What follows belongs to an exercise in optimizing a design on an open flow for small area, a short achievable clock period and few clock cycles; a production flow would make more cautious choices.
RTL that was checked went through simulation tests only; none was proved equivalent to the original.
Some runs may be left out. An edit can pass the tests and still lose a function that they never use.
Only the layout flow was run in run 2; the RTL was not checked for function there.

==> design/flow/design.v <==
module SM_CODE_RAM (i_RSTn, i_CLK, i_WE, i_WADDR, i_WDATA, i_RADDR, o_RDATA, o_WORD0);
  parameter DATA_WIDTH = 20;
  input                   i_RSTn, i_CLK, i_WE;
  input  [5:0]            i_WADDR, i_RADDR;
  input  [DATA_WIDTH-1:0] i_WDATA;
  output [DATA_WIDTH-1:0] o_RDATA;
  output [DATA_WIDTH-1:0] o_WORD0;
  reg [DATA_WIDTH-1:0] ram [0:62];
  reg [62:0]           vld;
  always @(posedge i_CLK)
    if (i_WE && i_WADDR != 6'd63)
      ram[i_WADDR] <= i_WDATA;
  always @(posedge i_CLK, negedge i_RSTn)
    if (!i_RSTn)
      vld <= 63'd0;
    else if (i_WE && i_WADDR != 6'd63)
      vld[i_WADDR] <= 1'b1;
  assign o_RDATA = (i_RADDR != 6'd63 && vld[i_RADDR]) ? ram[i_RADDR] : {DATA_WIDTH{1'b0}};
  assign o_WORD0 = vld[0] ? ram[0] : {DATA_WIDTH{1'b0}};
endmodule
module SM_DATA_RAM (i_RSTn, i_CLK, i_WE, i_WADDR, i_WDATA, i_RADDR0, o_RDATA0, i_RADDR1, o_RDATA1);
  input         i_RSTn, i_CLK, i_WE;
  input  [5:0]  i_WADDR, i_RADDR0, i_RADDR1;
  input  [15:0] i_WDATA;
  output [15:0] o_RDATA0, o_RDATA1;
  reg [15:0] ram [1:63];
  reg [63:1] vld;
  always @(posedge i_CLK)
    if (i_WE && i_WADDR != 6'd0)
      ram[i_WADDR] <= i_WDATA;
  always @(posedge i_CLK, negedge i_RSTn)
    if (!i_RSTn)
      vld <= 63'd0;
    else if (i_WE && i_WADDR != 6'd0)
      vld[i_WADDR] <= 1'b1;
  assign o_RDATA0 = (i_RADDR0 != 6'd0 && vld[i_RADDR0]) ? ram[i_RADDR0] : 16'd0;
  assign o_RDATA1 = (i_RADDR1 != 6'd0 && vld[i_RADDR1]) ? ram[i_RADDR1] : 16'd0;
endmodule
module SM_ALU (
    input  signed [15:0] i_X,
    input  signed [15:0] i_Y,
    input                i_ADD, i_SUB,
    output        [15:0] o_RES,
    output               o_OVF
);
  wire signed [16:0] sum  = i_X + i_Y;
  wire signed [16:0] diff = i_X - i_Y;
  wire signed [31:0] prod = i_X * i_Y;
  assign o_RES = i_ADD ? sum[15:0] : i_SUB ? diff[15:0] : prod[15:0];
  assign o_OVF = (sum[16] != sum[15]) | (diff[16] != diff[15]) |
                 ~((&prod[31:15]) | ~(|prod[31:15]));
endmodule
module SM_CORE (
    input             i_RSTn, i_CLK, i_WE,
    input      [6:0]  i_ADDRESS,
    input      [20:0] i_DATA,
    output            o_RDY, o_ERROR,
    output     [15:0] o_RESULT,
    output            o_CODE_WE,
    output     [5:0]  o_CODE_WADDR,
    output     [19:0] o_CODE_WDATA,
    output     [5:0]  o_CODE_RADDR,
    input      [19:0] i_CODE_RDATA,
    input      [19:0] i_CODE_WORD0,
    output            o_DATA_WE,
    output     [5:0]  o_DATA_WADDR,
    output     [15:0] o_DATA_WDATA,
    output     [5:0]  o_DATA_RADDR0,
    output     [5:0]  o_DATA_RADDR1,
    input      [15:0] i_DATA_RDATA0,
    input      [15:0] i_DATA_RDATA1
);
  wire [2:0]  iop  = i_DATA[20:18];
  wire [1:0]  icls = (iop == 3'd1) ? 2'b01 : (iop == 3'd2) ? 2'b10 :
                     (iop == 3'd3) ? 2'b11 : 2'b00;
  wire [19:0] enc  = {icls, (icls == 2'b00) ? {5'd0, iop == 3'd7} : i_DATA[17:12], i_DATA[11:0]};
  assign o_CODE_WE    = i_WE & ~i_ADDRESS[6];
  assign o_CODE_WADDR = i_ADDRESS[5:0];
  assign o_CODE_WDATA = enc;
  reg         run_r;           
  reg  [5:0]  pc;
  reg  [19:0] ir;
  reg         rdy;
  reg  [15:0] acc;
  reg         ovf;
  reg         xv, xadd, xsub, xacc_a, xacc_b, xwen;
  reg  [15:0] xa, xb;
  reg  [5:0]  xc;
  reg         wv;
  reg  [5:0]  wc;
  wire        r_act = run_r & ~i_WE;
  wire [1:0]  rcls  = ir[19:18];
  wire [5:0]  ra    = ir[17:12];
  wire [5:0]  rb    = ir[11:6];
  wire [5:0]  rc    = ir[5:0];
  wire        r_end = (rcls == 2'b00) & ra[0];
  wire        r_go  = r_act & ~r_end;
  assign o_CODE_RADDR  = pc;
  assign o_DATA_RADDR0 = ra;
  assign o_DATA_RADDR1 = rb;
  wire [15:0] op_a = (wv && wc == ra) ? acc : i_DATA_RDATA0;
  wire [15:0] op_b = (wv && wc == rb) ? acc : i_DATA_RDATA1;
  wire [19:0] fetched = {i_CODE_RDATA[19:13], i_CODE_RDATA[12] | (pc == 6'd63), i_CODE_RDATA[11:0]};
  always @(posedge i_CLK) begin
    if (i_WE) begin
      pc <= 6'd1;
      ir <= (o_CODE_WE && i_ADDRESS[5:0] == 6'd0) ? enc : i_CODE_WORD0;
    end else if (r_go) begin
      pc <= pc + 6'd1;
      ir <= fetched;
    end
  end
  always @(posedge i_CLK, negedge i_RSTn) begin
    if (!i_RSTn) begin
      run_r <= 1'b0;
      rdy   <= 1'b0;
      xv    <= 1'b0;
      xwen  <= 1'b0;
    end else begin
      if (i_WE)
        run_r <= 1'b1;
      else if (r_act && r_end)
        run_r <= 1'b0;
      rdy  <= r_act & r_end;
      xv   <= r_go & (rcls != 2'b00);
      xwen <= r_go & (rc != 6'd0);
    end
  end
  always @(posedge i_CLK) begin
    if (r_go) begin
      xadd   <= rcls == 2'b01;
      xsub   <= rcls == 2'b10;
      xacc_a <= ra == 6'd0;
      xacc_b <= rb == 6'd0;
      xa     <= op_a;
      xb     <= op_b;
      xc     <= rc;
    end
  end
  wire [15:0] x = xacc_a ? acc : xa;
  wire [15:0] y = xacc_b ? acc : xb;
  wire [15:0] res;
  wire        ovf_now;
  SM_ALU ALU (.i_X(x), .i_Y(y), .i_ADD(xadd), .i_SUB(xsub), .o_RES(res), .o_OVF(ovf_now));
  always @(posedge i_CLK, negedge i_RSTn) begin
    if (!i_RSTn) begin
      acc <= 16'd0;
      ovf <= 1'b0;
    end else begin
      if (xv)
        acc <= res;
      if (i_WE)
        ovf <= 1'b0;
      else if (xv)
        ovf <= ovf | ovf_now;
    end
  end
  wire ldw = i_WE & i_ADDRESS[6];
  assign o_DATA_WE    = ldw | wv;
  assign o_DATA_WADDR = ldw ? i_ADDRESS[5:0] : wc;
  assign o_DATA_WDATA = ldw ? i_DATA[15:0] : acc;
  always @(posedge i_CLK, negedge i_RSTn) begin
    if (!i_RSTn)
      wv <= 1'b0;
    else if (xwen)
      wv <= 1'b1;
    else if (!(ldw && i_ADDRESS[5:0] != wc))
      wv <= 1'b0;
  end
  always @(posedge i_CLK)
    if (xwen)
      wc <= xc;
  assign o_RDY    = rdy;
  assign o_ERROR  = ovf;
  assign o_RESULT = acc;
endmodule
module SM_TOP (
    input         i_CLK,
    input         i_RSTn,
    input         i_WE,
    input  [6:0]  i_ADDRESS,
    input  [20:0] i_DATA,
    output        o_RDY,
    output        o_ERROR,
    output [15:0] o_RESULT
);
  wire        code_we;
  wire [5:0]  code_waddr, code_raddr;
  wire [19:0] code_wdata, code_rdata, code_word0;
  wire        data_we;
  wire [5:0]  data_waddr, data_raddr0, data_raddr1;
  wire [15:0] data_wdata, data_rdata0, data_rdata1;
  SM_CORE CORE (
    .i_RSTn(i_RSTn), .i_CLK(i_CLK), .i_WE(i_WE), .i_ADDRESS(i_ADDRESS), .i_DATA(i_DATA),
    .o_RDY(o_RDY), .o_ERROR(o_ERROR), .o_RESULT(o_RESULT),
    .o_CODE_WE(code_we), .o_CODE_WADDR(code_waddr), .o_CODE_WDATA(code_wdata),
    .o_CODE_RADDR(code_raddr), .i_CODE_RDATA(code_rdata), .i_CODE_WORD0(code_word0),
    .o_DATA_WE(data_we), .o_DATA_WADDR(data_waddr), .o_DATA_WDATA(data_wdata),
    .o_DATA_RADDR0(data_raddr0), .o_DATA_RADDR1(data_raddr1),
    .i_DATA_RDATA0(data_rdata0), .i_DATA_RDATA1(data_rdata1)
  );
  SM_CODE_RAM CODE_RAM (
    .i_RSTn(i_RSTn), .i_CLK(i_CLK), .i_WE(code_we), .i_WADDR(code_waddr), .i_WDATA(code_wdata),
    .i_RADDR(code_raddr), .o_RDATA(code_rdata), .o_WORD0(code_word0)
  );
  SM_DATA_RAM DATA_RAM (
    .i_RSTn(i_RSTn), .i_CLK(i_CLK), .i_WE(data_we), .i_WADDR(data_waddr), .i_WDATA(data_wdata),
    .i_RADDR0(data_raddr0), .o_RDATA0(data_rdata0), .i_RADDR1(data_raddr1), .o_RDATA1(data_rdata1)
  );
endmodule
==> design/flow/run.sh <==
#!/bin/bash
# synth_recipe.tcl (not shown) runs the flow's synth.tcl, then flattens the netlist and writes it again
# the make line also repeats each setting of config.mk as NAME=value (left out here)
make -C /OpenROAD-flow-scripts/flow DESIGN_CONFIG=/design/flow/config.mk WORK_HOME=/design/flow/orfs CLKGATE_MAP_FILE= SYNTH_SCRIPT=/design/flow/synth_recipe.tcl finish
==> design/flow/config.mk <==
export PLATFORM = sky130hd
export DESIGN_NAME = SM_TOP
export DESIGN_NICKNAME = SM_TOP
export VERILOG_FILES = /design/flow/design.v
export SDC_FILE = /design/flow/constraint.sdc
export NUM_CORES = 4
export LEC_CHECK = 0
export CAP_MARGIN = 20
export CORE_MARGIN = 2
export CORE_UTILIZATION = 40
export SLEW_MARGIN = 20
==> design/flow/constraint.sdc <==
create_clock -name core_clock -period 10.0 [get_ports {i_CLK}]
set_input_delay 2.0000 -clock core_clock [delete_from_list [all_inputs] [get_ports {i_CLK}]]
set_output_delay 2.0000 -clock core_clock [all_outputs]
set_load 0.01 [all_outputs]
==> run summary, run 1 <==
- The largest fanout on the critical path is 9.
- After clock tree synthesis, the clock-pin slew on the worst setup and hold paths is 0.07 ns.
- In the final layout, non-clock buffers account for around 1.7% of the cell area.
- The share of the clock period used by the worst path after layout is a little over four fifths.
- Buffers inserted during clock tree synthesis total between 200 and 300.
- The fraction of area in clock buffers and inverters is under 10%.
- The cell type contributing the most total cell area after synthesis is sky130_fd_sc_hd__edfxtp_1.
- The top cell type's share of synthesized area is 59.44%.
- The worst setup path is of the flop to flop kind.
- OpenSTA, run right after detailed placement, puts the worst setup slack at 1.730 ns.
- The share of the final layout cell area in multi-input gates is 31.10%.
- Between clock sinks in the finished design, the worst skew comes to around 0.095 ns.
- The final period demand of the worst path is 8.427 ns.
- The post-synthesis sequential area ratio is 62.99%.
- The signal arrival time at the worst endpoint is 9.18 ns.
- The number of failing setup endpoints in the final timing report is 0.
- The beginning of the worst hold path is CORE.xc[2].
- The sum of negative setup slack is 0 ns.
- The data required time at the worst endpoint is about 11 ns.
- The H-tree generated during clock tree synthesis spans 5 levels.
- The number of antenna violations at the first check in global routing is 18.
- The global routing stage identified its most utilized layer as met2.
- Counting both buffers and inverters, the worst setup path holds a total of 3.
- Ranked by instance count, the synthesized netlist is headed by sky130_fd_sc_hd__edfxtp_1 (2,336), sky130_fd_sc_hd__mux4_2 (1,086), sky130_fd_sc_hd__nor2_1 (423).
- Setup repair after global routing left no endpoint under its margin.
- The cell area after placement is 124,500 sq um.
- In the synthesized netlist the async set-or-reset flop fraction comes to 5.901%.
- The library cell used most frequently in the layout, excluding fill and tap cells, is sky130_fd_sc_hd__edfxtp_1.
- The dominant cell type by count on the critical path is sky130_fd_sc_hd__fa_1.
- The startpoint identified for the worst register-to-register timing path is CORE.acc[6].
- The cell group occupying the most layout area is registers.
- The fraction of layout cells with a size suffix above 1 is between 20% and 30%.
- The number of flip-flops in the largest register is approximately 1,300.
- The layout filler cell count is 24,895.
- Summing the areas of all xor and xnor instances in the mapped netlist gives 0.7040% of the synthesized area.
- The worst-margin pin slew is 1.194 ns.
- Including well taps, the total number of placed cells is about 10,000.
- The mean cell area of the mapped netlist is 18.50 sq um.
- In the final layout, the multi-input gates occupy around 42,000 sq um.
- Leaving out fill and tap cells, the most frequent cells in the layout are sky130_fd_sc_hd__edfxtp_1 (2,336), sky130_fd_sc_hd__mux4_2 (1,086), sky130_fd_sc_hd__inv_1 (382).
- The register with the most flip-flops in the final layout is CODE_RAM.ram.
- The flow ran to the end and the layout has no timing, DRC or antenna violations.
Testbench counts for the RTL of run 1, summed over its fixed seeds: cycles 24,872.
run_1/zoom.png
Window x 127 to 147, y 127 to 147 um. Cells in gray, sequential cells in the stronger gray; small squares are vias.
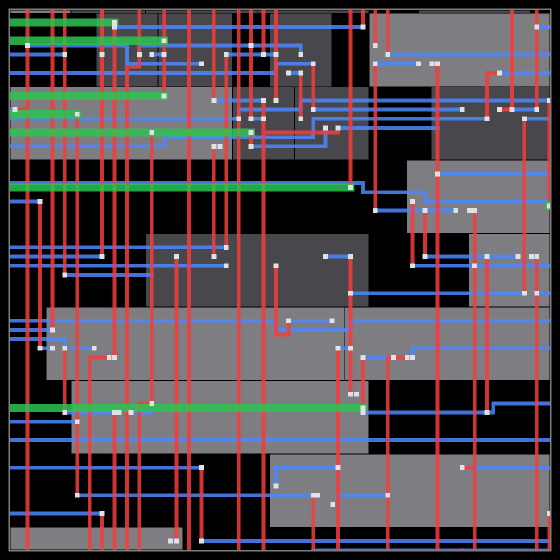
| color | layer |
|---|---|
| green | met3 |
| blue | met1 |
| red | met2 |
sequential cells in the window: 6
cells with their middle in the window: 13
netlist names of flops here include: CODE_RAM.ram (6)
most frequent: edfxtp_1 (6), nor2_2 (3)

run_1/met3.png
(1 px per um) Cells faint in the background.
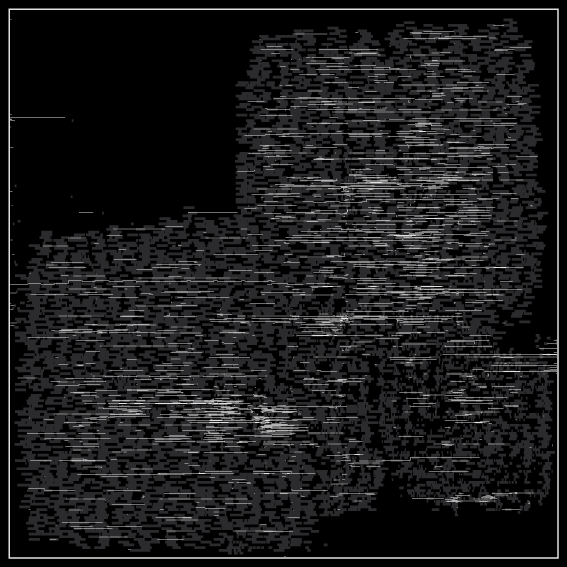
wire length on this layer: 24.5 mm
longest straight run: 148 um
nets with wire on the layer: 673
wirelength, routed: 332,300 um
count of vias placed by the detailed router: 63,250
met3 Resource Use GR: 3.425%

run_1/cell_classes.png
(1 px per um) Fill, decap, tap and diode cells in gray.
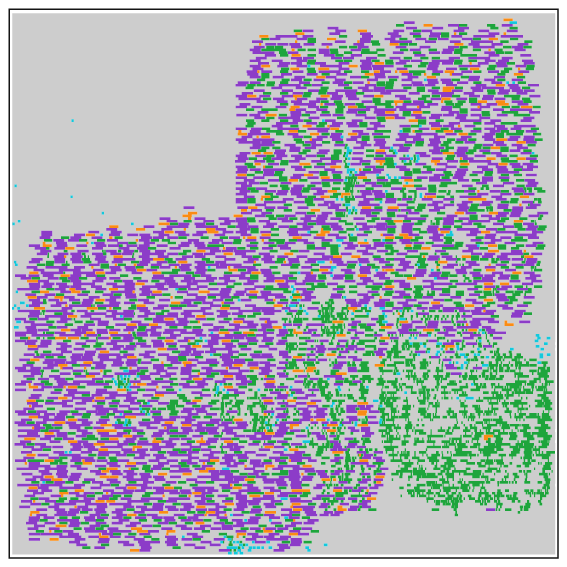
| color | class | cells | share of their area |
|---|---|---|---|
| orange | clock drivers and dummy loads | 481 | 7.0% |
| purple | flip-flops | 2,508 | 58% |
| cyan | other buffers and delay cells | 277 | 1.8% |
| green | all other logic | 3,500 | 33% |
post-layout utilization of the core: 45.44%
fraction of area in registers: 55.72%
Std-Cell Rows: 199
post-route design area: 133,500 sq um

run_1/final_all.png
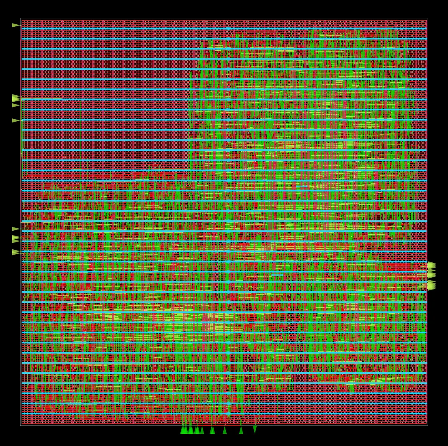
number of standard cells in the final layout excluding fillers: 10,690
die outline area: 299,400 sq um
boundary pin count: 49
Die Y-Extent: 547.2 um

--- run 2 (changed files replaced; the others as in run 1) ---
==> design/flow/design.v <==
module SM_CODE_RAM (i_RSTn, i_CLK, i_WE, i_WADDR, i_WDATA, i_RADDR, o_RDATA, o_WORD0);
  parameter DATA_WIDTH = 20;
  input                   i_RSTn, i_CLK, i_WE;
  input  [5:0]            i_WADDR, i_RADDR;
  input  [DATA_WIDTH-1:0] i_WDATA;
  output [DATA_WIDTH-1:0] o_RDATA;
  output [DATA_WIDTH-1:0] o_WORD0;
  reg [DATA_WIDTH-1:0] ram [0:62];
  reg [62:0]           vld;
  always @(posedge i_CLK)
    if (i_WE && i_WADDR != 6'd63)
      ram[i_WADDR] <= i_WDATA;
  always @(posedge i_CLK, negedge i_RSTn)
    if (!i_RSTn)
      vld <= 63'd0;
    else if (i_WE && i_WADDR != 6'd63)
      vld[i_WADDR] <= 1'b1;
  assign o_RDATA = (i_RADDR != 6'd63 && vld[i_RADDR]) ? ram[i_RADDR] : {DATA_WIDTH{1'b0}};
  assign o_WORD0 = vld[0] ? ram[0] : {DATA_WIDTH{1'b0}};
endmodule
module SM_DATA_RAM (i_RSTn, i_CLK, i_WE, i_WADDR, i_WDATA, i_RADDR0, o_RDATA0, i_RADDR1, o_RDATA1);
  input         i_RSTn, i_CLK, i_WE;
  input  [5:0]  i_WADDR, i_RADDR0, i_RADDR1;
  input  [15:0] i_WDATA;
  output [15:0] o_RDATA0, o_RDATA1;
  reg [15:0] ram [1:63];
  reg [63:1] vld;
  always @(posedge i_CLK)
    if (i_WE && i_WADDR != 6'd0)
      ram[i_WADDR] <= i_WDATA;
  always @(posedge i_CLK, negedge i_RSTn)
    if (!i_RSTn)
      vld <= 63'd0;
    else if (i_WE && i_WADDR != 6'd0)
      vld[i_WADDR] <= 1'b1;
  assign o_RDATA0 = (i_RADDR0 != 6'd0 && vld[i_RADDR0]) ? ram[i_RADDR0] : 16'd0;
  assign o_RDATA1 = (i_RADDR1 != 6'd0 && vld[i_RADDR1]) ? ram[i_RADDR1] : 16'd0;
endmodule
module SM_MUL (input [15:0] i_X, input [15:0] i_Y, output [31:0] o_P0, output [31:0] o_P1);
  wire [16:0] yy = {i_Y, 1'b0};
  wire [16:0] x1 = {i_X[15], i_X};
  wire [16:0] x2 = {i_X, 1'b0};
  wire b2_0 = yy[2], b1_0 = yy[1], b0_0 = yy[0];
  wire one_0 = b1_0 ^ b0_0;
  wire two_0 = (b2_0 & ~b1_0 & ~b0_0) | (~b2_0 & b1_0 & b0_0);
  wire [16:0] r_0 = (({17{one_0}} & x1) | ({17{two_0}} & x2)) ^ {17{b2_0}};
  wire b2_1 = yy[4], b1_1 = yy[3], b0_1 = yy[2];
  wire one_1 = b1_1 ^ b0_1;
  wire two_1 = (b2_1 & ~b1_1 & ~b0_1) | (~b2_1 & b1_1 & b0_1);
  wire [16:0] r_1 = (({17{one_1}} & x1) | ({17{two_1}} & x2)) ^ {17{b2_1}};
  wire b2_2 = yy[6], b1_2 = yy[5], b0_2 = yy[4];
  wire one_2 = b1_2 ^ b0_2;
  wire two_2 = (b2_2 & ~b1_2 & ~b0_2) | (~b2_2 & b1_2 & b0_2);
  wire [16:0] r_2 = (({17{one_2}} & x1) | ({17{two_2}} & x2)) ^ {17{b2_2}};
  wire b2_3 = yy[8], b1_3 = yy[7], b0_3 = yy[6];
  wire one_3 = b1_3 ^ b0_3;
  wire two_3 = (b2_3 & ~b1_3 & ~b0_3) | (~b2_3 & b1_3 & b0_3);
  wire [16:0] r_3 = (({17{one_3}} & x1) | ({17{two_3}} & x2)) ^ {17{b2_3}};
  wire b2_4 = yy[10], b1_4 = yy[9], b0_4 = yy[8];
  wire one_4 = b1_4 ^ b0_4;
  wire two_4 = (b2_4 & ~b1_4 & ~b0_4) | (~b2_4 & b1_4 & b0_4);
  wire [16:0] r_4 = (({17{one_4}} & x1) | ({17{two_4}} & x2)) ^ {17{b2_4}};
  wire b2_5 = yy[12], b1_5 = yy[11], b0_5 = yy[10];
  wire one_5 = b1_5 ^ b0_5;
  wire two_5 = (b2_5 & ~b1_5 & ~b0_5) | (~b2_5 & b1_5 & b0_5);
  wire [16:0] r_5 = (({17{one_5}} & x1) | ({17{two_5}} & x2)) ^ {17{b2_5}};
  wire b2_6 = yy[14], b1_6 = yy[13], b0_6 = yy[12];
  wire one_6 = b1_6 ^ b0_6;
  wire two_6 = (b2_6 & ~b1_6 & ~b0_6) | (~b2_6 & b1_6 & b0_6);
  wire [16:0] r_6 = (({17{one_6}} & x1) | ({17{two_6}} & x2)) ^ {17{b2_6}};
  wire b2_7 = yy[16], b1_7 = yy[15], b0_7 = yy[14];
  wire one_7 = b1_7 ^ b0_7;
  wire two_7 = (b2_7 & ~b1_7 & ~b0_7) | (~b2_7 & b1_7 & b0_7);
  wire [16:0] r_7 = (({17{one_7}} & x1) | ({17{two_7}} & x2)) ^ {17{b2_7}};
  wire t1 = r_0[10] ^ r_1[8];
  wire t2 = r_0[10] & r_1[8];
  wire t3 = r_0[11] ^ r_1[9];
  wire t4 = r_0[11] & r_1[9];
  wire t5 = r_0[12] ^ r_1[10] ^ r_2[8];
  wire t6 = (r_0[12] & r_1[10]) | (r_0[12] & r_2[8]) | (r_1[10] & r_2[8]);
  wire t7 = r_3[6] ^ r_4[4];
  wire t8 = r_3[6] & r_4[4];
  wire t9 = r_0[13] ^ r_1[11] ^ r_2[9];
  wire t10 = (r_0[13] & r_1[11]) | (r_0[13] & r_2[9]) | (r_1[11] & r_2[9]);
  wire t11 = r_3[7] ^ r_4[5];
  wire t12 = r_3[7] & r_4[5];
  wire t13 = r_0[14] ^ r_1[12] ^ r_2[10];
  wire t14 = (r_0[14] & r_1[12]) | (r_0[14] & r_2[10]) | (r_1[12] & r_2[10]);
  wire t15 = r_3[8] ^ r_4[6] ^ r_5[4];
  wire t16 = (r_3[8] & r_4[6]) | (r_3[8] & r_5[4]) | (r_4[6] & r_5[4]);
  wire t17 = r_6[2] ^ r_7[0];
  wire t18 = r_6[2] & r_7[0];
  wire t19 = r_0[15] ^ r_1[13] ^ r_2[11];
  wire t20 = (r_0[15] & r_1[13]) | (r_0[15] & r_2[11]) | (r_1[13] & r_2[11]);
  wire t21 = r_3[9] ^ r_4[7] ^ r_5[5];
  wire t22 = (r_3[9] & r_4[7]) | (r_3[9] & r_5[5]) | (r_4[7] & r_5[5]);
  wire t23 = r_6[3] ^ r_7[1];
  wire t24 = r_6[3] & r_7[1];
  wire t25 = ~r_0[16] ^ r_1[14] ^ r_2[12];
  wire t26 = (~r_0[16] & r_1[14]) | (~r_0[16] & r_2[12]) | (r_1[14] & r_2[12]);
  wire t27 = r_3[10] ^ r_4[8] ^ r_5[6];
  wire t28 = (r_3[10] & r_4[8]) | (r_3[10] & r_5[6]) | (r_4[8] & r_5[6]);
  wire t29 = r_6[4] ^ r_7[2] ^ 1'b1;
  wire t30 = (r_6[4] & r_7[2]) | (r_6[4] & 1'b1) | (r_7[2] & 1'b1);
  wire t31 = r_1[15] ^ r_2[13] ^ r_3[11];
  wire t32 = (r_1[15] & r_2[13]) | (r_1[15] & r_3[11]) | (r_2[13] & r_3[11]);
  wire t33 = r_4[9] ^ r_5[7] ^ r_6[5];
  wire t34 = (r_4[9] & r_5[7]) | (r_4[9] & r_6[5]) | (r_5[7] & r_6[5]);
  wire t35 = r_7[3] ^ 1'b1;
  wire t36 = r_7[3] & 1'b1;
  wire t37 = ~r_1[16] ^ r_2[14] ^ r_3[12];
  wire t38 = (~r_1[16] & r_2[14]) | (~r_1[16] & r_3[12]) | (r_2[14] & r_3[12]);
  wire t39 = r_4[10] ^ r_5[8] ^ r_6[6];
  wire t40 = (r_4[10] & r_5[8]) | (r_4[10] & r_6[6]) | (r_5[8] & r_6[6]);
  wire t41 = r_2[15] ^ r_3[13] ^ r_4[11];
  wire t42 = (r_2[15] & r_3[13]) | (r_2[15] & r_4[11]) | (r_3[13] & r_4[11]);
  wire t43 = r_5[9] ^ r_6[7];
  wire t44 = r_5[9] & r_6[7];
  wire t45 = ~r_2[16] ^ r_3[14] ^ r_4[12];
  wire t46 = (~r_2[16] & r_3[14]) | (~r_2[16] & r_4[12]) | (r_3[14] & r_4[12]);
  wire t47 = r_3[15] ^ r_4[13];
  wire t48 = r_3[15] & r_4[13];
  wire t49 = r_0[6] ^ r_1[4];
  wire t50 = r_0[6] & r_1[4];
  wire t51 = r_0[7] ^ r_1[5];
  wire t52 = r_0[7] & r_1[5];
  wire t53 = r_0[8] ^ r_1[6] ^ r_2[4];
  wire t54 = (r_0[8] & r_1[6]) | (r_0[8] & r_2[4]) | (r_1[6] & r_2[4]);
  wire t55 = r_3[2] ^ r_4[0];
  wire t56 = r_3[2] & r_4[0];
  wire t57 = r_0[9] ^ r_1[7] ^ r_2[5];
  wire t58 = (r_0[9] & r_1[7]) | (r_0[9] & r_2[5]) | (r_1[7] & r_2[5]);
  wire t59 = r_3[3] ^ r_4[1];
  wire t60 = r_3[3] & r_4[1];
  wire t61 = r_2[6] ^ r_3[4] ^ r_4[2];
  wire t62 = (r_2[6] & r_3[4]) | (r_2[6] & r_4[2]) | (r_3[4] & r_4[2]);
  wire t63 = r_5[0] ^ b2_5 ^ t1;
  wire t64 = (r_5[0] & b2_5) | (r_5[0] & t1) | (b2_5 & t1);
  wire t65 = r_2[7] ^ r_3[5] ^ r_4[3];
  wire t66 = (r_2[7] & r_3[5]) | (r_2[7] & r_4[3]) | (r_3[5] & r_4[3]);
  wire t67 = r_5[1] ^ t3 ^ t2;
  wire t68 = (r_5[1] & t3) | (r_5[1] & t2) | (t3 & t2);
  wire t69 = r_5[2] ^ r_6[0] ^ b2_6;
  wire t70 = (r_5[2] & r_6[0]) | (r_5[2] & b2_6) | (r_6[0] & b2_6);
  wire t71 = t5 ^ t7 ^ t4;
  wire t72 = (t5 & t7) | (t5 & t4) | (t7 & t4);
  wire t73 = r_5[3] ^ r_6[1] ^ t9;
  wire t74 = (r_5[3] & r_6[1]) | (r_5[3] & t9) | (r_6[1] & t9);
  wire t75 = t11 ^ t6 ^ t8;
  wire t76 = (t11 & t6) | (t11 & t8) | (t6 & t8);
  wire t77 = b2_7 ^ t13 ^ t15;
  wire t78 = (b2_7 & t13) | (b2_7 & t15) | (t13 & t15);
  wire t79 = t17 ^ t10 ^ t12;
  wire t80 = (t17 & t10) | (t17 & t12) | (t10 & t12);
  wire t81 = t19 ^ t21 ^ t23;
  wire t82 = (t19 & t21) | (t19 & t23) | (t21 & t23);
  wire t83 = t14 ^ t16 ^ t18;
  wire t84 = (t14 & t16) | (t14 & t18) | (t16 & t18);
  wire t85 = t25 ^ t27 ^ t29;
  wire t86 = (t25 & t27) | (t25 & t29) | (t27 & t29);
  wire t87 = t20 ^ t22 ^ t24;
  wire t88 = (t20 & t22) | (t20 & t24) | (t22 & t24);
  wire t89 = t31 ^ t33 ^ t35;
  wire t90 = (t31 & t33) | (t31 & t35) | (t33 & t35);
  wire t91 = t26 ^ t28 ^ t30;
  wire t92 = (t26 & t28) | (t26 & t30) | (t28 & t30);
  wire t93 = r_7[4] ^ t37 ^ t39;
  wire t94 = (r_7[4] & t37) | (r_7[4] & t39) | (t37 & t39);
  wire t95 = t32 ^ t34 ^ t36;
  wire t96 = (t32 & t34) | (t32 & t36) | (t34 & t36);
  wire t97 = r_7[5] ^ 1'b1 ^ t41;
  wire t98 = (r_7[5] & 1'b1) | (r_7[5] & t41) | (1'b1 & t41);
  wire t99 = t43 ^ t38 ^ t40;
  wire t100 = (t43 & t38) | (t43 & t40) | (t38 & t40);
  wire t101 = r_5[10] ^ r_6[8] ^ r_7[6];
  wire t102 = (r_5[10] & r_6[8]) | (r_5[10] & r_7[6]) | (r_6[8] & r_7[6]);
  wire t103 = t45 ^ t42 ^ t44;
  wire t104 = (t45 & t42) | (t45 & t44) | (t42 & t44);
  wire t105 = r_5[11] ^ r_6[9] ^ r_7[7];
  wire t106 = (r_5[11] & r_6[9]) | (r_5[11] & r_7[7]) | (r_6[9] & r_7[7]);
  wire t107 = 1'b1 ^ t47 ^ t46;
  wire t108 = (1'b1 & t47) | (1'b1 & t46) | (t47 & t46);
  wire t109 = ~r_3[16] ^ r_4[14] ^ r_5[12];
  wire t110 = (~r_3[16] & r_4[14]) | (~r_3[16] & r_5[12]) | (r_4[14] & r_5[12]);
  wire t111 = r_6[10] ^ r_7[8] ^ t48;
  wire t112 = (r_6[10] & r_7[8]) | (r_6[10] & t48) | (r_7[8] & t48);
  wire t113 = r_4[15] ^ r_5[13] ^ r_6[11];
  wire t114 = (r_4[15] & r_5[13]) | (r_4[15] & r_6[11]) | (r_5[13] & r_6[11]);
  wire t115 = r_7[9] ^ 1'b1;
  wire t116 = r_7[9] & 1'b1;
  wire t117 = ~r_4[16] ^ r_5[14] ^ r_6[12];
  wire t118 = (~r_4[16] & r_5[14]) | (~r_4[16] & r_6[12]) | (r_5[14] & r_6[12]);
  wire t119 = r_5[15] ^ r_6[13];
  wire t120 = r_5[15] & r_6[13];
  wire t121 = r_0[4] ^ r_1[2];
  wire t122 = r_0[4] & r_1[2];
  wire t123 = r_0[5] ^ r_1[3];
  wire t124 = r_0[5] & r_1[3];
  wire t125 = r_2[2] ^ r_3[0] ^ b2_3;
  wire t126 = (r_2[2] & r_3[0]) | (r_2[2] & b2_3) | (r_3[0] & b2_3);
  wire t127 = r_2[3] ^ r_3[1] ^ t51;
  wire t128 = (r_2[3] & r_3[1]) | (r_2[3] & t51) | (r_3[1] & t51);
  wire t129 = b2_4 ^ t53 ^ t55;
  wire t130 = (b2_4 & t53) | (b2_4 & t55) | (t53 & t55);
  wire t131 = t57 ^ t59 ^ t54;
  wire t132 = (t57 & t59) | (t57 & t54) | (t59 & t54);
  wire t133 = t61 ^ t63 ^ t58;
  wire t134 = (t61 & t63) | (t61 & t58) | (t63 & t58);
  wire t135 = t65 ^ t67 ^ t62;
  wire t136 = (t65 & t67) | (t65 & t62) | (t67 & t62);
  wire t137 = t69 ^ t71 ^ t66;
  wire t138 = (t69 & t71) | (t69 & t66) | (t71 & t66);
  wire t139 = t73 ^ t75 ^ t70;
  wire t140 = (t73 & t75) | (t73 & t70) | (t75 & t70);
  wire t141 = t77 ^ t79 ^ t74;
  wire t142 = (t77 & t79) | (t77 & t74) | (t79 & t74);
  wire t143 = t81 ^ t83 ^ t78;
  wire t144 = (t81 & t83) | (t81 & t78) | (t83 & t78);
  wire t145 = t85 ^ t87 ^ t82;
  wire t146 = (t85 & t87) | (t85 & t82) | (t87 & t82);
  wire t147 = t89 ^ t91 ^ t86;
  wire t148 = (t89 & t91) | (t89 & t86) | (t91 & t86);
  wire t149 = t93 ^ t95 ^ t90;
  wire t150 = (t93 & t95) | (t93 & t90) | (t95 & t90);
  wire t151 = t97 ^ t99 ^ t94;
  wire t152 = (t97 & t99) | (t97 & t94) | (t99 & t94);
  wire t153 = t101 ^ t103 ^ t98;
  wire t154 = (t101 & t103) | (t101 & t98) | (t103 & t98);
  wire t155 = t105 ^ t107 ^ t102;
  wire t156 = (t105 & t107) | (t105 & t102) | (t107 & t102);
  wire t157 = t109 ^ t111 ^ t106;
  wire t158 = (t109 & t111) | (t109 & t106) | (t111 & t106);
  wire t159 = t113 ^ t115 ^ t110;
  wire t160 = (t113 & t115) | (t113 & t110) | (t115 & t110);
  wire t161 = r_7[10] ^ t117 ^ t114;
  wire t162 = (r_7[10] & t117) | (r_7[10] & t114) | (t117 & t114);
  wire t163 = r_7[11] ^ 1'b1 ^ t119;
  wire t164 = (r_7[11] & 1'b1) | (r_7[11] & t119) | (1'b1 & t119);
  wire t165 = ~r_5[16] ^ r_6[14] ^ r_7[12];
  wire t166 = (~r_5[16] & r_6[14]) | (~r_5[16] & r_7[12]) | (r_6[14] & r_7[12]);
  wire t167 = r_6[15] ^ r_7[13];
  wire t168 = r_6[15] & r_7[13];
  wire t169 = r_0[2] ^ r_1[0];
  wire t170 = r_0[2] & r_1[0];
  wire t171 = r_0[3] ^ r_1[1];
  wire t172 = r_0[3] & r_1[1];
  wire t173 = r_2[0] ^ b2_2 ^ t121;
  wire t174 = (r_2[0] & b2_2) | (r_2[0] & t121) | (b2_2 & t121);
  wire t175 = r_2[1] ^ t123 ^ t122;
  wire t176 = (r_2[1] & t123) | (r_2[1] & t122) | (t123 & t122);
  wire t177 = t49 ^ t125 ^ t124;
  wire t178 = (t49 & t125) | (t49 & t124) | (t125 & t124);
  wire t179 = t50 ^ t127 ^ t126;
  wire t180 = (t50 & t127) | (t50 & t126) | (t127 & t126);
  wire t181 = t52 ^ t129 ^ t128;
  wire t182 = (t52 & t129) | (t52 & t128) | (t129 & t128);
  wire t183 = t56 ^ t131 ^ t130;
  wire t184 = (t56 & t131) | (t56 & t130) | (t131 & t130);
  wire t185 = t60 ^ t133 ^ t132;
  wire t186 = (t60 & t133) | (t60 & t132) | (t133 & t132);
  wire t187 = t64 ^ t135 ^ t134;
  wire t188 = (t64 & t135) | (t64 & t134) | (t135 & t134);
  wire t189 = t68 ^ t137 ^ t136;
  wire t190 = (t68 & t137) | (t68 & t136) | (t137 & t136);
  wire t191 = t72 ^ t139 ^ t138;
  wire t192 = (t72 & t139) | (t72 & t138) | (t139 & t138);
  wire t193 = t76 ^ t141 ^ t140;
  wire t194 = (t76 & t141) | (t76 & t140) | (t141 & t140);
  wire t195 = t80 ^ t143 ^ t142;
  wire t196 = (t80 & t143) | (t80 & t142) | (t143 & t142);
  wire t197 = t84 ^ t145 ^ t144;
  wire t198 = (t84 & t145) | (t84 & t144) | (t145 & t144);
  wire t199 = t88 ^ t147 ^ t146;
  wire t200 = (t88 & t147) | (t88 & t146) | (t147 & t146);
  wire t201 = t92 ^ t149 ^ t148;
  wire t202 = (t92 & t149) | (t92 & t148) | (t149 & t148);
  wire t203 = t96 ^ t151 ^ t150;
  wire t204 = (t96 & t151) | (t96 & t150) | (t151 & t150);
  wire t205 = t100 ^ t153 ^ t152;
  wire t206 = (t100 & t153) | (t100 & t152) | (t153 & t152);
  wire t207 = t104 ^ t155 ^ t154;
  wire t208 = (t104 & t155) | (t104 & t154) | (t155 & t154);
  wire t209 = t108 ^ t157 ^ t156;
  wire t210 = (t108 & t157) | (t108 & t156) | (t157 & t156);
  wire t211 = t112 ^ t159 ^ t158;
  wire t212 = (t112 & t159) | (t112 & t158) | (t159 & t158);
  wire t213 = t116 ^ t161 ^ t160;
  wire t214 = (t116 & t161) | (t116 & t160) | (t161 & t160);
  wire t215 = t118 ^ t163 ^ t162;
  wire t216 = (t118 & t163) | (t118 & t162) | (t163 & t162);
  wire t217 = t120 ^ t165 ^ t164;
  wire t218 = (t120 & t165) | (t120 & t164) | (t165 & t164);
  wire t219 = 1'b1 ^ t167 ^ t166;
  wire t220 = (1'b1 & t167) | (1'b1 & t166) | (t167 & t166);
  wire t221 = ~r_6[16] ^ r_7[14] ^ t168;
  wire t222 = (~r_6[16] & r_7[14]) | (~r_6[16] & t168) | (r_7[14] & t168);
  wire t223 = r_7[15] ^ 1'b1;
  wire t224 = r_7[15] & 1'b1;
  assign o_P0 = {1'b1, ~r_7[16], t223, t221, t219, t217, t215, t213, t211, t209, t207, t205, t203, t201, t199, t197, t195, t193, t191, t189, t187, t185, t183, t181, t179, t177, t175, t173, t171, b2_1, r_0[1], r_0[0]};
  assign o_P1 = {1'b0, t224, t222, t220, t218, t216, t214, t212, t210, t208, t206, t204, t202, t200, t198, t196, t194, t192, t190, t188, t186, t184, t182, t180, t178, t176, t174, t172, t170, t169, 1'b0, b2_0};
endmodule
module SM_ALU (
    input  signed [15:0] i_X,
    input  signed [15:0] i_Y,
    input                i_ADD, i_SUB,
    output        [15:0] o_RES,
    output               o_OVF
);
  wire signed [16:0] sum  = i_X + i_Y;
  wire signed [16:0] diff = i_X - i_Y;
  wire [31:0] p0, p1;
  SM_MUL MUL (.i_X(i_X), .i_Y(i_Y), .o_P0(p0), .o_P1(p1));
  wire [15:0] plo = p0[15:0] + p1[15:0];
  wire        c15 = plo[15] ^ p0[15] ^ p1[15];
  wire [16:0] a = p0[31:15], b = p1[31:15];
  wire [16:0] zc = (a ^ b) ^ {a[15:0] | b[15:0], c15};
  wire [16:0] oc = ~(a ^ b) ^ {a[15:0] & b[15:0], c15};
  wire mul_ok = ~(|zc) | ~(|oc);
  assign o_RES = i_ADD ? sum[15:0] : i_SUB ? diff[15:0] : plo;
  assign o_OVF = (sum[16] != sum[15]) | (diff[16] != diff[15]) | ~mul_ok;
endmodule
module SM_CORE (
    input             i_RSTn, i_CLK, i_WE,
    input      [6:0]  i_ADDRESS,
    input      [20:0] i_DATA,
    output            o_RDY, o_ERROR,
    output     [15:0] o_RESULT,
    output            o_CODE_WE,
    output     [5:0]  o_CODE_WADDR,
    output     [19:0] o_CODE_WDATA,
    output     [5:0]  o_CODE_RADDR,
    input      [19:0] i_CODE_RDATA,
    input      [19:0] i_CODE_WORD0,
    output            o_DATA_WE,
    output     [5:0]  o_DATA_WADDR,
    output     [15:0] o_DATA_WDATA,
    output     [5:0]  o_DATA_RADDR0,
    output     [5:0]  o_DATA_RADDR1,
    input      [15:0] i_DATA_RDATA0,
    input      [15:0] i_DATA_RDATA1
);
  wire [2:0]  iop  = i_DATA[20:18];
  wire [1:0]  icls = (iop == 3'd1) ? 2'b01 : (iop == 3'd2) ? 2'b10 :
                     (iop == 3'd3) ? 2'b11 : 2'b00;
  wire [19:0] enc  = {icls, (icls == 2'b00) ? {5'd0, iop == 3'd7} : i_DATA[17:12], i_DATA[11:0]};
  assign o_CODE_WE    = i_WE & ~i_ADDRESS[6];
  assign o_CODE_WADDR = i_ADDRESS[5:0];
  assign o_CODE_WDATA = enc;
  reg         run_r;           
  reg  [5:0]  pc;
  reg  [19:0] ir;
  reg         rdy;
  reg  [15:0] acc;
  reg         ovf;
  reg         xv, xadd, xsub, xacc_a, xacc_b, xwen;
  reg  [15:0] xa, xb;
  reg  [5:0]  xc;
  reg         wv;
  reg  [5:0]  wc;
  wire        r_act = run_r & ~i_WE;
  wire [1:0]  rcls  = ir[19:18];
  wire [5:0]  ra    = ir[17:12];
  wire [5:0]  rb    = ir[11:6];
  wire [5:0]  rc    = ir[5:0];
  wire        r_end = (rcls == 2'b00) & ra[0];
  wire        r_go  = r_act & ~r_end;
  assign o_CODE_RADDR  = pc;
  assign o_DATA_RADDR0 = ra;
  assign o_DATA_RADDR1 = rb;
  wire [15:0] op_a = (wv && wc == ra) ? acc : i_DATA_RDATA0;
  wire [15:0] op_b = (wv && wc == rb) ? acc : i_DATA_RDATA1;
  wire [19:0] fetched = {i_CODE_RDATA[19:13], i_CODE_RDATA[12] | (pc == 6'd63), i_CODE_RDATA[11:0]};
  always @(posedge i_CLK) begin
    if (i_WE) begin
      pc <= 6'd1;
      ir <= (o_CODE_WE && i_ADDRESS[5:0] == 6'd0) ? enc : i_CODE_WORD0;
    end else if (r_go) begin
      pc <= pc + 6'd1;
      ir <= fetched;
    end
  end
  always @(posedge i_CLK, negedge i_RSTn) begin
    if (!i_RSTn) begin
      run_r <= 1'b0;
      rdy   <= 1'b0;
      xv    <= 1'b0;
      xwen  <= 1'b0;
    end else begin
      if (i_WE)
        run_r <= 1'b1;
      else if (r_act && r_end)
        run_r <= 1'b0;
      rdy  <= r_act & r_end;
      xv   <= r_go & (rcls != 2'b00);
      xwen <= r_go & (rc != 6'd0);
    end
  end
  always @(posedge i_CLK) begin
    if (r_go) begin
      xadd   <= rcls == 2'b01;
      xsub   <= rcls == 2'b10;
      xacc_a <= ra == 6'd0;
      xacc_b <= rb == 6'd0;
      xa     <= op_a;
      xb     <= op_b;
      xc     <= rc;
    end
  end
  wire [15:0] x = xacc_a ? acc : xa;
  wire [15:0] y = xacc_b ? acc : xb;
  wire [15:0] res;
  wire        ovf_now;
  SM_ALU ALU (.i_X(x), .i_Y(y), .i_ADD(xadd), .i_SUB(xsub), .o_RES(res), .o_OVF(ovf_now));
  always @(posedge i_CLK, negedge i_RSTn) begin
    if (!i_RSTn) begin
      acc <= 16'd0;
      ovf <= 1'b0;
    end else begin
      if (xv)
        acc <= res;
      if (i_WE)
        ovf <= 1'b0;
      else if (xv)
        ovf <= ovf | ovf_now;
    end
  end
  wire ldw = i_WE & i_ADDRESS[6];
  assign o_DATA_WE    = ldw | wv;
  assign o_DATA_WADDR = ldw ? i_ADDRESS[5:0] : wc;
  assign o_DATA_WDATA = ldw ? i_DATA[15:0] : acc;
  always @(posedge i_CLK, negedge i_RSTn) begin
    if (!i_RSTn)
      wv <= 1'b0;
    else if (xwen)
      wv <= 1'b1;
    else if (!(ldw && i_ADDRESS[5:0] != wc))
      wv <= 1'b0;
  end
  always @(posedge i_CLK)
    if (xwen)
      wc <= xc;
  assign o_RDY    = rdy;
  assign o_ERROR  = ovf;
  assign o_RESULT = acc;
endmodule
module SM_TOP (
    input         i_CLK,
    input         i_RSTn,
    input         i_WE,
    input  [6:0]  i_ADDRESS,
    input  [20:0] i_DATA,
    output        o_RDY,
    output        o_ERROR,
    output [15:0] o_RESULT
);
  wire        code_we;
  wire [5:0]  code_waddr, code_raddr;
  wire [19:0] code_wdata, code_rdata, code_word0;
  wire        data_we;
  wire [5:0]  data_waddr, data_raddr0, data_raddr1;
  wire [15:0] data_wdata, data_rdata0, data_rdata1;
  SM_CORE CORE (
    .i_RSTn(i_RSTn), .i_CLK(i_CLK), .i_WE(i_WE), .i_ADDRESS(i_ADDRESS), .i_DATA(i_DATA),
    .o_RDY(o_RDY), .o_ERROR(o_ERROR), .o_RESULT(o_RESULT),
    .o_CODE_WE(code_we), .o_CODE_WADDR(code_waddr), .o_CODE_WDATA(code_wdata),
    .o_CODE_RADDR(code_raddr), .i_CODE_RDATA(code_rdata), .i_CODE_WORD0(code_word0),
    .o_DATA_WE(data_we), .o_DATA_WADDR(data_waddr), .o_DATA_WDATA(data_wdata),
    .o_DATA_RADDR0(data_raddr0), .o_DATA_RADDR1(data_raddr1),
    .i_DATA_RDATA0(data_rdata0), .i_DATA_RDATA1(data_rdata1)
  );
  SM_CODE_RAM CODE_RAM (
    .i_RSTn(i_RSTn), .i_CLK(i_CLK), .i_WE(code_we), .i_WADDR(code_waddr), .i_WDATA(code_wdata),
    .i_RADDR(code_raddr), .o_RDATA(code_rdata), .o_WORD0(code_word0)
  );
  SM_DATA_RAM DATA_RAM (
    .i_RSTn(i_RSTn), .i_CLK(i_CLK), .i_WE(data_we), .i_WADDR(data_waddr), .i_WDATA(data_wdata),
    .i_RADDR0(data_raddr0), .o_RDATA0(data_rdata0), .i_RADDR1(data_raddr1), .o_RDATA1(data_rdata1)
  );
endmodule
==> design/flow/config.mk <==
export PLATFORM = sky130hd
export DESIGN_NAME = SM_TOP
export DESIGN_NICKNAME = SM_TOP
export VERILOG_FILES = /design/flow/design.v
export SDC_FILE = /design/flow/constraint.sdc
export NUM_CORES = 4
export LEC_CHECK = 0
export CAP_MARGIN = 20
export CORE_MARGIN = 2
export CORE_UTILIZATION = 55
export CTS_CLUSTER_DIAMETER = 80
export CTS_CLUSTER_SIZE = 30
export PLACE_DENSITY = 0.65
export SETUP_SLACK_MARGIN = 3.0
export SLEW_MARGIN = 20
run_2/final_all.png
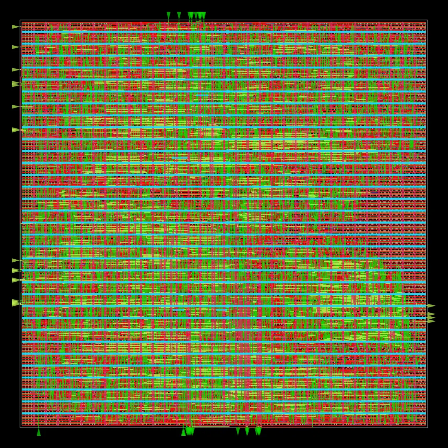
post-layout utilization of the core: 59.49%
post-route design area: 125,900 sq um
Die X: 465.0 um
Std-Cell Rows: 169
die outline area: 216,300 sq um

run_2/cell_classes.png
(1 px per um) Fill, decap, tap and diode cells in gray.
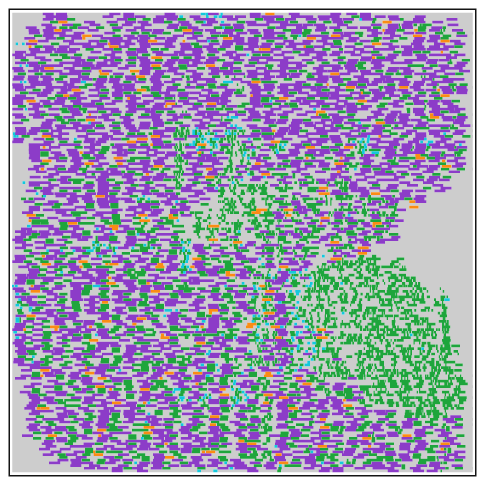
| color | class | cells | share of their area |
|---|---|---|---|
| orange | clock drivers and dummy loads | 221 | 3.5% |
| cyan | other buffers and delay cells | 290 | 1.9% |
| purple | flip-flops | 2,508 | 61% |
| green | all other logic | 3,572 | 34% |
fraction of area in registers: 59.07%
Core Area: 211,700 sq um

==> run 2 against run 1 <==
  * Still clean on timing, DRC and antenna
  * Routed wire length decreased by 3.5%
  * Final cell count fell by 12%
  * Non-clock buffer count is 13 higher
  * Critical endpoint is now DATA_RAM.vld[34]
==> run summary, run 2 <==
- The category of the critical setup timing path is primary input to flop.
- The beginning of the worst register-to-register path is CORE.xacc_b.
- The proportion of final cell area spent on non-clock buffers is 1.850% (+0.16 points).
- The largest fanout on the critical path is 45 (+36).
- The startpoint identified for the worst hold timing path is CORE.xc[3].
- The clock edge transition at the registers on the reported setup and hold paths is 0.10 ns (+0.03 ns).
- The total via count after detailed routing came to 65,267 (+3.2%).
- Leaving out fill and tap cells, the most frequent cell in the layout is sky130_fd_sc_hd__edfxtp_1.
- The post-synthesis sequential area ratio was 63.58% (+0.60 points).
- Setup repair after global routing left no endpoint under its margin.
- The leading register cell type out of synthesis is sky130_fd_sc_hd__edfxtp_1.
- The multi-input combinational cell area is 40,610 sq um (-2.2%).
- The number of antenna violations at the first check in global routing came to 26 (+8).
- The number of failing setup endpoints in the final timing report is 0 (unchanged).
- The fraction of layout cells with a size suffix above 1 is 27.72% (-0.91 points).
- The layer flagged by global routing as most heavily used is met1.
- The H-tree depth reported by CTS is 3 (-2).
- By area, registers come first.
- The final period demand of the worst path was 6.701 ns (-1.727 ns).
- The commonest cells after synthesis are sky130_fd_sc_hd__edfxtp_1 (2,336), sky130_fd_sc_hd__mux4_2 (1,041), sky130_fd_sc_hd__nor2_1 (318).
- The number of top-level pins was 49 (unchanged).
- The effective utilization at floorplan is a little under three fifths.
- The number of flip-flops in the largest register is 1,260 (unchanged).
- The global-route met3 utilization is 5.847% (+2.4 points).
- The share of flip-flops with an asynchronous set or reset is 5.901% (unchanged).
- In the layout the commonest cells are sky130_fd_sc_hd__edfxtp_1 (2,336), sky130_fd_sc_hd__mux4_2 (1,041), sky130_fd_sc_hd__o21ai_0 (255).
- The non-filler instance count after layout is 9,422 (-12%).
- The share of the clock period used by the worst path after layout came to 67.01% (-17 points).
- The data required time at the worst endpoint is 10.76 ns (about the same).
- The worst-margin pin slew is 1.087 ns (-0.1064 ns).
- The fraction of area in clock buffers and inverters is 3.385% (-3.3 points).
- The final clock skew is 0.04824 ns (-0.04630 ns).
- The top cell type's share of synthesized area is 60.00% (+0.56 points).
- The sum of negative setup slack is 0 ns (unchanged).
- The number of placed cells counting well taps is 9,184 (-10%).
- The mean cell area of the mapped netlist is 17.85 sq um (-3.5%).
- The register with the most flip-flops is CODE_RAM.ram.
- The layout filler cell count was 15,420 (-38%).
- The flow ran to the end and the layout has no timing, DRC or antenna violations.
- The total buffers and inverters traversed by the critical path is 3 (unchanged).
- Among the stages of the critical path, the cell type that occurs most often is sky130_fd_sc_hd__or4_1.
- The worst setup timing slack at the placement stage is 1.407 ns (-0.3225 ns).
- The parity-gate share of the synthesized area counting xor and xnor cells is 0.9440% (+0.24 points).
--- run 3 (changed files replaced; the others as in run 2) ---
removed: design/flow/run.sh
==> design/flow/design.v <==
module SM_CODE_RAM (i_RSTn, i_CLK, i_WE, i_WADDR, i_WDATA, i_RADDR, o_RDATA, o_WORD0, o_WORD1);
  parameter DATA_WIDTH = 20;
  input                   i_RSTn, i_CLK, i_WE;
  input  [5:0]            i_WADDR, i_RADDR;
  input  [DATA_WIDTH-1:0] i_WDATA;
  output [DATA_WIDTH-1:0] o_RDATA;
  output [DATA_WIDTH-1:0] o_WORD0, o_WORD1;
  reg [DATA_WIDTH-1:0] ram [0:62];
  reg [62:0]           vld;
  always @(posedge i_CLK)
    if (i_WE && i_WADDR != 6'd63)
      ram[i_WADDR] <= i_WDATA;
  genvar w;
  generate
    for (w = 0; w < 63; w = w + 1) begin : gv
      always @(posedge i_CLK, negedge i_RSTn)
        if (!i_RSTn)
          vld[w] <= 1'b0;
        else if (i_WE && i_WADDR == w)
          vld[w] <= 1'b1;
    end
  endgenerate
  assign o_RDATA = (i_RADDR != 6'd63 && vld[i_RADDR]) ? ram[i_RADDR] : {DATA_WIDTH{1'b0}};
  assign o_WORD0 = vld[0] ? ram[0] : {DATA_WIDTH{1'b0}};
  assign o_WORD1 = vld[1] ? ram[1] : {DATA_WIDTH{1'b0}};
endmodule
module SM_DATA_RAM (i_RSTn, i_CLK, i_WE, i_WADDR, i_WDATA, i_RADDR0, o_RDATA0, i_RADDR1, o_RDATA1);
  input         i_RSTn, i_CLK, i_WE;
  input  [5:0]  i_WADDR, i_RADDR0, i_RADDR1;
  input  [15:0] i_WDATA;
  output [15:0] o_RDATA0, o_RDATA1;
  reg [15:0] ram [1:63];
  reg [63:1] vld;
  always @(posedge i_CLK)
    if (i_WE && i_WADDR != 6'd0)
      ram[i_WADDR] <= i_WDATA;
  genvar w;
  generate
    for (w = 1; w < 64; w = w + 1) begin : gv
      always @(posedge i_CLK, negedge i_RSTn)
        if (!i_RSTn)
          vld[w] <= 1'b0;
        else if (i_WE && i_WADDR == w)
          vld[w] <= 1'b1;
    end
  endgenerate
  assign o_RDATA0 = (i_RADDR0 != 6'd0 && vld[i_RADDR0]) ? ram[i_RADDR0] : 16'd0;
  assign o_RDATA1 = (i_RADDR1 != 6'd0 && vld[i_RADDR1]) ? ram[i_RADDR1] : 16'd0;
endmodule
module SM_MUL (input [15:0] i_X, input [15:0] i_Y, output [31:0] o_P0, output [31:0] o_P1, output [31:0] o_P2);
  wire [16:0] yy = {i_Y, 1'b0};
  wire [16:0] x1 = {i_X[15], i_X};
  wire [16:0] x2 = {i_X, 1'b0};
  wire b2_0 = yy[2], b1_0 = yy[1], b0_0 = yy[0];
  wire one_0 = b1_0 ^ b0_0;
  wire two_0 = (b2_0 & ~b1_0 & ~b0_0) | (~b2_0 & b1_0 & b0_0);
  wire [16:0] r_0 = (({17{one_0}} & x1) | ({17{two_0}} & x2)) ^ {17{b2_0}};
  wire b2_1 = yy[4], b1_1 = yy[3], b0_1 = yy[2];
  wire one_1 = b1_1 ^ b0_1;
  wire two_1 = (b2_1 & ~b1_1 & ~b0_1) | (~b2_1 & b1_1 & b0_1);
  wire [16:0] r_1 = (({17{one_1}} & x1) | ({17{two_1}} & x2)) ^ {17{b2_1}};
  wire b2_2 = yy[6], b1_2 = yy[5], b0_2 = yy[4];
  wire one_2 = b1_2 ^ b0_2;
  wire two_2 = (b2_2 & ~b1_2 & ~b0_2) | (~b2_2 & b1_2 & b0_2);
  wire [16:0] r_2 = (({17{one_2}} & x1) | ({17{two_2}} & x2)) ^ {17{b2_2}};
  wire b2_3 = yy[8], b1_3 = yy[7], b0_3 = yy[6];
  wire one_3 = b1_3 ^ b0_3;
  wire two_3 = (b2_3 & ~b1_3 & ~b0_3) | (~b2_3 & b1_3 & b0_3);
  wire [16:0] r_3 = (({17{one_3}} & x1) | ({17{two_3}} & x2)) ^ {17{b2_3}};
  wire b2_4 = yy[10], b1_4 = yy[9], b0_4 = yy[8];
  wire one_4 = b1_4 ^ b0_4;
  wire two_4 = (b2_4 & ~b1_4 & ~b0_4) | (~b2_4 & b1_4 & b0_4);
  wire [16:0] r_4 = (({17{one_4}} & x1) | ({17{two_4}} & x2)) ^ {17{b2_4}};
  wire b2_5 = yy[12], b1_5 = yy[11], b0_5 = yy[10];
  wire one_5 = b1_5 ^ b0_5;
  wire two_5 = (b2_5 & ~b1_5 & ~b0_5) | (~b2_5 & b1_5 & b0_5);
  wire [16:0] r_5 = (({17{one_5}} & x1) | ({17{two_5}} & x2)) ^ {17{b2_5}};
  wire b2_6 = yy[14], b1_6 = yy[13], b0_6 = yy[12];
  wire one_6 = b1_6 ^ b0_6;
  wire two_6 = (b2_6 & ~b1_6 & ~b0_6) | (~b2_6 & b1_6 & b0_6);
  wire [16:0] r_6 = (({17{one_6}} & x1) | ({17{two_6}} & x2)) ^ {17{b2_6}};
  wire b2_7 = yy[16], b1_7 = yy[15], b0_7 = yy[14];
  wire one_7 = b1_7 ^ b0_7;
  wire two_7 = (b2_7 & ~b1_7 & ~b0_7) | (~b2_7 & b1_7 & b0_7);
  wire [16:0] r_7 = (({17{one_7}} & x1) | ({17{two_7}} & x2)) ^ {17{b2_7}};
  wire t1 = r_0[10] ^ r_1[8];
  wire t2 = r_0[10] & r_1[8];
  wire t3 = r_0[11] ^ r_1[9];
  wire t4 = r_0[11] & r_1[9];
  wire t5 = r_0[12] ^ r_1[10] ^ r_2[8];
  wire t6 = (r_0[12] & r_1[10]) | (r_0[12] & r_2[8]) | (r_1[10] & r_2[8]);
  wire t7 = r_3[6] ^ r_4[4];
  wire t8 = r_3[6] & r_4[4];
  wire t9 = r_0[13] ^ r_1[11] ^ r_2[9];
  wire t10 = (r_0[13] & r_1[11]) | (r_0[13] & r_2[9]) | (r_1[11] & r_2[9]);
  wire t11 = r_3[7] ^ r_4[5];
  wire t12 = r_3[7] & r_4[5];
  wire t13 = r_0[14] ^ r_1[12] ^ r_2[10];
  wire t14 = (r_0[14] & r_1[12]) | (r_0[14] & r_2[10]) | (r_1[12] & r_2[10]);
  wire t15 = r_3[8] ^ r_4[6] ^ r_5[4];
  wire t16 = (r_3[8] & r_4[6]) | (r_3[8] & r_5[4]) | (r_4[6] & r_5[4]);
  wire t17 = r_6[2] ^ r_7[0];
  wire t18 = r_6[2] & r_7[0];
  wire t19 = r_0[15] ^ r_1[13] ^ r_2[11];
  wire t20 = (r_0[15] & r_1[13]) | (r_0[15] & r_2[11]) | (r_1[13] & r_2[11]);
  wire t21 = r_3[9] ^ r_4[7] ^ r_5[5];
  wire t22 = (r_3[9] & r_4[7]) | (r_3[9] & r_5[5]) | (r_4[7] & r_5[5]);
  wire t23 = r_6[3] ^ r_7[1];
  wire t24 = r_6[3] & r_7[1];
  wire t25 = ~r_0[16] ^ r_1[14] ^ r_2[12];
  wire t26 = (~r_0[16] & r_1[14]) | (~r_0[16] & r_2[12]) | (r_1[14] & r_2[12]);
  wire t27 = r_3[10] ^ r_4[8] ^ r_5[6];
  wire t28 = (r_3[10] & r_4[8]) | (r_3[10] & r_5[6]) | (r_4[8] & r_5[6]);
  wire t29 = r_6[4] ^ r_7[2] ^ 1'b1;
  wire t30 = (r_6[4] & r_7[2]) | (r_6[4] & 1'b1) | (r_7[2] & 1'b1);
  wire t31 = r_1[15] ^ r_2[13] ^ r_3[11];
  wire t32 = (r_1[15] & r_2[13]) | (r_1[15] & r_3[11]) | (r_2[13] & r_3[11]);
  wire t33 = r_4[9] ^ r_5[7] ^ r_6[5];
  wire t34 = (r_4[9] & r_5[7]) | (r_4[9] & r_6[5]) | (r_5[7] & r_6[5]);
  wire t35 = r_7[3] ^ 1'b1;
  wire t36 = r_7[3] & 1'b1;
  wire t37 = ~r_1[16] ^ r_2[14] ^ r_3[12];
  wire t38 = (~r_1[16] & r_2[14]) | (~r_1[16] & r_3[12]) | (r_2[14] & r_3[12]);
  wire t39 = r_4[10] ^ r_5[8] ^ r_6[6];
  wire t40 = (r_4[10] & r_5[8]) | (r_4[10] & r_6[6]) | (r_5[8] & r_6[6]);
  wire t41 = r_2[15] ^ r_3[13] ^ r_4[11];
  wire t42 = (r_2[15] & r_3[13]) | (r_2[15] & r_4[11]) | (r_3[13] & r_4[11]);
  wire t43 = r_5[9] ^ r_6[7];
  wire t44 = r_5[9] & r_6[7];
  wire t45 = ~r_2[16] ^ r_3[14] ^ r_4[12];
  wire t46 = (~r_2[16] & r_3[14]) | (~r_2[16] & r_4[12]) | (r_3[14] & r_4[12]);
  wire t47 = r_3[15] ^ r_4[13];
  wire t48 = r_3[15] & r_4[13];
  wire t49 = r_0[6] ^ r_1[4];
  wire t50 = r_0[6] & r_1[4];
  wire t51 = r_0[7] ^ r_1[5];
  wire t52 = r_0[7] & r_1[5];
  wire t53 = r_0[8] ^ r_1[6] ^ r_2[4];
  wire t54 = (r_0[8] & r_1[6]) | (r_0[8] & r_2[4]) | (r_1[6] & r_2[4]);
  wire t55 = r_3[2] ^ r_4[0];
  wire t56 = r_3[2] & r_4[0];
  wire t57 = r_0[9] ^ r_1[7] ^ r_2[5];
  wire t58 = (r_0[9] & r_1[7]) | (r_0[9] & r_2[5]) | (r_1[7] & r_2[5]);
  wire t59 = r_3[3] ^ r_4[1];
  wire t60 = r_3[3] & r_4[1];
  wire t61 = r_2[6] ^ r_3[4] ^ r_4[2];
  wire t62 = (r_2[6] & r_3[4]) | (r_2[6] & r_4[2]) | (r_3[4] & r_4[2]);
  wire t63 = r_5[0] ^ b2_5 ^ t1;
  wire t64 = (r_5[0] & b2_5) | (r_5[0] & t1) | (b2_5 & t1);
  wire t65 = r_2[7] ^ r_3[5] ^ r_4[3];
  wire t66 = (r_2[7] & r_3[5]) | (r_2[7] & r_4[3]) | (r_3[5] & r_4[3]);
  wire t67 = r_5[1] ^ t3 ^ t2;
  wire t68 = (r_5[1] & t3) | (r_5[1] & t2) | (t3 & t2);
  wire t69 = r_5[2] ^ r_6[0] ^ b2_6;
  wire t70 = (r_5[2] & r_6[0]) | (r_5[2] & b2_6) | (r_6[0] & b2_6);
  wire t71 = t5 ^ t7 ^ t4;
  wire t72 = (t5 & t7) | (t5 & t4) | (t7 & t4);
  wire t73 = r_5[3] ^ r_6[1] ^ t9;
  wire t74 = (r_5[3] & r_6[1]) | (r_5[3] & t9) | (r_6[1] & t9);
  wire t75 = t11 ^ t6 ^ t8;
  wire t76 = (t11 & t6) | (t11 & t8) | (t6 & t8);
  wire t77 = b2_7 ^ t13 ^ t15;
  wire t78 = (b2_7 & t13) | (b2_7 & t15) | (t13 & t15);
  wire t79 = t17 ^ t10 ^ t12;
  wire t80 = (t17 & t10) | (t17 & t12) | (t10 & t12);
  wire t81 = t19 ^ t21 ^ t23;
  wire t82 = (t19 & t21) | (t19 & t23) | (t21 & t23);
  wire t83 = t14 ^ t16 ^ t18;
  wire t84 = (t14 & t16) | (t14 & t18) | (t16 & t18);
  wire t85 = t25 ^ t27 ^ t29;
  wire t86 = (t25 & t27) | (t25 & t29) | (t27 & t29);
  wire t87 = t20 ^ t22 ^ t24;
  wire t88 = (t20 & t22) | (t20 & t24) | (t22 & t24);
  wire t89 = t31 ^ t33 ^ t35;
  wire t90 = (t31 & t33) | (t31 & t35) | (t33 & t35);
  wire t91 = t26 ^ t28 ^ t30;
  wire t92 = (t26 & t28) | (t26 & t30) | (t28 & t30);
  wire t93 = r_7[4] ^ t37 ^ t39;
  wire t94 = (r_7[4] & t37) | (r_7[4] & t39) | (t37 & t39);
  wire t95 = t32 ^ t34 ^ t36;
  wire t96 = (t32 & t34) | (t32 & t36) | (t34 & t36);
  wire t97 = r_7[5] ^ 1'b1 ^ t41;
  wire t98 = (r_7[5] & 1'b1) | (r_7[5] & t41) | (1'b1 & t41);
  wire t99 = t43 ^ t38 ^ t40;
  wire t100 = (t43 & t38) | (t43 & t40) | (t38 & t40);
  wire t101 = r_5[10] ^ r_6[8] ^ r_7[6];
  wire t102 = (r_5[10] & r_6[8]) | (r_5[10] & r_7[6]) | (r_6[8] & r_7[6]);
  wire t103 = t45 ^ t42 ^ t44;
  wire t104 = (t45 & t42) | (t45 & t44) | (t42 & t44);
  wire t105 = r_5[11] ^ r_6[9] ^ r_7[7];
  wire t106 = (r_5[11] & r_6[9]) | (r_5[11] & r_7[7]) | (r_6[9] & r_7[7]);
  wire t107 = 1'b1 ^ t47 ^ t46;
  wire t108 = (1'b1 & t47) | (1'b1 & t46) | (t47 & t46);
  wire t109 = ~r_3[16] ^ r_4[14] ^ r_5[12];
  wire t110 = (~r_3[16] & r_4[14]) | (~r_3[16] & r_5[12]) | (r_4[14] & r_5[12]);
  wire t111 = r_6[10] ^ r_7[8] ^ t48;
  wire t112 = (r_6[10] & r_7[8]) | (r_6[10] & t48) | (r_7[8] & t48);
  wire t113 = r_4[15] ^ r_5[13] ^ r_6[11];
  wire t114 = (r_4[15] & r_5[13]) | (r_4[15] & r_6[11]) | (r_5[13] & r_6[11]);
  wire t115 = r_7[9] ^ 1'b1;
  wire t116 = r_7[9] & 1'b1;
  wire t117 = ~r_4[16] ^ r_5[14] ^ r_6[12];
  wire t118 = (~r_4[16] & r_5[14]) | (~r_4[16] & r_6[12]) | (r_5[14] & r_6[12]);
  wire t119 = r_5[15] ^ r_6[13];
  wire t120 = r_5[15] & r_6[13];
  wire t121 = r_0[4] ^ r_1[2];
  wire t122 = r_0[4] & r_1[2];
  wire t123 = r_0[5] ^ r_1[3];
  wire t124 = r_0[5] & r_1[3];
  wire t125 = r_2[2] ^ r_3[0] ^ b2_3;
  wire t126 = (r_2[2] & r_3[0]) | (r_2[2] & b2_3) | (r_3[0] & b2_3);
  wire t127 = r_2[3] ^ r_3[1] ^ t51;
  wire t128 = (r_2[3] & r_3[1]) | (r_2[3] & t51) | (r_3[1] & t51);
  wire t129 = b2_4 ^ t53 ^ t55;
  wire t130 = (b2_4 & t53) | (b2_4 & t55) | (t53 & t55);
  wire t131 = t57 ^ t59 ^ t54;
  wire t132 = (t57 & t59) | (t57 & t54) | (t59 & t54);
  wire t133 = t61 ^ t63 ^ t58;
  wire t134 = (t61 & t63) | (t61 & t58) | (t63 & t58);
  wire t135 = t65 ^ t67 ^ t62;
  wire t136 = (t65 & t67) | (t65 & t62) | (t67 & t62);
  wire t137 = t69 ^ t71 ^ t66;
  wire t138 = (t69 & t71) | (t69 & t66) | (t71 & t66);
  wire t139 = t73 ^ t75 ^ t70;
  wire t140 = (t73 & t75) | (t73 & t70) | (t75 & t70);
  wire t141 = t77 ^ t79 ^ t74;
  wire t142 = (t77 & t79) | (t77 & t74) | (t79 & t74);
  wire t143 = t81 ^ t83 ^ t78;
  wire t144 = (t81 & t83) | (t81 & t78) | (t83 & t78);
  wire t145 = t85 ^ t87 ^ t82;
  wire t146 = (t85 & t87) | (t85 & t82) | (t87 & t82);
  wire t147 = t89 ^ t91 ^ t86;
  wire t148 = (t89 & t91) | (t89 & t86) | (t91 & t86);
  wire t149 = t93 ^ t95 ^ t90;
  wire t150 = (t93 & t95) | (t93 & t90) | (t95 & t90);
  wire t151 = t97 ^ t99 ^ t94;
  wire t152 = (t97 & t99) | (t97 & t94) | (t99 & t94);
  wire t153 = t101 ^ t103 ^ t98;
  wire t154 = (t101 & t103) | (t101 & t98) | (t103 & t98);
  wire t155 = t105 ^ t107 ^ t102;
  wire t156 = (t105 & t107) | (t105 & t102) | (t107 & t102);
  wire t157 = t109 ^ t111 ^ t106;
  wire t158 = (t109 & t111) | (t109 & t106) | (t111 & t106);
  wire t159 = t113 ^ t115 ^ t110;
  wire t160 = (t113 & t115) | (t113 & t110) | (t115 & t110);
  wire t161 = r_7[10] ^ t117 ^ t114;
  wire t162 = (r_7[10] & t117) | (r_7[10] & t114) | (t117 & t114);
  wire t163 = r_7[11] ^ 1'b1 ^ t119;
  wire t164 = (r_7[11] & 1'b1) | (r_7[11] & t119) | (1'b1 & t119);
  wire t165 = ~r_5[16] ^ r_6[14] ^ r_7[12];
  wire t166 = (~r_5[16] & r_6[14]) | (~r_5[16] & r_7[12]) | (r_6[14] & r_7[12]);
  wire t167 = r_6[15] ^ r_7[13];
  wire t168 = r_6[15] & r_7[13];
  assign o_P0 = {1'b1, ~r_7[16], r_7[15], ~r_6[16], 1'b1, t120, t118, t116, t112, t108, t104, t100, t96, t92, t88, t84, t80, t76, t72, t68, t64, t60, t56, t52, t50, t49, r_2[1], r_2[0], r_0[3], r_0[2], r_0[1], r_0[0]};
  assign o_P1 = {1'b0, 1'b0, 1'b1, r_7[14], t167, t165, t163, t161, t159, t157, t155, t153, t151, t149, t147, t145, t143, t141, t139, t137, t135, t133, t131, t129, t127, t125, t123, b2_2, r_1[1], r_1[0], 1'b0, b2_0};
  assign o_P2 = {1'b0, 1'b0, 1'b0, t168, t166, t164, t162, t160, t158, t156, t154, t152, t150, t148, t146, t144, t142, t140, t138, t136, t134, t132, t130, t128, t126, t124, t122, t121, 1'b0, b2_1, 1'b0, 1'b0};
endmodule
module SM_CORE (
    input             i_RSTn, i_CLK, i_WE,
    input      [6:0]  i_ADDRESS,
    input      [20:0] i_DATA,
    output            o_RDY, o_ERROR,
    output     [15:0] o_RESULT,
    output            o_CODE_WE,
    output     [5:0]  o_CODE_WADDR,
    output     [19:0] o_CODE_WDATA,
    output     [5:0]  o_CODE_RADDR,
    input      [19:0] i_CODE_RDATA,
    input      [19:0] i_CODE_WORD0,
    input      [19:0] i_CODE_WORD1,
    output            o_DATA_WE,
    output     [5:0]  o_DATA_WADDR,
    output     [15:0] o_DATA_WDATA,
    output     [5:0]  o_DATA_RADDR0,
    output     [5:0]  o_DATA_RADDR1,
    input      [15:0] i_DATA_RDATA0,
    input      [15:0] i_DATA_RDATA1
);
  function [19:0] encode(input [20:0] d);
    reg [1:0] cls;
    begin
      cls = (d[20:18] == 3'd1) ? 2'b01 : (d[20:18] == 3'd2) ? 2'b10 :
            (d[20:18] == 3'd3) ? 2'b11 : 2'b00;
      encode = {cls, (cls == 2'b00) ? {5'd0, d[20:18] == 3'd7} : d[17:12], d[11:0]};
    end
  endfunction
  reg         we_r;
  reg  [6:0]  ad_r;
  reg  [20:0] dt_r;
  always @(posedge i_CLK, negedge i_RSTn)
    if (!i_RSTn)
      we_r <= 1'b0;
    else
      we_r <= i_WE;
  always @(posedge i_CLK) begin
    ad_r <= i_ADDRESS;
    dt_r <= i_DATA;
  end
  wire [19:0] enc_r = encode(dt_r);
  wire        cw    = we_r & ~ad_r[6];
  wire        ldw   = we_r & ad_r[6];
  assign o_CODE_WE    = cw;
  assign o_CODE_WADDR = ad_r[5:0];
  assign o_CODE_WDATA = enc_r;
  reg         run_r;           
  reg  [5:0]  pc;
  reg  [19:0] ir;
  reg         fin, rdy;
  reg  [15:0] acc;
  wire [15:0] acc_n;           
  reg         ovf;
  reg         xlive, xalu, xmul, xadd, xsub, xwen;
  reg  [15:0] xa, xb;
  reg  [5:0]  xc;
  reg         ov_v, m_v, m_wen, as_ovf;
  reg  [31:0] m_p0, m_p1, m_p2;
  reg  [5:0]  m_c;
  reg         wv;
  reg  [5:0]  wc;
  reg  [15:0] wd;
  wire        cyc1  = we_r & ~i_WE;        
  wire        r_act = run_r | cyc1;
  wire [1:0]  rcls  = ir[19:18];
  wire [5:0]  ra    = ir[17:12];
  wire [5:0]  rb    = ir[11:6];
  wire [5:0]  rc    = ir[5:0];
  wire        r_end = (rcls == 2'b00) & ra[0];
  wire        r_free = (rcls == 2'b00) | (ra != 6'd0 && rb != 6'd0);
  wire        r_wq   = (rc != 6'd0) & (rcls != 2'b11);
  wire        r_rdc  = (rcls != 2'b00) & (ra == m_c || rb == m_c);
  wire        stall  = (xlive & xmul & (~r_free | (xwen & r_wq))) | (m_v & m_wen & r_rdc);
  wire        issue = r_act & ~stall & ~r_end;
  wire        issue_run = run_r & ~stall & ~r_end;    
  assign o_CODE_RADDR  = pc;
  assign o_DATA_RADDR0 = ra;
  assign o_DATA_RADDR1 = rb;
  wire [15:0] op_a = (ldw && ad_r[5:0] == ra) ? dt_r[15:0] : (wv && wc == ra) ? wd : i_DATA_RDATA0;
  wire [15:0] op_b = (ldw && ad_r[5:0] == rb) ? dt_r[15:0] : (wv && wc == rb) ? wd : i_DATA_RDATA1;
  wire [19:0] fetched = {i_CODE_RDATA[19:13], i_CODE_RDATA[12] | (pc == 6'd63), i_CODE_RDATA[11:0]};
  wire [19:0] word0_n = (cw && ad_r[5:0] == 6'd0) ? enc_r : i_CODE_WORD0;
  wire [19:0] word1_n = (cw && ad_r[5:0] == 6'd1) ? enc_r : i_CODE_WORD1;
  always @(posedge i_CLK) begin
    if (i_WE)
      ir <= (!i_ADDRESS[6] && i_ADDRESS[5:0] == 6'd0) ? encode(i_DATA) : word0_n;
    else if (we_r)
      ir <= word1_n;
    else if (issue_run)
      ir <= fetched;
  end
  always @(posedge i_CLK) begin
    if (we_r)
      pc <= 6'd2;
    else if (issue_run)
      pc <= pc + 6'd1;
  end
  always @(posedge i_CLK, negedge i_RSTn) begin
    if (!i_RSTn) begin
      run_r <= 1'b0;
      fin   <= 1'b0;
      rdy   <= 1'b0;
      xlive <= 1'b0;
    end else begin
      run_r <= r_act & ~r_end;
      fin   <= r_act & r_end & xlive & xalu;
      rdy   <= fin | (r_act & r_end & ~(xlive & xalu));
      xlive <= issue;
    end
  end
  always @(posedge i_CLK) begin
    xalu   <= rcls != 2'b00;
    xmul   <= rcls == 2'b11;
    xadd   <= rcls == 2'b01;
    xsub   <= rcls == 2'b10;
    xwen   <= rc != 6'd0;
    xa     <= (ra == 6'd0) ? acc_n : op_a;
    xb     <= (rb == 6'd0) ? acc_n : op_b;
    xc     <= rc;
  end
  wire signed [15:0] x = xa;
  wire signed [15:0] y = xb;
  wire signed [16:0] sum  = x + y;
  wire signed [16:0] diff = x - y;
  wire [31:0] p0, p1, p2;
  SM_MUL MUL (.i_X(x), .i_Y(y), .o_P0(p0), .o_P1(p1), .o_P2(p2));
  wire x_as = xlive & xalu & ~xmul;
  wire [31:0] q0  = m_p0 ^ m_p1 ^ m_p2;
  wire [31:0] q1  = {(m_p0[30:0] & m_p1[30:0]) | (m_p0[30:0] & m_p2[30:0]) | (m_p1[30:0] & m_p2[30:0]), 1'b0};
  wire [15:0] plo = q0[15:0] + q1[15:0];
  wire        c15 = plo[15] ^ q0[15] ^ q1[15];
  wire [16:0] ha = q0[31:15], hb = q1[31:15];
  wire [16:0] zc = (ha ^ hb) ^ {ha[15:0] | hb[15:0], c15};
  wire [16:0] oc = ~(ha ^ hb) ^ {ha[15:0] & hb[15:0], c15};
  wire        mul_ok = ~(|zc) | ~(|oc);
  assign acc_n = x_as ? (xadd ? sum[15:0] : diff[15:0]) : m_v ? plo : acc;
  always @(posedge i_CLK, negedge i_RSTn) begin
    if (!i_RSTn) begin
      acc  <= 16'd0;
      ovf  <= 1'b0;
      ov_v <= 1'b0;
      m_v  <= 1'b0;
    end else begin
      acc <= acc_n;
      if (we_r)
        ovf <= 1'b0;
      else if (ov_v)
        ovf <= ovf | as_ovf | ~mul_ok;
      ov_v <= xlive & xalu;
      m_v  <= xlive & xmul;
    end
  end
  always @(posedge i_CLK) begin
    m_p0   <= p0;
    m_p1   <= p1;
    m_p2   <= p2;
    as_ovf <= (sum[16] != sum[15]) | (diff[16] != diff[15]);
    m_wen  <= xwen;
    m_c    <= xc;
  end
  wire        w_mul = m_v & m_wen;
  wire        w_new = (xlive & ~xmul & xwen) | w_mul;
  assign o_DATA_WE    = ldw | wv;
  assign o_DATA_WADDR = ldw ? ad_r[5:0] : wc;
  assign o_DATA_WDATA = ldw ? dt_r[15:0] : wd;
  always @(posedge i_CLK, negedge i_RSTn) begin
    if (!i_RSTn)
      wv <= 1'b0;
    else if (w_new)
      wv <= 1'b1;
    else if (!(ldw && ad_r[5:0] != wc))
      wv <= 1'b0;
  end
  always @(posedge i_CLK)
    if (w_new) begin
      wc <= w_mul ? m_c : xc;
      wd <= w_mul ? plo : acc_n;
    end
  assign o_RDY    = rdy;
  assign o_ERROR  = ovf;
  assign o_RESULT = acc;
endmodule
module SM_TOP (
    input         i_CLK,
    input         i_RSTn,
    input         i_WE,
    input  [6:0]  i_ADDRESS,
    input  [20:0] i_DATA,
    output        o_RDY,
    output        o_ERROR,
    output [15:0] o_RESULT
);
  wire        code_we;
  wire [5:0]  code_waddr, code_raddr;
  wire [19:0] code_wdata, code_rdata, code_word0, code_word1;
  wire        data_we;
  wire [5:0]  data_waddr, data_raddr0, data_raddr1;
  wire [15:0] data_wdata, data_rdata0, data_rdata1;
  SM_CORE CORE (
    .i_RSTn(i_RSTn), .i_CLK(i_CLK), .i_WE(i_WE), .i_ADDRESS(i_ADDRESS), .i_DATA(i_DATA),
    .o_RDY(o_RDY), .o_ERROR(o_ERROR), .o_RESULT(o_RESULT),
    .o_CODE_WE(code_we), .o_CODE_WADDR(code_waddr), .o_CODE_WDATA(code_wdata),
    .o_CODE_RADDR(code_raddr), .i_CODE_RDATA(code_rdata), .i_CODE_WORD0(code_word0), .i_CODE_WORD1(code_word1),
    .o_DATA_WE(data_we), .o_DATA_WADDR(data_waddr), .o_DATA_WDATA(data_wdata),
    .o_DATA_RADDR0(data_raddr0), .o_DATA_RADDR1(data_raddr1),
    .i_DATA_RDATA0(data_rdata0), .i_DATA_RDATA1(data_rdata1)
  );
  SM_CODE_RAM CODE_RAM (
    .i_RSTn(i_RSTn), .i_CLK(i_CLK), .i_WE(code_we), .i_WADDR(code_waddr), .i_WDATA(code_wdata),
    .i_RADDR(code_raddr), .o_RDATA(code_rdata), .o_WORD0(code_word0), .o_WORD1(code_word1)
  );
  SM_DATA_RAM DATA_RAM (
    .i_RSTn(i_RSTn), .i_CLK(i_CLK), .i_WE(data_we), .i_WADDR(data_waddr), .i_WDATA(data_wdata),
    .i_RADDR0(data_raddr0), .o_RDATA0(data_rdata0), .i_RADDR1(data_raddr1), .o_RDATA1(data_rdata1)
  );
endmodule
==> design/flow/flow/run.sh <==
#!/bin/bash
export SETUP_SLACK_MARGIN=6.5
bash standard.sh > standard.log 2>&1
==> design/flow/standard.sh <==
#!/bin/bash
# synth_recipe.tcl (not shown) runs the flow's synth.tcl, then flattens the netlist and writes it again
# the make line also repeats each setting of config.mk as NAME=value (left out here)
make -C /OpenROAD-flow-scripts/flow DESIGN_CONFIG=/design/flow/config.mk WORK_HOME=/design/flow/orfs CLKGATE_MAP_FILE= SYNTH_SCRIPT=/design/flow/synth_recipe.tcl "${@:-finish}"
==> design/flow/config.mk <==
export PLATFORM = sky130hd
export DESIGN_NAME = SM_TOP
export DESIGN_NICKNAME = SM_TOP
export VERILOG_FILES = /design/flow/design.v
export SDC_FILE = /design/flow/constraint.sdc
export NUM_CORES = 4
export LEC_CHECK = 0
export CAP_MARGIN = 20
export CORE_MARGIN = 2
export CORE_UTILIZATION = 55
export CTS_CLUSTER_DIAMETER = 80
export CTS_CLUSTER_SIZE = 30
export PLACE_DENSITY = 0.65
export SLEW_MARGIN = 20
run_3/zoom.png
Window x 108 to 128, y 108 to 128 um. Cells in gray, sequential cells in the stronger gray; small squares are vias.
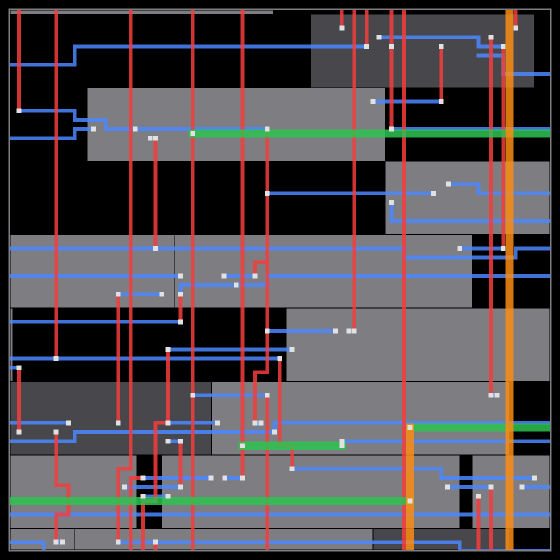
| color | layer |
|---|---|
| green | met3 |
| blue | met1 |
| orange | met4 |
| red | met2 |
sequential cells in the window: 7
netlist names of flops here include: CODE_RAM.ram (7)
cells with their middle in the window: 9
most frequent: edfxtp_1 (7), mux4_2 (2)

run_3/met3.png
(1 px per um) Cells faint in the background.
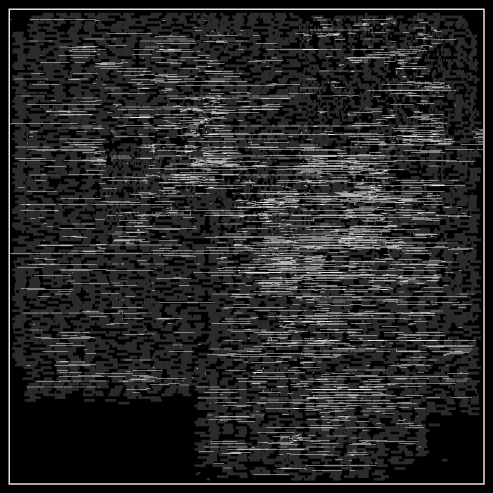
main direction: horizontal
wire length on this layer: 34.8 mm
wirelength, routed: 356,200 um
count of vias placed by the detailed router: 69,598
met3 Resource Use GR: 5.517%

==> run 3 against run 2 <==
  * Final cell count grew 6.3%
  * Synthesized cell count increased by 7.1%
  * Flip-flop and latch count grew 159
  * Area after synthesis rose by 3.6%
  * Hold slack got worse by 0.071 ns
  * Critical path depth is 11 lower
  * Core utilization up 1.0 points
  * Clock skew is 0.0081 ns higher
==> run summary, run 3 <==
- The total buffers and inverters traversed by the critical path is 2 (-1).
- The worst-margin pin slew was 1.185 ns (+0.09715 ns).
- The startpoint identified for the worst register-to-register timing path is CORE.we_r.
- Ranked by instance count, the synthesized netlist is headed by sky130_fd_sc_hd__edfxtp_1 (2,330), sky130_fd_sc_hd__mux4_2 (1,031), sky130_fd_sc_hd__nand2_1 (396).
- The proportion of final cell area spent on non-clock buffers is 3.242% (+1.4 points).
- The top cell types in the final layout, fill and taps aside, are sky130_fd_sc_hd__edfxtp_1 (2,330), sky130_fd_sc_hd__mux4_2 (1,031), sky130_fd_sc_hd__nand2_1 (377).
- The H-tree depth reported by CTS is 4 (+1).
- The top cell type's share of synthesized area came to 57.75% (-2.3 points).
- The final period demand of the worst path is 3.598 ns (-3.103 ns).
- The mean cell area of the mapped netlist is 17.27 sq um (-3.3%).
- The parity-gate share of the synthesized area counting xor and xnor cells is 0.9037% (-0.040 points).
- Counting flops per register, the top entry is CODE_RAM.ram.
- The fraction of layout cells with a size suffix above 1 came to 28.79% (+1.1 points).
- The sequential portion of the cell area is 58.46% (-0.61 points).
- The share of the clock period used by the worst path after layout is 35.98% (-31 points).
- The number of antenna violations at the first check in global routing came to 20 (-23%).
- The multi-input combinational cell area is 42,050 sq um (+3.6%).
- The final standard cell utilization of the core is 60.50% (+1.0 points).
- The post-synthesis sequential area ratio is 63.94% (+0.36 points).
- The effective utilization at floorplan came to 55.25% (about the same).
- The layout filler cell count was 15,650 (+1.5%).
- The dominant cell type by count on the critical path is sky130_fd_sc_hd__nand2_1.
- The x dimension of the die is 473.3 um (+1.8%).
- The sum of negative setup slack is 0 ns (unchanged).
- The flow ran to the end and the layout has no timing, DRC or antenna violations.
- Leaving out fill and tap cells, the most frequent cell in the layout is sky130_fd_sc_hd__edfxtp_1.
- The worst setup timing slack at the placement stage came to 5.407 ns (+4.000 ns).
- The beginning of the worst hold path is CORE.xc[0].
- The most used routing layer in global routing is met2.
- The area of the placeable core was 219,300 sq um (+3.6%).
- The fraction of area in clock buffers and inverters came to 3.374% (-0.011 points).
- For this run, the leading register cell type out of synthesis is sky130_fd_sc_hd__edfxtp_1.
- The final clock skew came to 0.05635 ns (+0.008112 ns).
- The largest fanout on the critical path came to 49 (+8.9%).
- The clock edge transition at the registers on the reported setup and hold paths is 0.11 ns (about the same).
- The number of failing setup endpoints in the final timing report is 0 (unchanged).
Testbench counts for the RTL of run 3, summed over its fixed seeds: cycles 27,024.
--- run 4 (diff from run 3) ---
--- a/design/flow/design.v
+++ b/design/flow/design.v
@@ -1,50 +1,92 @@
-module SM_CODE_RAM (i_RSTn, i_CLK, i_WE, i_WADDR, i_WDATA, i_RADDR, o_RDATA, o_WORD0, o_WORD1);
+module SM_MUX64 (i_D, i_A, o_Q);
+  parameter W = 16;
+  input  [64*W-1:0] i_D;
+  input  [5:0]      i_A;
+  output [W-1:0]    o_Q;
+  wire [W-1:0] t [0:126];      
+  genvar n;
+  generate
+    for (n = 0; n < 64; n = n + 1) begin : leaf
+      assign t[63 + n] = i_D[W*n +: W];
+    end
+    for (n = 0; n < 63; n = n + 1) begin : node
+      localparam integer D = (n < 1) ? 0 : (n < 3) ? 1 : (n < 7) ? 2 : (n < 15) ? 3 : (n < 31) ? 4 : 5;
+      assign t[n] = i_A[5 - D] ? t[2 * n + 2] : t[2 * n + 1];
+    end
+  endgenerate
+  assign o_Q = t[0];
+endmodule
+module SM_CODE_RAM (i_RSTn, i_CLK, i_WSEL, i_WDATA, i_RADDR, o_RDATA, o_WORD0, o_WORD1);
   parameter DATA_WIDTH = 20;
-  input                   i_RSTn, i_CLK, i_WE;
-  input  [5:0]            i_WADDR, i_RADDR;
+  input                   i_RSTn, i_CLK;
+  input  [62:0]           i_WSEL;
   input  [DATA_WIDTH-1:0] i_WDATA;
+  input  [5:0]            i_RADDR;
   output [DATA_WIDTH-1:0] o_RDATA;
   output [DATA_WIDTH-1:0] o_WORD0, o_WORD1;
-  reg [DATA_WIDTH-1:0] ram [0:62];
-  reg [62:0]           vld;
-  always @(posedge i_CLK)
-    if (i_WE && i_WADDR != 6'd63)
-      ram[i_WADDR] <= i_WDATA;
+  wire [64*DATA_WIDTH-1:0] words;
+  wire [63:0]              vld;
   genvar w;
   generate
-    for (w = 0; w < 63; w = w + 1) begin : gv
+    for (w = 0; w < 63; w = w + 1) begin : g
+      reg [DATA_WIDTH-1:0] q;
+      reg                  v;
+      always @(posedge i_CLK)
+        if (i_WSEL[w])
+          q <= i_WDATA;
       always @(posedge i_CLK, negedge i_RSTn)
         if (!i_RSTn)
-          vld[w] <= 1'b0;
-        else if (i_WE && i_WADDR == w)
-          vld[w] <= 1'b1;
+          v <= 1'b0;
+        else if (i_WSEL[w])
+          v <= 1'b1;
+      assign words[DATA_WIDTH*w +: DATA_WIDTH] = q;
+      assign vld[w] = v;
     end
   endgenerate
-  assign o_RDATA = (i_RADDR != 6'd63 && vld[i_RADDR]) ? ram[i_RADDR] : {DATA_WIDTH{1'b0}};
-  assign o_WORD0 = vld[0] ? ram[0] : {DATA_WIDTH{1'b0}};
-  assign o_WORD1 = vld[1] ? ram[1] : {DATA_WIDTH{1'b0}};
+  assign words[DATA_WIDTH*63 +: DATA_WIDTH] = {DATA_WIDTH{1'b0}};
+  assign vld[63] = 1'b0;
+  wire [DATA_WIDTH-1:0] rd;
+  wire                  rv;
+  SM_MUX64 #(.W(DATA_WIDTH)) RD (.i_D(words), .i_A(i_RADDR), .o_Q(rd));
+  SM_MUX64 #(.W(1))          RV (.i_D(vld),   .i_A(i_RADDR), .o_Q(rv));
+  assign o_RDATA = rd & {DATA_WIDTH{rv}};
+  assign o_WORD0 = vld[0] ? words[0 +: DATA_WIDTH] : {DATA_WIDTH{1'b0}};
+  assign o_WORD1 = vld[1] ? words[DATA_WIDTH +: DATA_WIDTH] : {DATA_WIDTH{1'b0}};
 endmodule
-module SM_DATA_RAM (i_RSTn, i_CLK, i_WE, i_WADDR, i_WDATA, i_RADDR0, o_RDATA0, i_RADDR1, o_RDATA1);
-  input         i_RSTn, i_CLK, i_WE;
-  input  [5:0]  i_WADDR, i_RADDR0, i_RADDR1;
+module SM_DATA_RAM (i_RSTn, i_CLK, i_WSEL, i_WDATA, i_RADDR0, o_RDATA0, i_RADDR1, o_RDATA1);
+  input         i_RSTn, i_CLK;
+  input  [63:1] i_WSEL;
   input  [15:0] i_WDATA;
+  input  [5:0]  i_RADDR0, i_RADDR1;
   output [15:0] o_RDATA0, o_RDATA1;
-  reg [15:0] ram [1:63];
-  reg [63:1] vld;
-  always @(posedge i_CLK)
-    if (i_WE && i_WADDR != 6'd0)
-      ram[i_WADDR] <= i_WDATA;
+  wire [64*16-1:0] words;
+  wire [63:0]      vld;
   genvar w;
   generate
-    for (w = 1; w < 64; w = w + 1) begin : gv
+    for (w = 1; w < 64; w = w + 1) begin : g
+      reg [15:0] q;
+      reg        v;
+      always @(posedge i_CLK)
+        if (i_WSEL[w])
+          q <= i_WDATA;
       always @(posedge i_CLK, negedge i_RSTn)
         if (!i_RSTn)
-          vld[w] <= 1'b0;
-        else if (i_WE && i_WADDR == w)
-          vld[w] <= 1'b1;
+          v <= 1'b0;
+        else if (i_WSEL[w])
+          v <= 1'b1;
+      assign words[16*w +: 16] = q;
+      assign vld[w] = v;
     end
   endgenerate
-  assign o_RDATA0 = (i_RADDR0 != 6'd0 && vld[i_RADDR0]) ? ram[i_RADDR0] : 16'd0;
-  assign o_RDATA1 = (i_RADDR1 != 6'd0 && vld[i_RADDR1]) ? ram[i_RADDR1] : 16'd0;
+  assign words[15:0] = 16'd0;
+  assign vld[0] = 1'b0;
+  wire [15:0] rd0, rd1;
+  wire        rv0, rv1;
+  SM_MUX64 #(.W(16)) RD0 (.i_D(words), .i_A(i_RADDR0), .o_Q(rd0));
+  SM_MUX64 #(.W(16)) RD1 (.i_D(words), .i_A(i_RADDR1), .o_Q(rd1));
+  SM_MUX64 #(.W(1))  RV0 (.i_D(vld),   .i_A(i_RADDR0), .o_Q(rv0));
+  SM_MUX64 #(.W(1))  RV1 (.i_D(vld),   .i_A(i_RADDR1), .o_Q(rv1));
+  assign o_RDATA0 = rd0 & {16{rv0}};
+  assign o_RDATA1 = rd1 & {16{rv1}};
 endmodule
 module SM_MUL (input [15:0] i_X, input [15:0] i_Y, output [31:0] o_P0, output [31:0] o_P1, output [31:0] o_P2);
@@ -262,6 +304,5 @@
     output            o_RDY, o_ERROR,
     output     [15:0] o_RESULT,
-    output            o_CODE_WE,
-    output     [5:0]  o_CODE_WADDR,
+    output     [62:0] o_CODE_WSEL,
     output     [19:0] o_CODE_WDATA,
     output     [5:0]  o_CODE_RADDR,
@@ -269,6 +310,5 @@
     input      [19:0] i_CODE_WORD0,
     input      [19:0] i_CODE_WORD1,
-    output            o_DATA_WE,
-    output     [5:0]  o_DATA_WADDR,
+    output     [63:1] o_DATA_WSEL,
     output     [15:0] o_DATA_WDATA,
     output     [5:0]  o_DATA_RADDR0,
@@ -297,9 +337,24 @@
     dt_r <= i_DATA;
   end
+  reg  [7:0]  pd_lo, pd_hc, pd_hd;
+  always @(posedge i_CLK)
+    pd_lo <= 8'd1 << i_ADDRESS[2:0];
+  always @(posedge i_CLK, negedge i_RSTn)
+    if (!i_RSTn) begin
+      pd_hc <= 8'd0;
+      pd_hd <= 8'd0;
+    end else begin
+      pd_hc <= (i_WE && !i_ADDRESS[6]) ? 8'd1 << i_ADDRESS[5:3] : 8'd0;
+      pd_hd <= (i_WE &&  i_ADDRESS[6]) ? 8'd1 << i_ADDRESS[5:3] : 8'd0;
+    end
   wire [19:0] enc_r = encode(dt_r);
   wire        cw    = we_r & ~ad_r[6];
   wire        ldw   = we_r & ad_r[6];
-  assign o_CODE_WE    = cw;
-  assign o_CODE_WADDR = ad_r[5:0];
+  genvar gw;
+  generate
+    for (gw = 0; gw < 63; gw = gw + 1) begin : gcw
+      assign o_CODE_WSEL[gw] = pd_hc[gw / 8] & pd_lo[gw % 8];
+    end
+  endgenerate
   assign o_CODE_WDATA = enc_r;
   reg         run_r;           
@@ -319,4 +374,5 @@
   reg  [5:0]  wc;
   reg  [15:0] wd;
+  reg  [7:0]  w_hi, w_lo;      
   wire        cyc1  = we_r & ~i_WE;        
   wire        r_act = run_r | cyc1;
@@ -419,6 +475,11 @@
   wire        w_mul = m_v & m_wen;
   wire        w_new = (xlive & ~xmul & xwen) | w_mul;
-  assign o_DATA_WE    = ldw | wv;
-  assign o_DATA_WADDR = ldw ? ad_r[5:0] : wc;
+  wire        w_com = wv & ~ldw;
+  wire [7:0]  w_hc  = w_hi & {8{w_com}};
+  generate
+    for (gw = 1; gw < 64; gw = gw + 1) begin : gdw
+      assign o_DATA_WSEL[gw] = (pd_hd[gw / 8] & pd_lo[gw % 8]) | (w_hc[gw / 8] & w_lo[gw % 8]);
+    end
+  endgenerate
   assign o_DATA_WDATA = ldw ? dt_r[15:0] : wd;
   always @(posedge i_CLK, negedge i_RSTn) begin
@@ -432,6 +493,8 @@
   always @(posedge i_CLK)
     if (w_new) begin
-      wc <= w_mul ? m_c : xc;
-      wd <= w_mul ? plo : acc_n;
+      wc   <= w_mul ? m_c : xc;
+      w_hi <= 8'd1 << (w_mul ? m_c[5:3] : xc[5:3]);
+      w_lo <= 8'd1 << (w_mul ? m_c[2:0] : xc[2:0]);
+      wd   <= w_mul ? plo : acc_n;
     end
   assign o_RDY    = rdy;
@@ -449,25 +512,25 @@
     output [15:0] o_RESULT
 );
-  wire        code_we;
-  wire [5:0]  code_waddr, code_raddr;
+  wire [62:0] code_wsel;
+  wire [5:0]  code_raddr;
   wire [19:0] code_wdata, code_rdata, code_word0, code_word1;
-  wire        data_we;
-  wire [5:0]  data_waddr, data_raddr0, data_raddr1;
+  wire [63:1] data_wsel;
+  wire [5:0]  data_raddr0, data_raddr1;
   wire [15:0] data_wdata, data_rdata0, data_rdata1;
   SM_CORE CORE (
     .i_RSTn(i_RSTn), .i_CLK(i_CLK), .i_WE(i_WE), .i_ADDRESS(i_ADDRESS), .i_DATA(i_DATA),
     .o_RDY(o_RDY), .o_ERROR(o_ERROR), .o_RESULT(o_RESULT),
-    .o_CODE_WE(code_we), .o_CODE_WADDR(code_waddr), .o_CODE_WDATA(code_wdata),
+    .o_CODE_WSEL(code_wsel), .o_CODE_WDATA(code_wdata),
     .o_CODE_RADDR(code_raddr), .i_CODE_RDATA(code_rdata), .i_CODE_WORD0(code_word0), .i_CODE_WORD1(code_word1),
-    .o_DATA_WE(data_we), .o_DATA_WADDR(data_waddr), .o_DATA_WDATA(data_wdata),
+    .o_DATA_WSEL(data_wsel), .o_DATA_WDATA(data_wdata),
     .o_DATA_RADDR0(data_raddr0), .o_DATA_RADDR1(data_raddr1),
     .i_DATA_RDATA0(data_rdata0), .i_DATA_RDATA1(data_rdata1)
   );
   SM_CODE_RAM CODE_RAM (
-    .i_RSTn(i_RSTn), .i_CLK(i_CLK), .i_WE(code_we), .i_WADDR(code_waddr), .i_WDATA(code_wdata),
+    .i_RSTn(i_RSTn), .i_CLK(i_CLK), .i_WSEL(code_wsel), .i_WDATA(code_wdata),
     .i_RADDR(code_raddr), .o_RDATA(code_rdata), .o_WORD0(code_word0), .o_WORD1(code_word1)
   );
   SM_DATA_RAM DATA_RAM (
-    .i_RSTn(i_RSTn), .i_CLK(i_CLK), .i_WE(data_we), .i_WADDR(data_waddr), .i_WDATA(data_wdata),
+    .i_RSTn(i_RSTn), .i_CLK(i_CLK), .i_WSEL(data_wsel), .i_WDATA(data_wdata),
     .i_RADDR0(data_raddr0), .o_RDATA0(data_rdata0), .i_RADDR1(data_raddr1), .o_RDATA1(data_rdata1)
   );
run_4/final_all.png
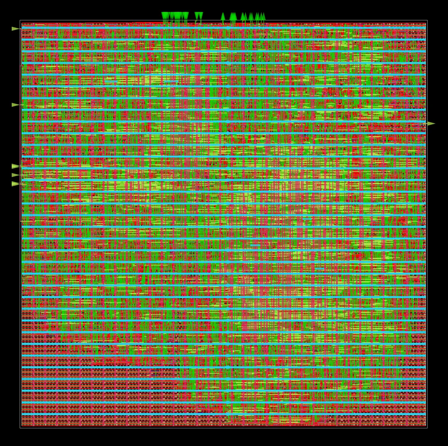
wirelength, routed: 365,100 um
Die X: 474.0 um
die outline area: 224,700 sq um
Die Y-Extent: 474.0 um
post-layout utilization of the core: 60.15%

run_4/met3.png
(1 px per um) Cells faint in the background.
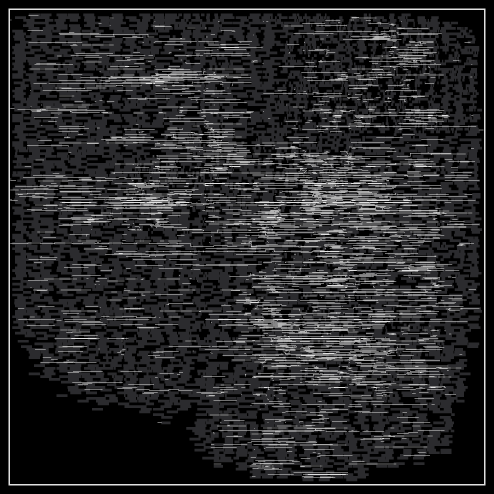
share of all routed wire: 11%
longest straight run: 195 um
nets with wire on the layer: 928
main direction: horizontal
met3 Resource Use GR: 6.057%
count of vias placed by the detailed router: 70,878

==> run 4 against run 3 <==
  * Critical endpoint is now CORE.xa[2]
  * Cell area down 0.38%
  * Synthesized cell count grew 0.37%
  * First-iteration DRC count up 12%
  * Global-route usage increased by 0.34 points
  * Area after synthesis is 0.30% higher
  * Clock skew increased by 0.0033 ns
  * Non-clock buffer count down 16
  * Setup slack worse by 0.038 ns
  * Maximum frequency is 1.0% lower
  * Final cell count rose by 0.70%
==> run summary, run 4 <==
- In the routed layout, each cell is associated on average with a via count of 7.029.
- The worst setup timing slack at the placement stage is 5.326 ns (-0.08170 ns).
- Buffers added to address setup during post-CTS repair amount to 35.
- The number of failing setup endpoints in the final timing report came to 0 (unchanged).
- The number of antenna violations at the first check in global routing came to 28 (+40%).
- The parity-gate share of the synthesized area counting xor and xnor cells is 0.8649% (-0.039 points).
- The largest fanout on the critical path is 31 (-37%).
- The standard-cell row count is between 150 and 200.
- The fraction of layout cells with a size suffix above 1 is 26.81% (-2.0 points).
- CODE_RAM.g.q holds more flip-flops than any other register.
- The layout inverter count without the clock tree is roughly 150.
- The post-synthesis sequential area ratio is 63.82% (-0.13 points).
- The effective utilization at floorplan is 55.30% (+0.057 points).
- The proportion of final cell area spent on non-clock buffers is 3.267% (+0.025 points).
- The multi-input combinational cell area is 41,330 sq um (-1.7%).
- The tightest min-delay check is of the flop to flop type.
- The final period demand of the worst path is 3.635 ns (+0.03762 ns).
- The area of the placeable core is 219,700 sq um (+0.20%).
- The sequential portion of the cell area is 58.73% (+0.26 points).
- The layout filler cell count is 15,891 (+1.5%).
- In the final routing, the length of wire on met1 measures between 100,000 and 150,000 um.
- The detail route stage leaves a number of antenna-violating nets equal to 0.
- The run finished with no timing, DRC or antenna violations.
- The commonest cells after synthesis are sky130_fd_sc_hd__edfxtp_1 (2,326), sky130_fd_sc_hd__mux4_2 (932), sky130_fd_sc_hd__nand2_1 (364).
- For this run, global-route usage on met2 was measured as 49.94%.
- The top cell type's share of synthesized area is 57.48% (-0.27 points).
- The sum of negative setup slack is 0 ns (unchanged).
- Entering global routing, the biggest net connects 104 pins.
- The synthesized netlist devotes 5.580% of its cell area to compound gates.
- The H-tree depth reported by CTS is 4 (unchanged).
- Among all flip-flop cells after synthesis, the most frequent one is sky130_fd_sc_hd__edfxtp_1.
- The final clock skew is 0.05969 ns (+0.003334 ns).
- The worst-margin pin slew is 1.098 ns (-0.08628 ns).
- The beginning of the worst hold path is CORE.xc[2].
- The share of the clock period used by the worst path after layout is 36.35% (+0.38 points).
- The worst reg2reg path depth is 9.
- The fraction of area in clock buffers and inverters is 3.432% (+0.058 points).
- The mean cell area of the mapped netlist is 17.26 sq um (about the same).
- The cell depth of the worst setup path is 9.
- The number of flops mapped to enable cells by yosys is 2,326.
- Leaving out fill and tap cells, the most frequent cell in the layout is sky130_fd_sc_hd__edfxtp_1.
- Input and output buffers added on the ports amount to 48.
- The beginning of the worst register-to-register path is CORE.ir[14].
- The total buffers and inverters traversed by the critical path is 2 (unchanged).
- In the final design database the tool counted 7,227 nets.
- Leaving out fill and tap cells, the most frequent cells in the layout are sky130_fd_sc_hd__edfxtp_1 (2,326), sky130_fd_sc_hd__mux4_2 (932), sky130_fd_sc_hd__nand2_1 (362).
- The most used routing layer in global routing is met2.
- The clock edge transition at the registers on the reported setup and hold paths is 0.11 ns (about the same).
- The worst hold path terminates at CORE.m_c[2].
- The endpoint identified for the worst register-to-register timing path is CORE.xa[2].
Testbench counts for the RTL of run 4, summed over its fixed seeds: cycles 27,024.
--- run 5 (diff from run 4) ---
--- a/design/flow/design.v
+++ b/design/flow/design.v
@@ -328,12 +328,18 @@
   reg  [6:0]  ad_r;
   reg  [20:0] dt_r;
+  reg         ldw;             
   always @(posedge i_CLK, negedge i_RSTn)
-    if (!i_RSTn)
+    if (!i_RSTn) begin
       we_r <= 1'b0;
-    else
+      ldw  <= 1'b0;
+    end else begin
       we_r <= i_WE;
+      ldw  <= i_WE & i_ADDRESS[6];
+    end
+  reg  [7:0]  eh_r;            
   always @(posedge i_CLK) begin
     ad_r <= i_ADDRESS;
     dt_r <= i_DATA;
+    eh_r <= encode(i_DATA) >> 12;
   end
   reg  [7:0]  pd_lo, pd_hc, pd_hd;
@@ -348,7 +354,6 @@
       pd_hd <= (i_WE &&  i_ADDRESS[6]) ? 8'd1 << i_ADDRESS[5:3] : 8'd0;
     end
-  wire [19:0] enc_r = encode(dt_r);
+  wire [19:0] enc_r = {eh_r, dt_r[11:0]};
   wire        cw    = we_r & ~ad_r[6];
-  wire        ldw   = we_r & ad_r[6];
   genvar gw;
   generate
--- a/design/flow/config.mk
+++ b/design/flow/config.mk
@@ -8,7 +8,7 @@
 export CAP_MARGIN = 20
 export CORE_MARGIN = 2
-export CORE_UTILIZATION = 55
+export CORE_UTILIZATION = 60
 export CTS_CLUSTER_DIAMETER = 80
 export CTS_CLUSTER_SIZE = 30
-export PLACE_DENSITY = 0.65
+export PLACE_DENSITY = 0.68
 export SLEW_MARGIN = 20
run_5/cell_classes.png
(1 px per um) Fill, decap, tap and diode cells in gray.
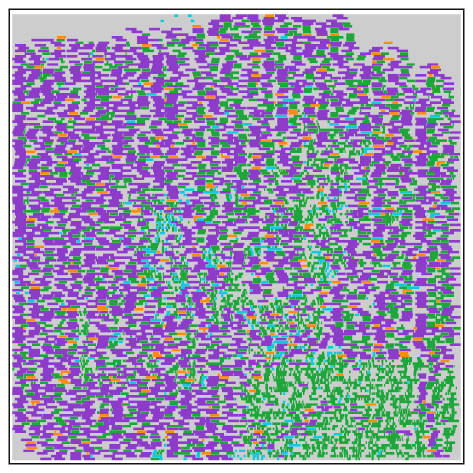
| color | class | cells | share of their area |
|---|---|---|---|
| cyan | other buffers and delay cells | 374 | 3.4% |
| green | all other logic | 3,805 | 32% |
| purple | flip-flops | 2,673 | 61% |
| orange | clock drivers and dummy loads | 241 | 3.7% |
post-route design area: 131,800 sq um
fraction of area in registers: 58.97%
Std-Cell Rows: 164
Core Area: 200,100 sq um
post-layout utilization of the core: 65.89%

run_5/met3.png
(1 px per um) Cells faint in the background.
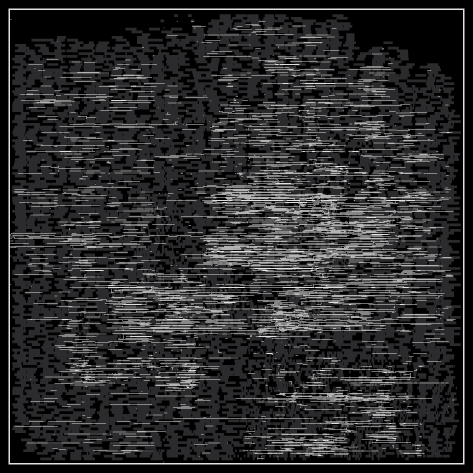
longest straight run: 196 um
nets with wire on the layer: 978
main direction: horizontal
wire length on this layer: 39.6 mm
share of all routed wire: 11%
met3 Resource Use GR: 6.294%
wirelength, routed: 361,200 um
count of vias placed by the detailed router: 70,593

==> run 5 against run 4 <==
  * Still clean on timing, DRC and antenna
  * Setup slack better by 0.084 ns
  * Register-to-register slack better by 0.13 ns
  * First-iteration DRC count about the same
  * Core utilization up 5.7 points
  * Maximum frequency up 2.4%
  * Cell area down 0.27%
  * Critical path depth down 2
  * Highest routed layer unchanged
==> run summary, run 5 <==
- The clock edge transition at the registers on the reported setup and hold paths came to 0.10 ns (about the same).
- The beginning of the worst hold path is CORE.xc[2].
- The run finished with no timing, DRC or antenna violations.
- In the layout the commonest cells are sky130_fd_sc_hd__edfxtp_1 (2,326), sky130_fd_sc_hd__mux4_2 (968), sky130_fd_sc_hd__nand2_1 (402).
- The post-synthesis sequential area ratio was 64.19% (+0.37 points).
- The most used routing layer in global routing is met2.
- The worst setup timing slack at the placement stage came to 5.089 ns (-0.2369 ns).
- Sorting the synthesized cells by how often they occur yields sky130_fd_sc_hd__edfxtp_1 (2,326), sky130_fd_sc_hd__mux4_2 (968), sky130_fd_sc_hd__nand2_1 (404).
- The largest fanout on the critical path is 40 (+29%).
- The final net count is 7,208 (-0.26%).
- The number of antenna violations at the first check in global routing is 24 (-14%).
- The routed metal-1 wire length is 128,000 um (-6.2%).
- The layout filler cell count was 13,374 (-16%).
- The signal arrival time at the worst endpoint is between 4 and 5 ns.
- The post-synthesis compound-gate area fraction was 5.336% (-0.24 points).
- The global-route track usage on met2 is 55.39% (+5.5 points).
- The worst register-to-register path begins at CORE.ir[15].
- The final period demand of the worst path is 3.551 ns (-0.08399 ns).
- The endpoint identified for the worst register-to-register timing path is CORE.xa[14].
- The number of failing setup endpoints in the final timing report is 0 (unchanged).
- The effective utilization at floorplan was 60.45% (+5.2 points).
- The mean cell area of the mapped netlist is 17.26 sq um (about the same).
- The share of the clock period used by the worst path after layout is 35.51% (-0.84 points).
- The H-tree depth reported by CTS was 4 (unchanged).
- The top cell type's share of synthesized area is 57.75% (+0.27 points).
- The multi-input combinational cell area came to 41,130 sq um (-0.47%).
- In this run the cell area measured after placement is 124,500 sq um.
- The final clock skew is 0.04739 ns (-0.01230 ns).
- The fraction of layout cells with a size suffix above 1 came to 27.31% (+0.50 points).
- The average via count per standard cell is 7.235 (+2.9%).
- The fraction of area in clock buffers and inverters was 3.583% (+0.15 points).
- The number of I/O port buffers is 48 (unchanged).
- The die footprint is 205,200 sq um (-8.7%).
- The post-CTS setup repair buffer count came to 25 (-29%).
- The height of the die is 453.0 um (-4.4%).
- The worst reg2reg path depth was 10 (+1).
- The path with the worst hold slack has its endpoint at CORE.m_c[2].
- The parity-gate share of the synthesized area counting xor and xnor cells is 0.8545% (-0.010 points).
- The layout inverter count without the clock tree came to 138 (-9.8%).
- The sum of negative setup slack was 0 ns (unchanged).
- The number of flops mapped to enable cells by yosys was 2,326 (unchanged).
- The register with the most flip-flops is CODE_RAM.g.q.
- In the global route stage, overall resource usage came out at 35.15%.
- The commonest non-fill, non-tap cell in the layout is sky130_fd_sc_hd__edfxtp_1.
- The proportion of final cell area spent on non-clock buffers is 3.272% (+0.0050 points).
- The largest net degree at the start of global routing came to 122 (+17%).
- The x dimension of the die is 453.0 um (-4.4%).
Testbench counts for the RTL of run 5, summed over its fixed seeds: cycles 27,024.
--- run 6 (diff from run 5) ---
--- a/design/flow/design.v
+++ b/design/flow/design.v
@@ -454,4 +454,11 @@
   wire        mul_ok = ~(|zc) | ~(|oc);
   assign acc_n = x_as ? (xadd ? sum[15:0] : diff[15:0]) : m_v ? plo : acc;
+  wire ovf_n = we_r ? 1'b0 : ov_v ? (ovf | as_ovf | ~mul_ok) : ovf;
+  reg  [15:0] res_q;
+  reg         err_q;
+  always @(posedge i_CLK) begin
+    res_q <= acc_n;
+    err_q <= ovf_n;
+  end
   always @(posedge i_CLK, negedge i_RSTn) begin
     if (!i_RSTn) begin
@@ -462,8 +469,5 @@
     end else begin
       acc <= acc_n;
-      if (we_r)
-        ovf <= 1'b0;
-      else if (ov_v)
-        ovf <= ovf | as_ovf | ~mul_ok;
+      ovf <= ovf_n;
       ov_v <= xlive & xalu;
       m_v  <= xlive & xmul;
@@ -504,6 +508,6 @@
     end
   assign o_RDY    = rdy;
-  assign o_ERROR  = ovf;
-  assign o_RESULT = acc;
+  assign o_ERROR  = err_q;
+  assign o_RESULT = res_q;
 endmodule
 module SM_TOP (
run_6/met3.png
(1 px per um) Cells faint in the background.
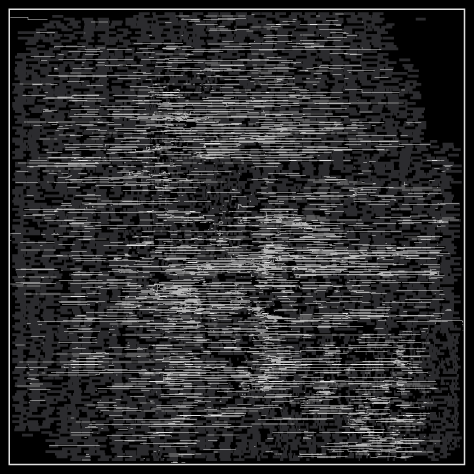
main direction: horizontal
wire length on this layer: 44.9 mm
nets with wire on the layer: 1,014
wirelength, routed: 358,700 um
met3 Resource Use GR: 7.841%
count of vias placed by the detailed router: 70,487

run_6/final_all.png
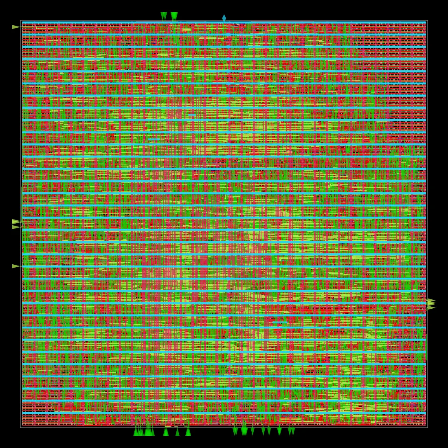
post-layout utilization of the core: 65.22%
die outline area: 205,900 sq um

==> run 6 against run 5 <==
  * Flip-flop and latch count is 17 higher
  * Register-to-register slack worse by 0.11 ns
  * Still clean
  * Synthesized cell count is 0.51% lower
  * Count of clock-buffer cells in the layout is 4 lower
  * Critical endpoint is now CORE.xb[6]
  * Routed wire length is 0.71% lower
  * Largest cell class unchanged
  * Hold slack worse by 0.0097 ns
==> run summary, run 6 <==
- The layout inverter count without the clock tree came to 142 (+2.9%).
- The sum of negative setup slack is 0 ns (unchanged).
- The number of failing setup endpoints in the final timing report was 0 (unchanged).
- The number of I/O port buffers came to 48 (unchanged).
- The H-tree depth reported by CTS is 4 (unchanged).
- The final non-filler cell area is 131,600 sq um (-0.20%).
- The clock edge transition at the registers on the reported setup and hold paths came to 0.10 ns (about the same).
- The global routing stage identified its most utilized layer as met1.
- The worst reg2reg path depth is 11 (+1).
- The post-synthesis compound-gate area fraction came to 5.466% (+0.13 points).
- The combined global-route utilization of all metal layers is 34.69% (-0.46 points).
- The sequential portion of the cell area is 59.34% (+0.38 points).
- The routed metal-1 wire length is 135,700 um (+6.0%).
- The final period demand of the worst path is 3.617 ns (+0.06519 ns).
- The average via count per standard cell is 7.234 (about the same).
- The final clock skew came to 0.04018 ns (-0.007213 ns).
- Counting instances in the post-synthesis netlist gives the leading cell types as sky130_fd_sc_hd__edfxtp_1 (2,326), sky130_fd_sc_hd__mux4_2 (974), sky130_fd_sc_hd__nand2_1 (356).
- The cell area after placement is 125,000 sq um (+0.46%).
- The post-CTS setup repair buffer count is 28 (+12%).
- The effective utilization at floorplan is 60.18% (-0.28 points).
- The register with the most flip-flops in the final layout is CODE_RAM.g.q.
- The number of antenna violations at the first check in global routing came to 31 (+29%).
- The global-route track usage on met2 came to 50.43% (-5.0 points).
- The final net count is 7,177 (-0.43%).
- The x dimension of the die is 453.8 um (+0.18%).
- The height of the die came to 453.8 um (+0.18%).
- The post-synthesis sequential area ratio came to 64.24% (about the same).
- The share of the clock period used by the worst path after layout was 36.17% (+0.65 points).
- The area of the placeable core is 201,700 sq um (+0.82%).
- The run finished with no timing, DRC or antenna violations.
- The proportion of final cell area spent on non-clock buffers is 3.177% (-0.095 points).
- The layout filler cell count is 13,557 (+1.4%).
- The parity-gate share of the synthesized area counting xor and xnor cells is 0.8514% (-0.0030 points).
- The worst setup timing slack at the placement stage is 5.192 ns (+0.1028 ns).
- The signal arrival time at the worst endpoint is 4.40 ns (+0.29 ns).
- The fraction of layout cells with a size suffix above 1 is 26.89% (-0.42 points).
- In the layout the commonest cells are sky130_fd_sc_hd__edfxtp_1 (2,326), sky130_fd_sc_hd__mux4_2 (974), sky130_fd_sc_hd__nand2_1 (353).
- The standard-cell row count was 165 (+0.61%).
- The largest net degree at the start of global routing is 99 (-19%).
- The commonest non-fill, non-tap cell in the layout is sky130_fd_sc_hd__edfxtp_1.
- The largest fanout on the critical path is 48 (+20%).
- The number of flops mapped to enable cells by yosys was 2,326 (unchanged).
Testbench counts for the RTL of run 6, summed over its fixed seeds: cycles 27,024.
--- run 7 (diff from run 6) ---
==> design/flow/flow/run.sh (replaced) <==
#!/bin/bash
export SETUP_SLACK_MARGIN=6.8
bash standard.sh > standard.log 2>&1
run_7/final_all.png
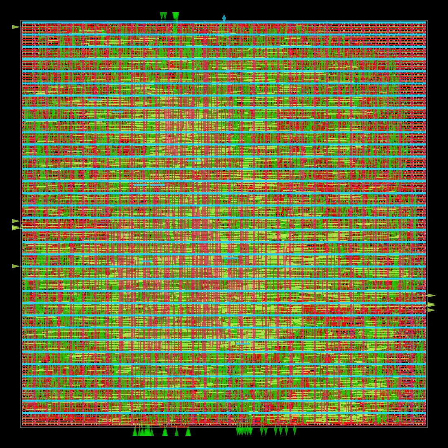
Die Y-Extent: 453.8 um
number of standard cells in the final layout excluding fillers: 9,927
post-layout utilization of the core: 67.35%

run_7/cell_classes.png
(1 px per um) Fill, decap, tap and diode cells in gray.
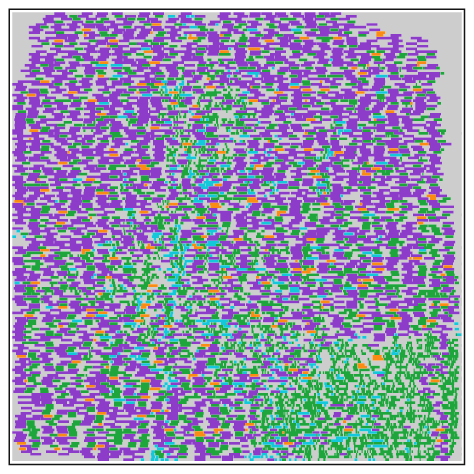
| color | class | cells | share of their area |
|---|---|---|---|
| green | all other logic | 3,763 | 32% |
| cyan | other buffers and delay cells | 548 | 5.3% |
| purple | flip-flops | 2,690 | 59% |
| orange | clock drivers and dummy loads | 242 | 3.5% |
post-route design area: 135,800 sq um
fraction of area in registers: 57.49%
Std-Cell Rows: 165
Core Area: 201,700 sq um

==> run 7 against run 6 <==
  * Still clean
  * Global-route usage up 2.1 points
  * Synthesized cell count stayed put
  * Clock skew up 0.0030 ns
  * Routed wire length up 6.0%
  * Maximum frequency grew 5.9%
  * Largest cell class unchanged
  * Highest routed layer unchanged
==> run summary, run 7 <==
- The run finished with no timing, DRC or antenna violations.
- The number of buffers inserted during clock tree synthesis is 134.
- The routed metal-1 wire length is 140,600 um (+3.6%).
- The clock edge transition at the registers on the reported setup and hold paths came to 0.10 ns (about the same).
- The layout inverter count without the clock tree came to 142 (unchanged).
- The post-synthesis compound-gate area fraction was 5.466% (unchanged).
- The number of buffers inserted for hold repair after clock tree synthesis is 0.
- The largest fanout on the critical path is 1 (-98%).
- The worst setup timing slack at the placement stage came to 5.174 ns (-0.01809 ns).
- The number of antenna violations at the first check in global routing is 34 (+9.7%).
- The final period demand of the worst path was 3.416 ns (-0.2003 ns).
- The number of flops mapped to enable cells by yosys is 2,326 (unchanged).
- Of the total standard cell area in the layout, the multi-input combinational portion is 31.02%.
- The x dimension of the die was 453.8 um (unchanged).
- The cell area that synthesis handed to floorplanning was around 120,000 sq um.
- The average via count per standard cell is 7.320 (+1.2%).
- The number of failing setup endpoints in the final timing report is 0 (unchanged).
- The sum of negative setup slack came to 0 ns (unchanged).
- The multi-input combinational cell count is approximately 3,600.
- The share of synthesized area in the top cell type comes to 57.54%.
- The fraction of layout cells with a size suffix above 1 is 31.17% (+4.3 points).
- The final clock skew is 0.04323 ns (+0.003049 ns).
- The cell area after placement is 125,000 sq um (about the same).
- The die footprint is 205,900 sq um (unchanged).
- The multi-input combinational cell area is 42,140 sq um.
- In the layout the commonest cells are sky130_fd_sc_hd__edfxtp_1 (2,326), sky130_fd_sc_hd__mux4_2 (976), sky130_fd_sc_hd__nand2_1 (349).
- The worst reg2reg path depth is 7 (-4).
- In this run the critical register-to-register path is launched from CORE.ir[16].
- The parity-gate share of the synthesized area counting xor and xnor cells is 0.8514% (unchanged).
- The met1 layer usage reported by global route is 54.35%.
- The commonest non-fill, non-tap cell in the layout is sky130_fd_sc_hd__edfxtp_1.
- After global routing, the most crowded layer is met1.
- The effective utilization at floorplan is 60.18% (unchanged).
- The cell type contributing the most total cell area after synthesis is sky130_fd_sc_hd__edfxtp_1.
- The global-route met3 utilization is 10.62% (+2.8 points).
- The global-route track usage on met2 came to 52.18% (+1.7 points).
- Counting instances in the post-synthesis netlist gives the leading cell types as sky130_fd_sc_hd__edfxtp_1 (2,326), sky130_fd_sc_hd__mux4_2 (974), sky130_fd_sc_hd__nand2_1 (356).
- The number of antenna repair diodes is 12.
- The layout filler cell count is 13,097 (-3.4%).
- The share of the clock period used by the worst path after layout is 34.16% (-2.0 points).
- The H-tree depth reported by CTS is 4 (unchanged).
- The post-synthesis sequential area ratio is 64.24% (unchanged).
- The number of max-cap violations is 0.
- Tap insertion was completed with roughly 2,700 tapcells.
- CODE_RAM.g.q holds more flip-flops than any other register.
- The largest net degree at the start of global routing is 96 (-3.0%).
- The number of I/O port buffers is 48 (unchanged).
- The total via count after detailed routing is 72,668 (+3.1%).
- The signal arrival time at the worst endpoint is 1.42 ns (-2.98 ns).

==> notes/layouts.md <==
Pictures saved along the way, in no particular order.

Layout detail.
(a)
Window x 109 to 129, y 109 to 129 um. Cells in gray, sequential cells in the stronger gray; small squares are vias.
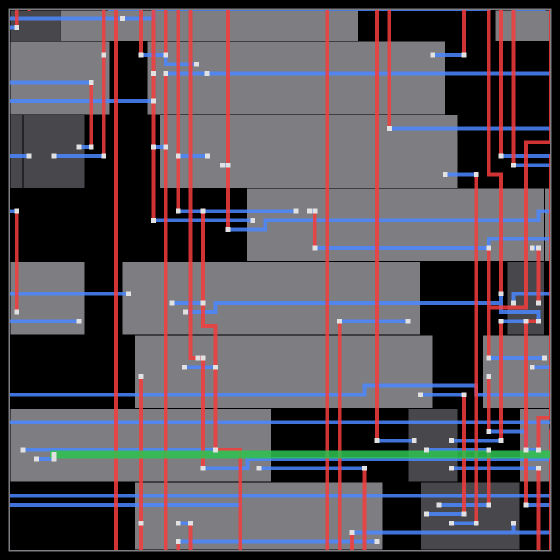
(b)
Window x 106 to 126, y 106 to 126 um. Cells in gray, sequential cells in the stronger gray; small squares are vias.
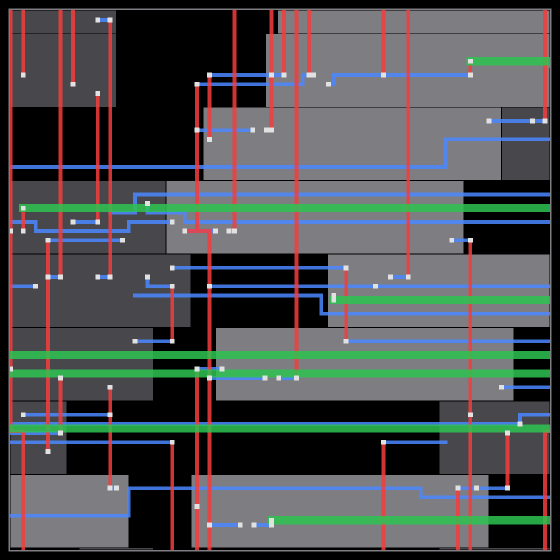
(c)
Window x 103 to 123, y 103 to 123 um. Cells in gray, sequential cells in the stronger gray; small squares are vias.
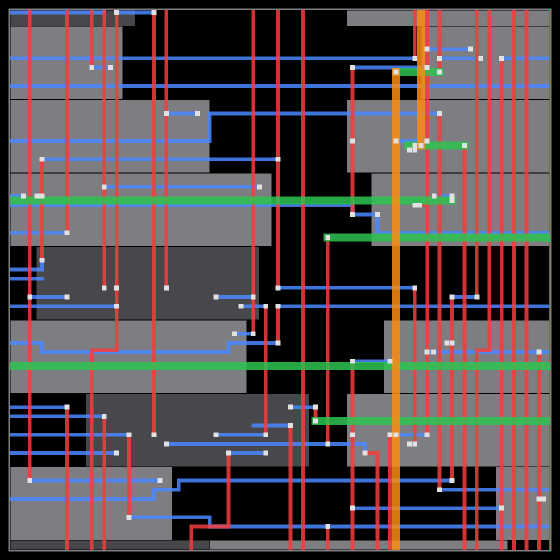
(d)
Window x 103 to 123, y 103 to 123 um. Cells in gray, sequential cells in the stronger gray; small squares are vias.
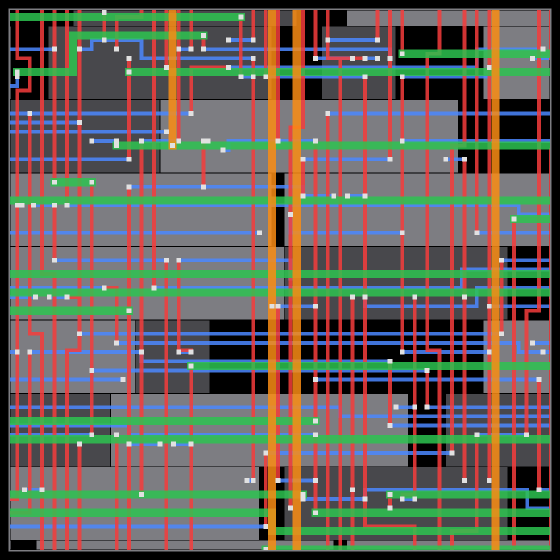
(e)
Window x 103 to 123, y 103 to 123 um. Cells in gray, sequential cells in the stronger gray; small squares are vias.
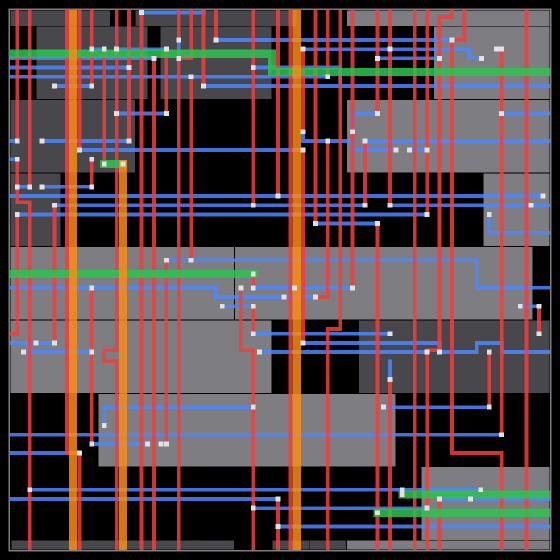
| picture | from |
|---|---|
| (b) | run 2 |
| (e) | run 5 |
| (a) | run 4 |
| (d) | run 7 |
| (c) | run 6 |

Key to (b):
| color | layer |
|---|---|
| green | met3 |
| red | met2 |
| blue | met1 |
cells with their middle in the window: 9
sequential cells in the window: 6
most frequent: edfxtp_1 (6), mux4_2 (3)
netlist names of flops here include: DATA_RAM.ram (6)


## Gallery

Cells colored by class.
(1 px per um) Fill, decap, tap and diode cells in gray.
panel A
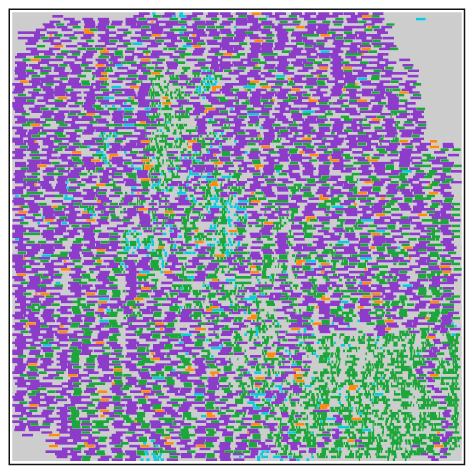
panel B
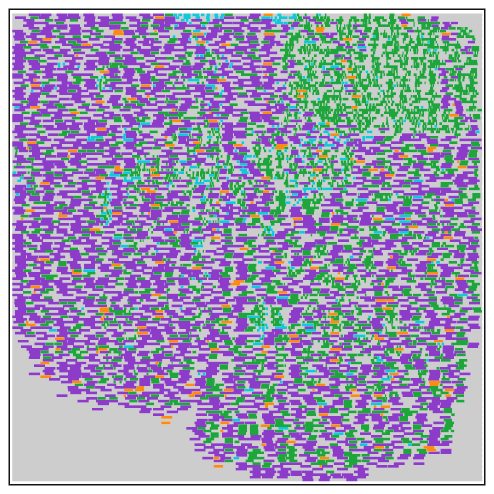
panel B: run 4
panel A: run 6

static timing again, ports no longer ideal:
Ports are ideal in the flow. The routed layouts listed here were re-timed in OpenROAD. Step 1 assumes that a clkbuf_16 drives the clock port and a buf_2 every other input. Step 2 moves the port delays by t, midway between the first and last clock arrival at a register: inputs arrive t later, outputs are due t later. That takes back most of the time a late clock gives input paths. Three values: ideal ports, drivers, drivers and shift; two values: the first two.
run	t (ns)	setup slack, ns	worst slew at a driven data input, ns	cell pins on the clock port's net
run 1	0.977	1.573 / 1.573 / 1.573	0.15	1
run 2	0.905	3.299 / 3.266 / 2.361	0.14	1
run 3	0.944	6.402 / 6.398 / 5.712	0.09	1
run 4	0.942	6.365 / 6.365 / 5.610	0.05	1
run 5	0.917	6.449 / 6.420 / 5.530	0.19	1
run 6	0.930	6.383 / 6.383 / 5.613	0.24	1
run 7	0.931	6.584 / 6.493 / 5.781	0.11	1
After both steps setup and hold are still met in every run listed. The setup slack of run 2, which loses most, moves by -0.033 ns with the drivers and by -0.938 ns with both steps.
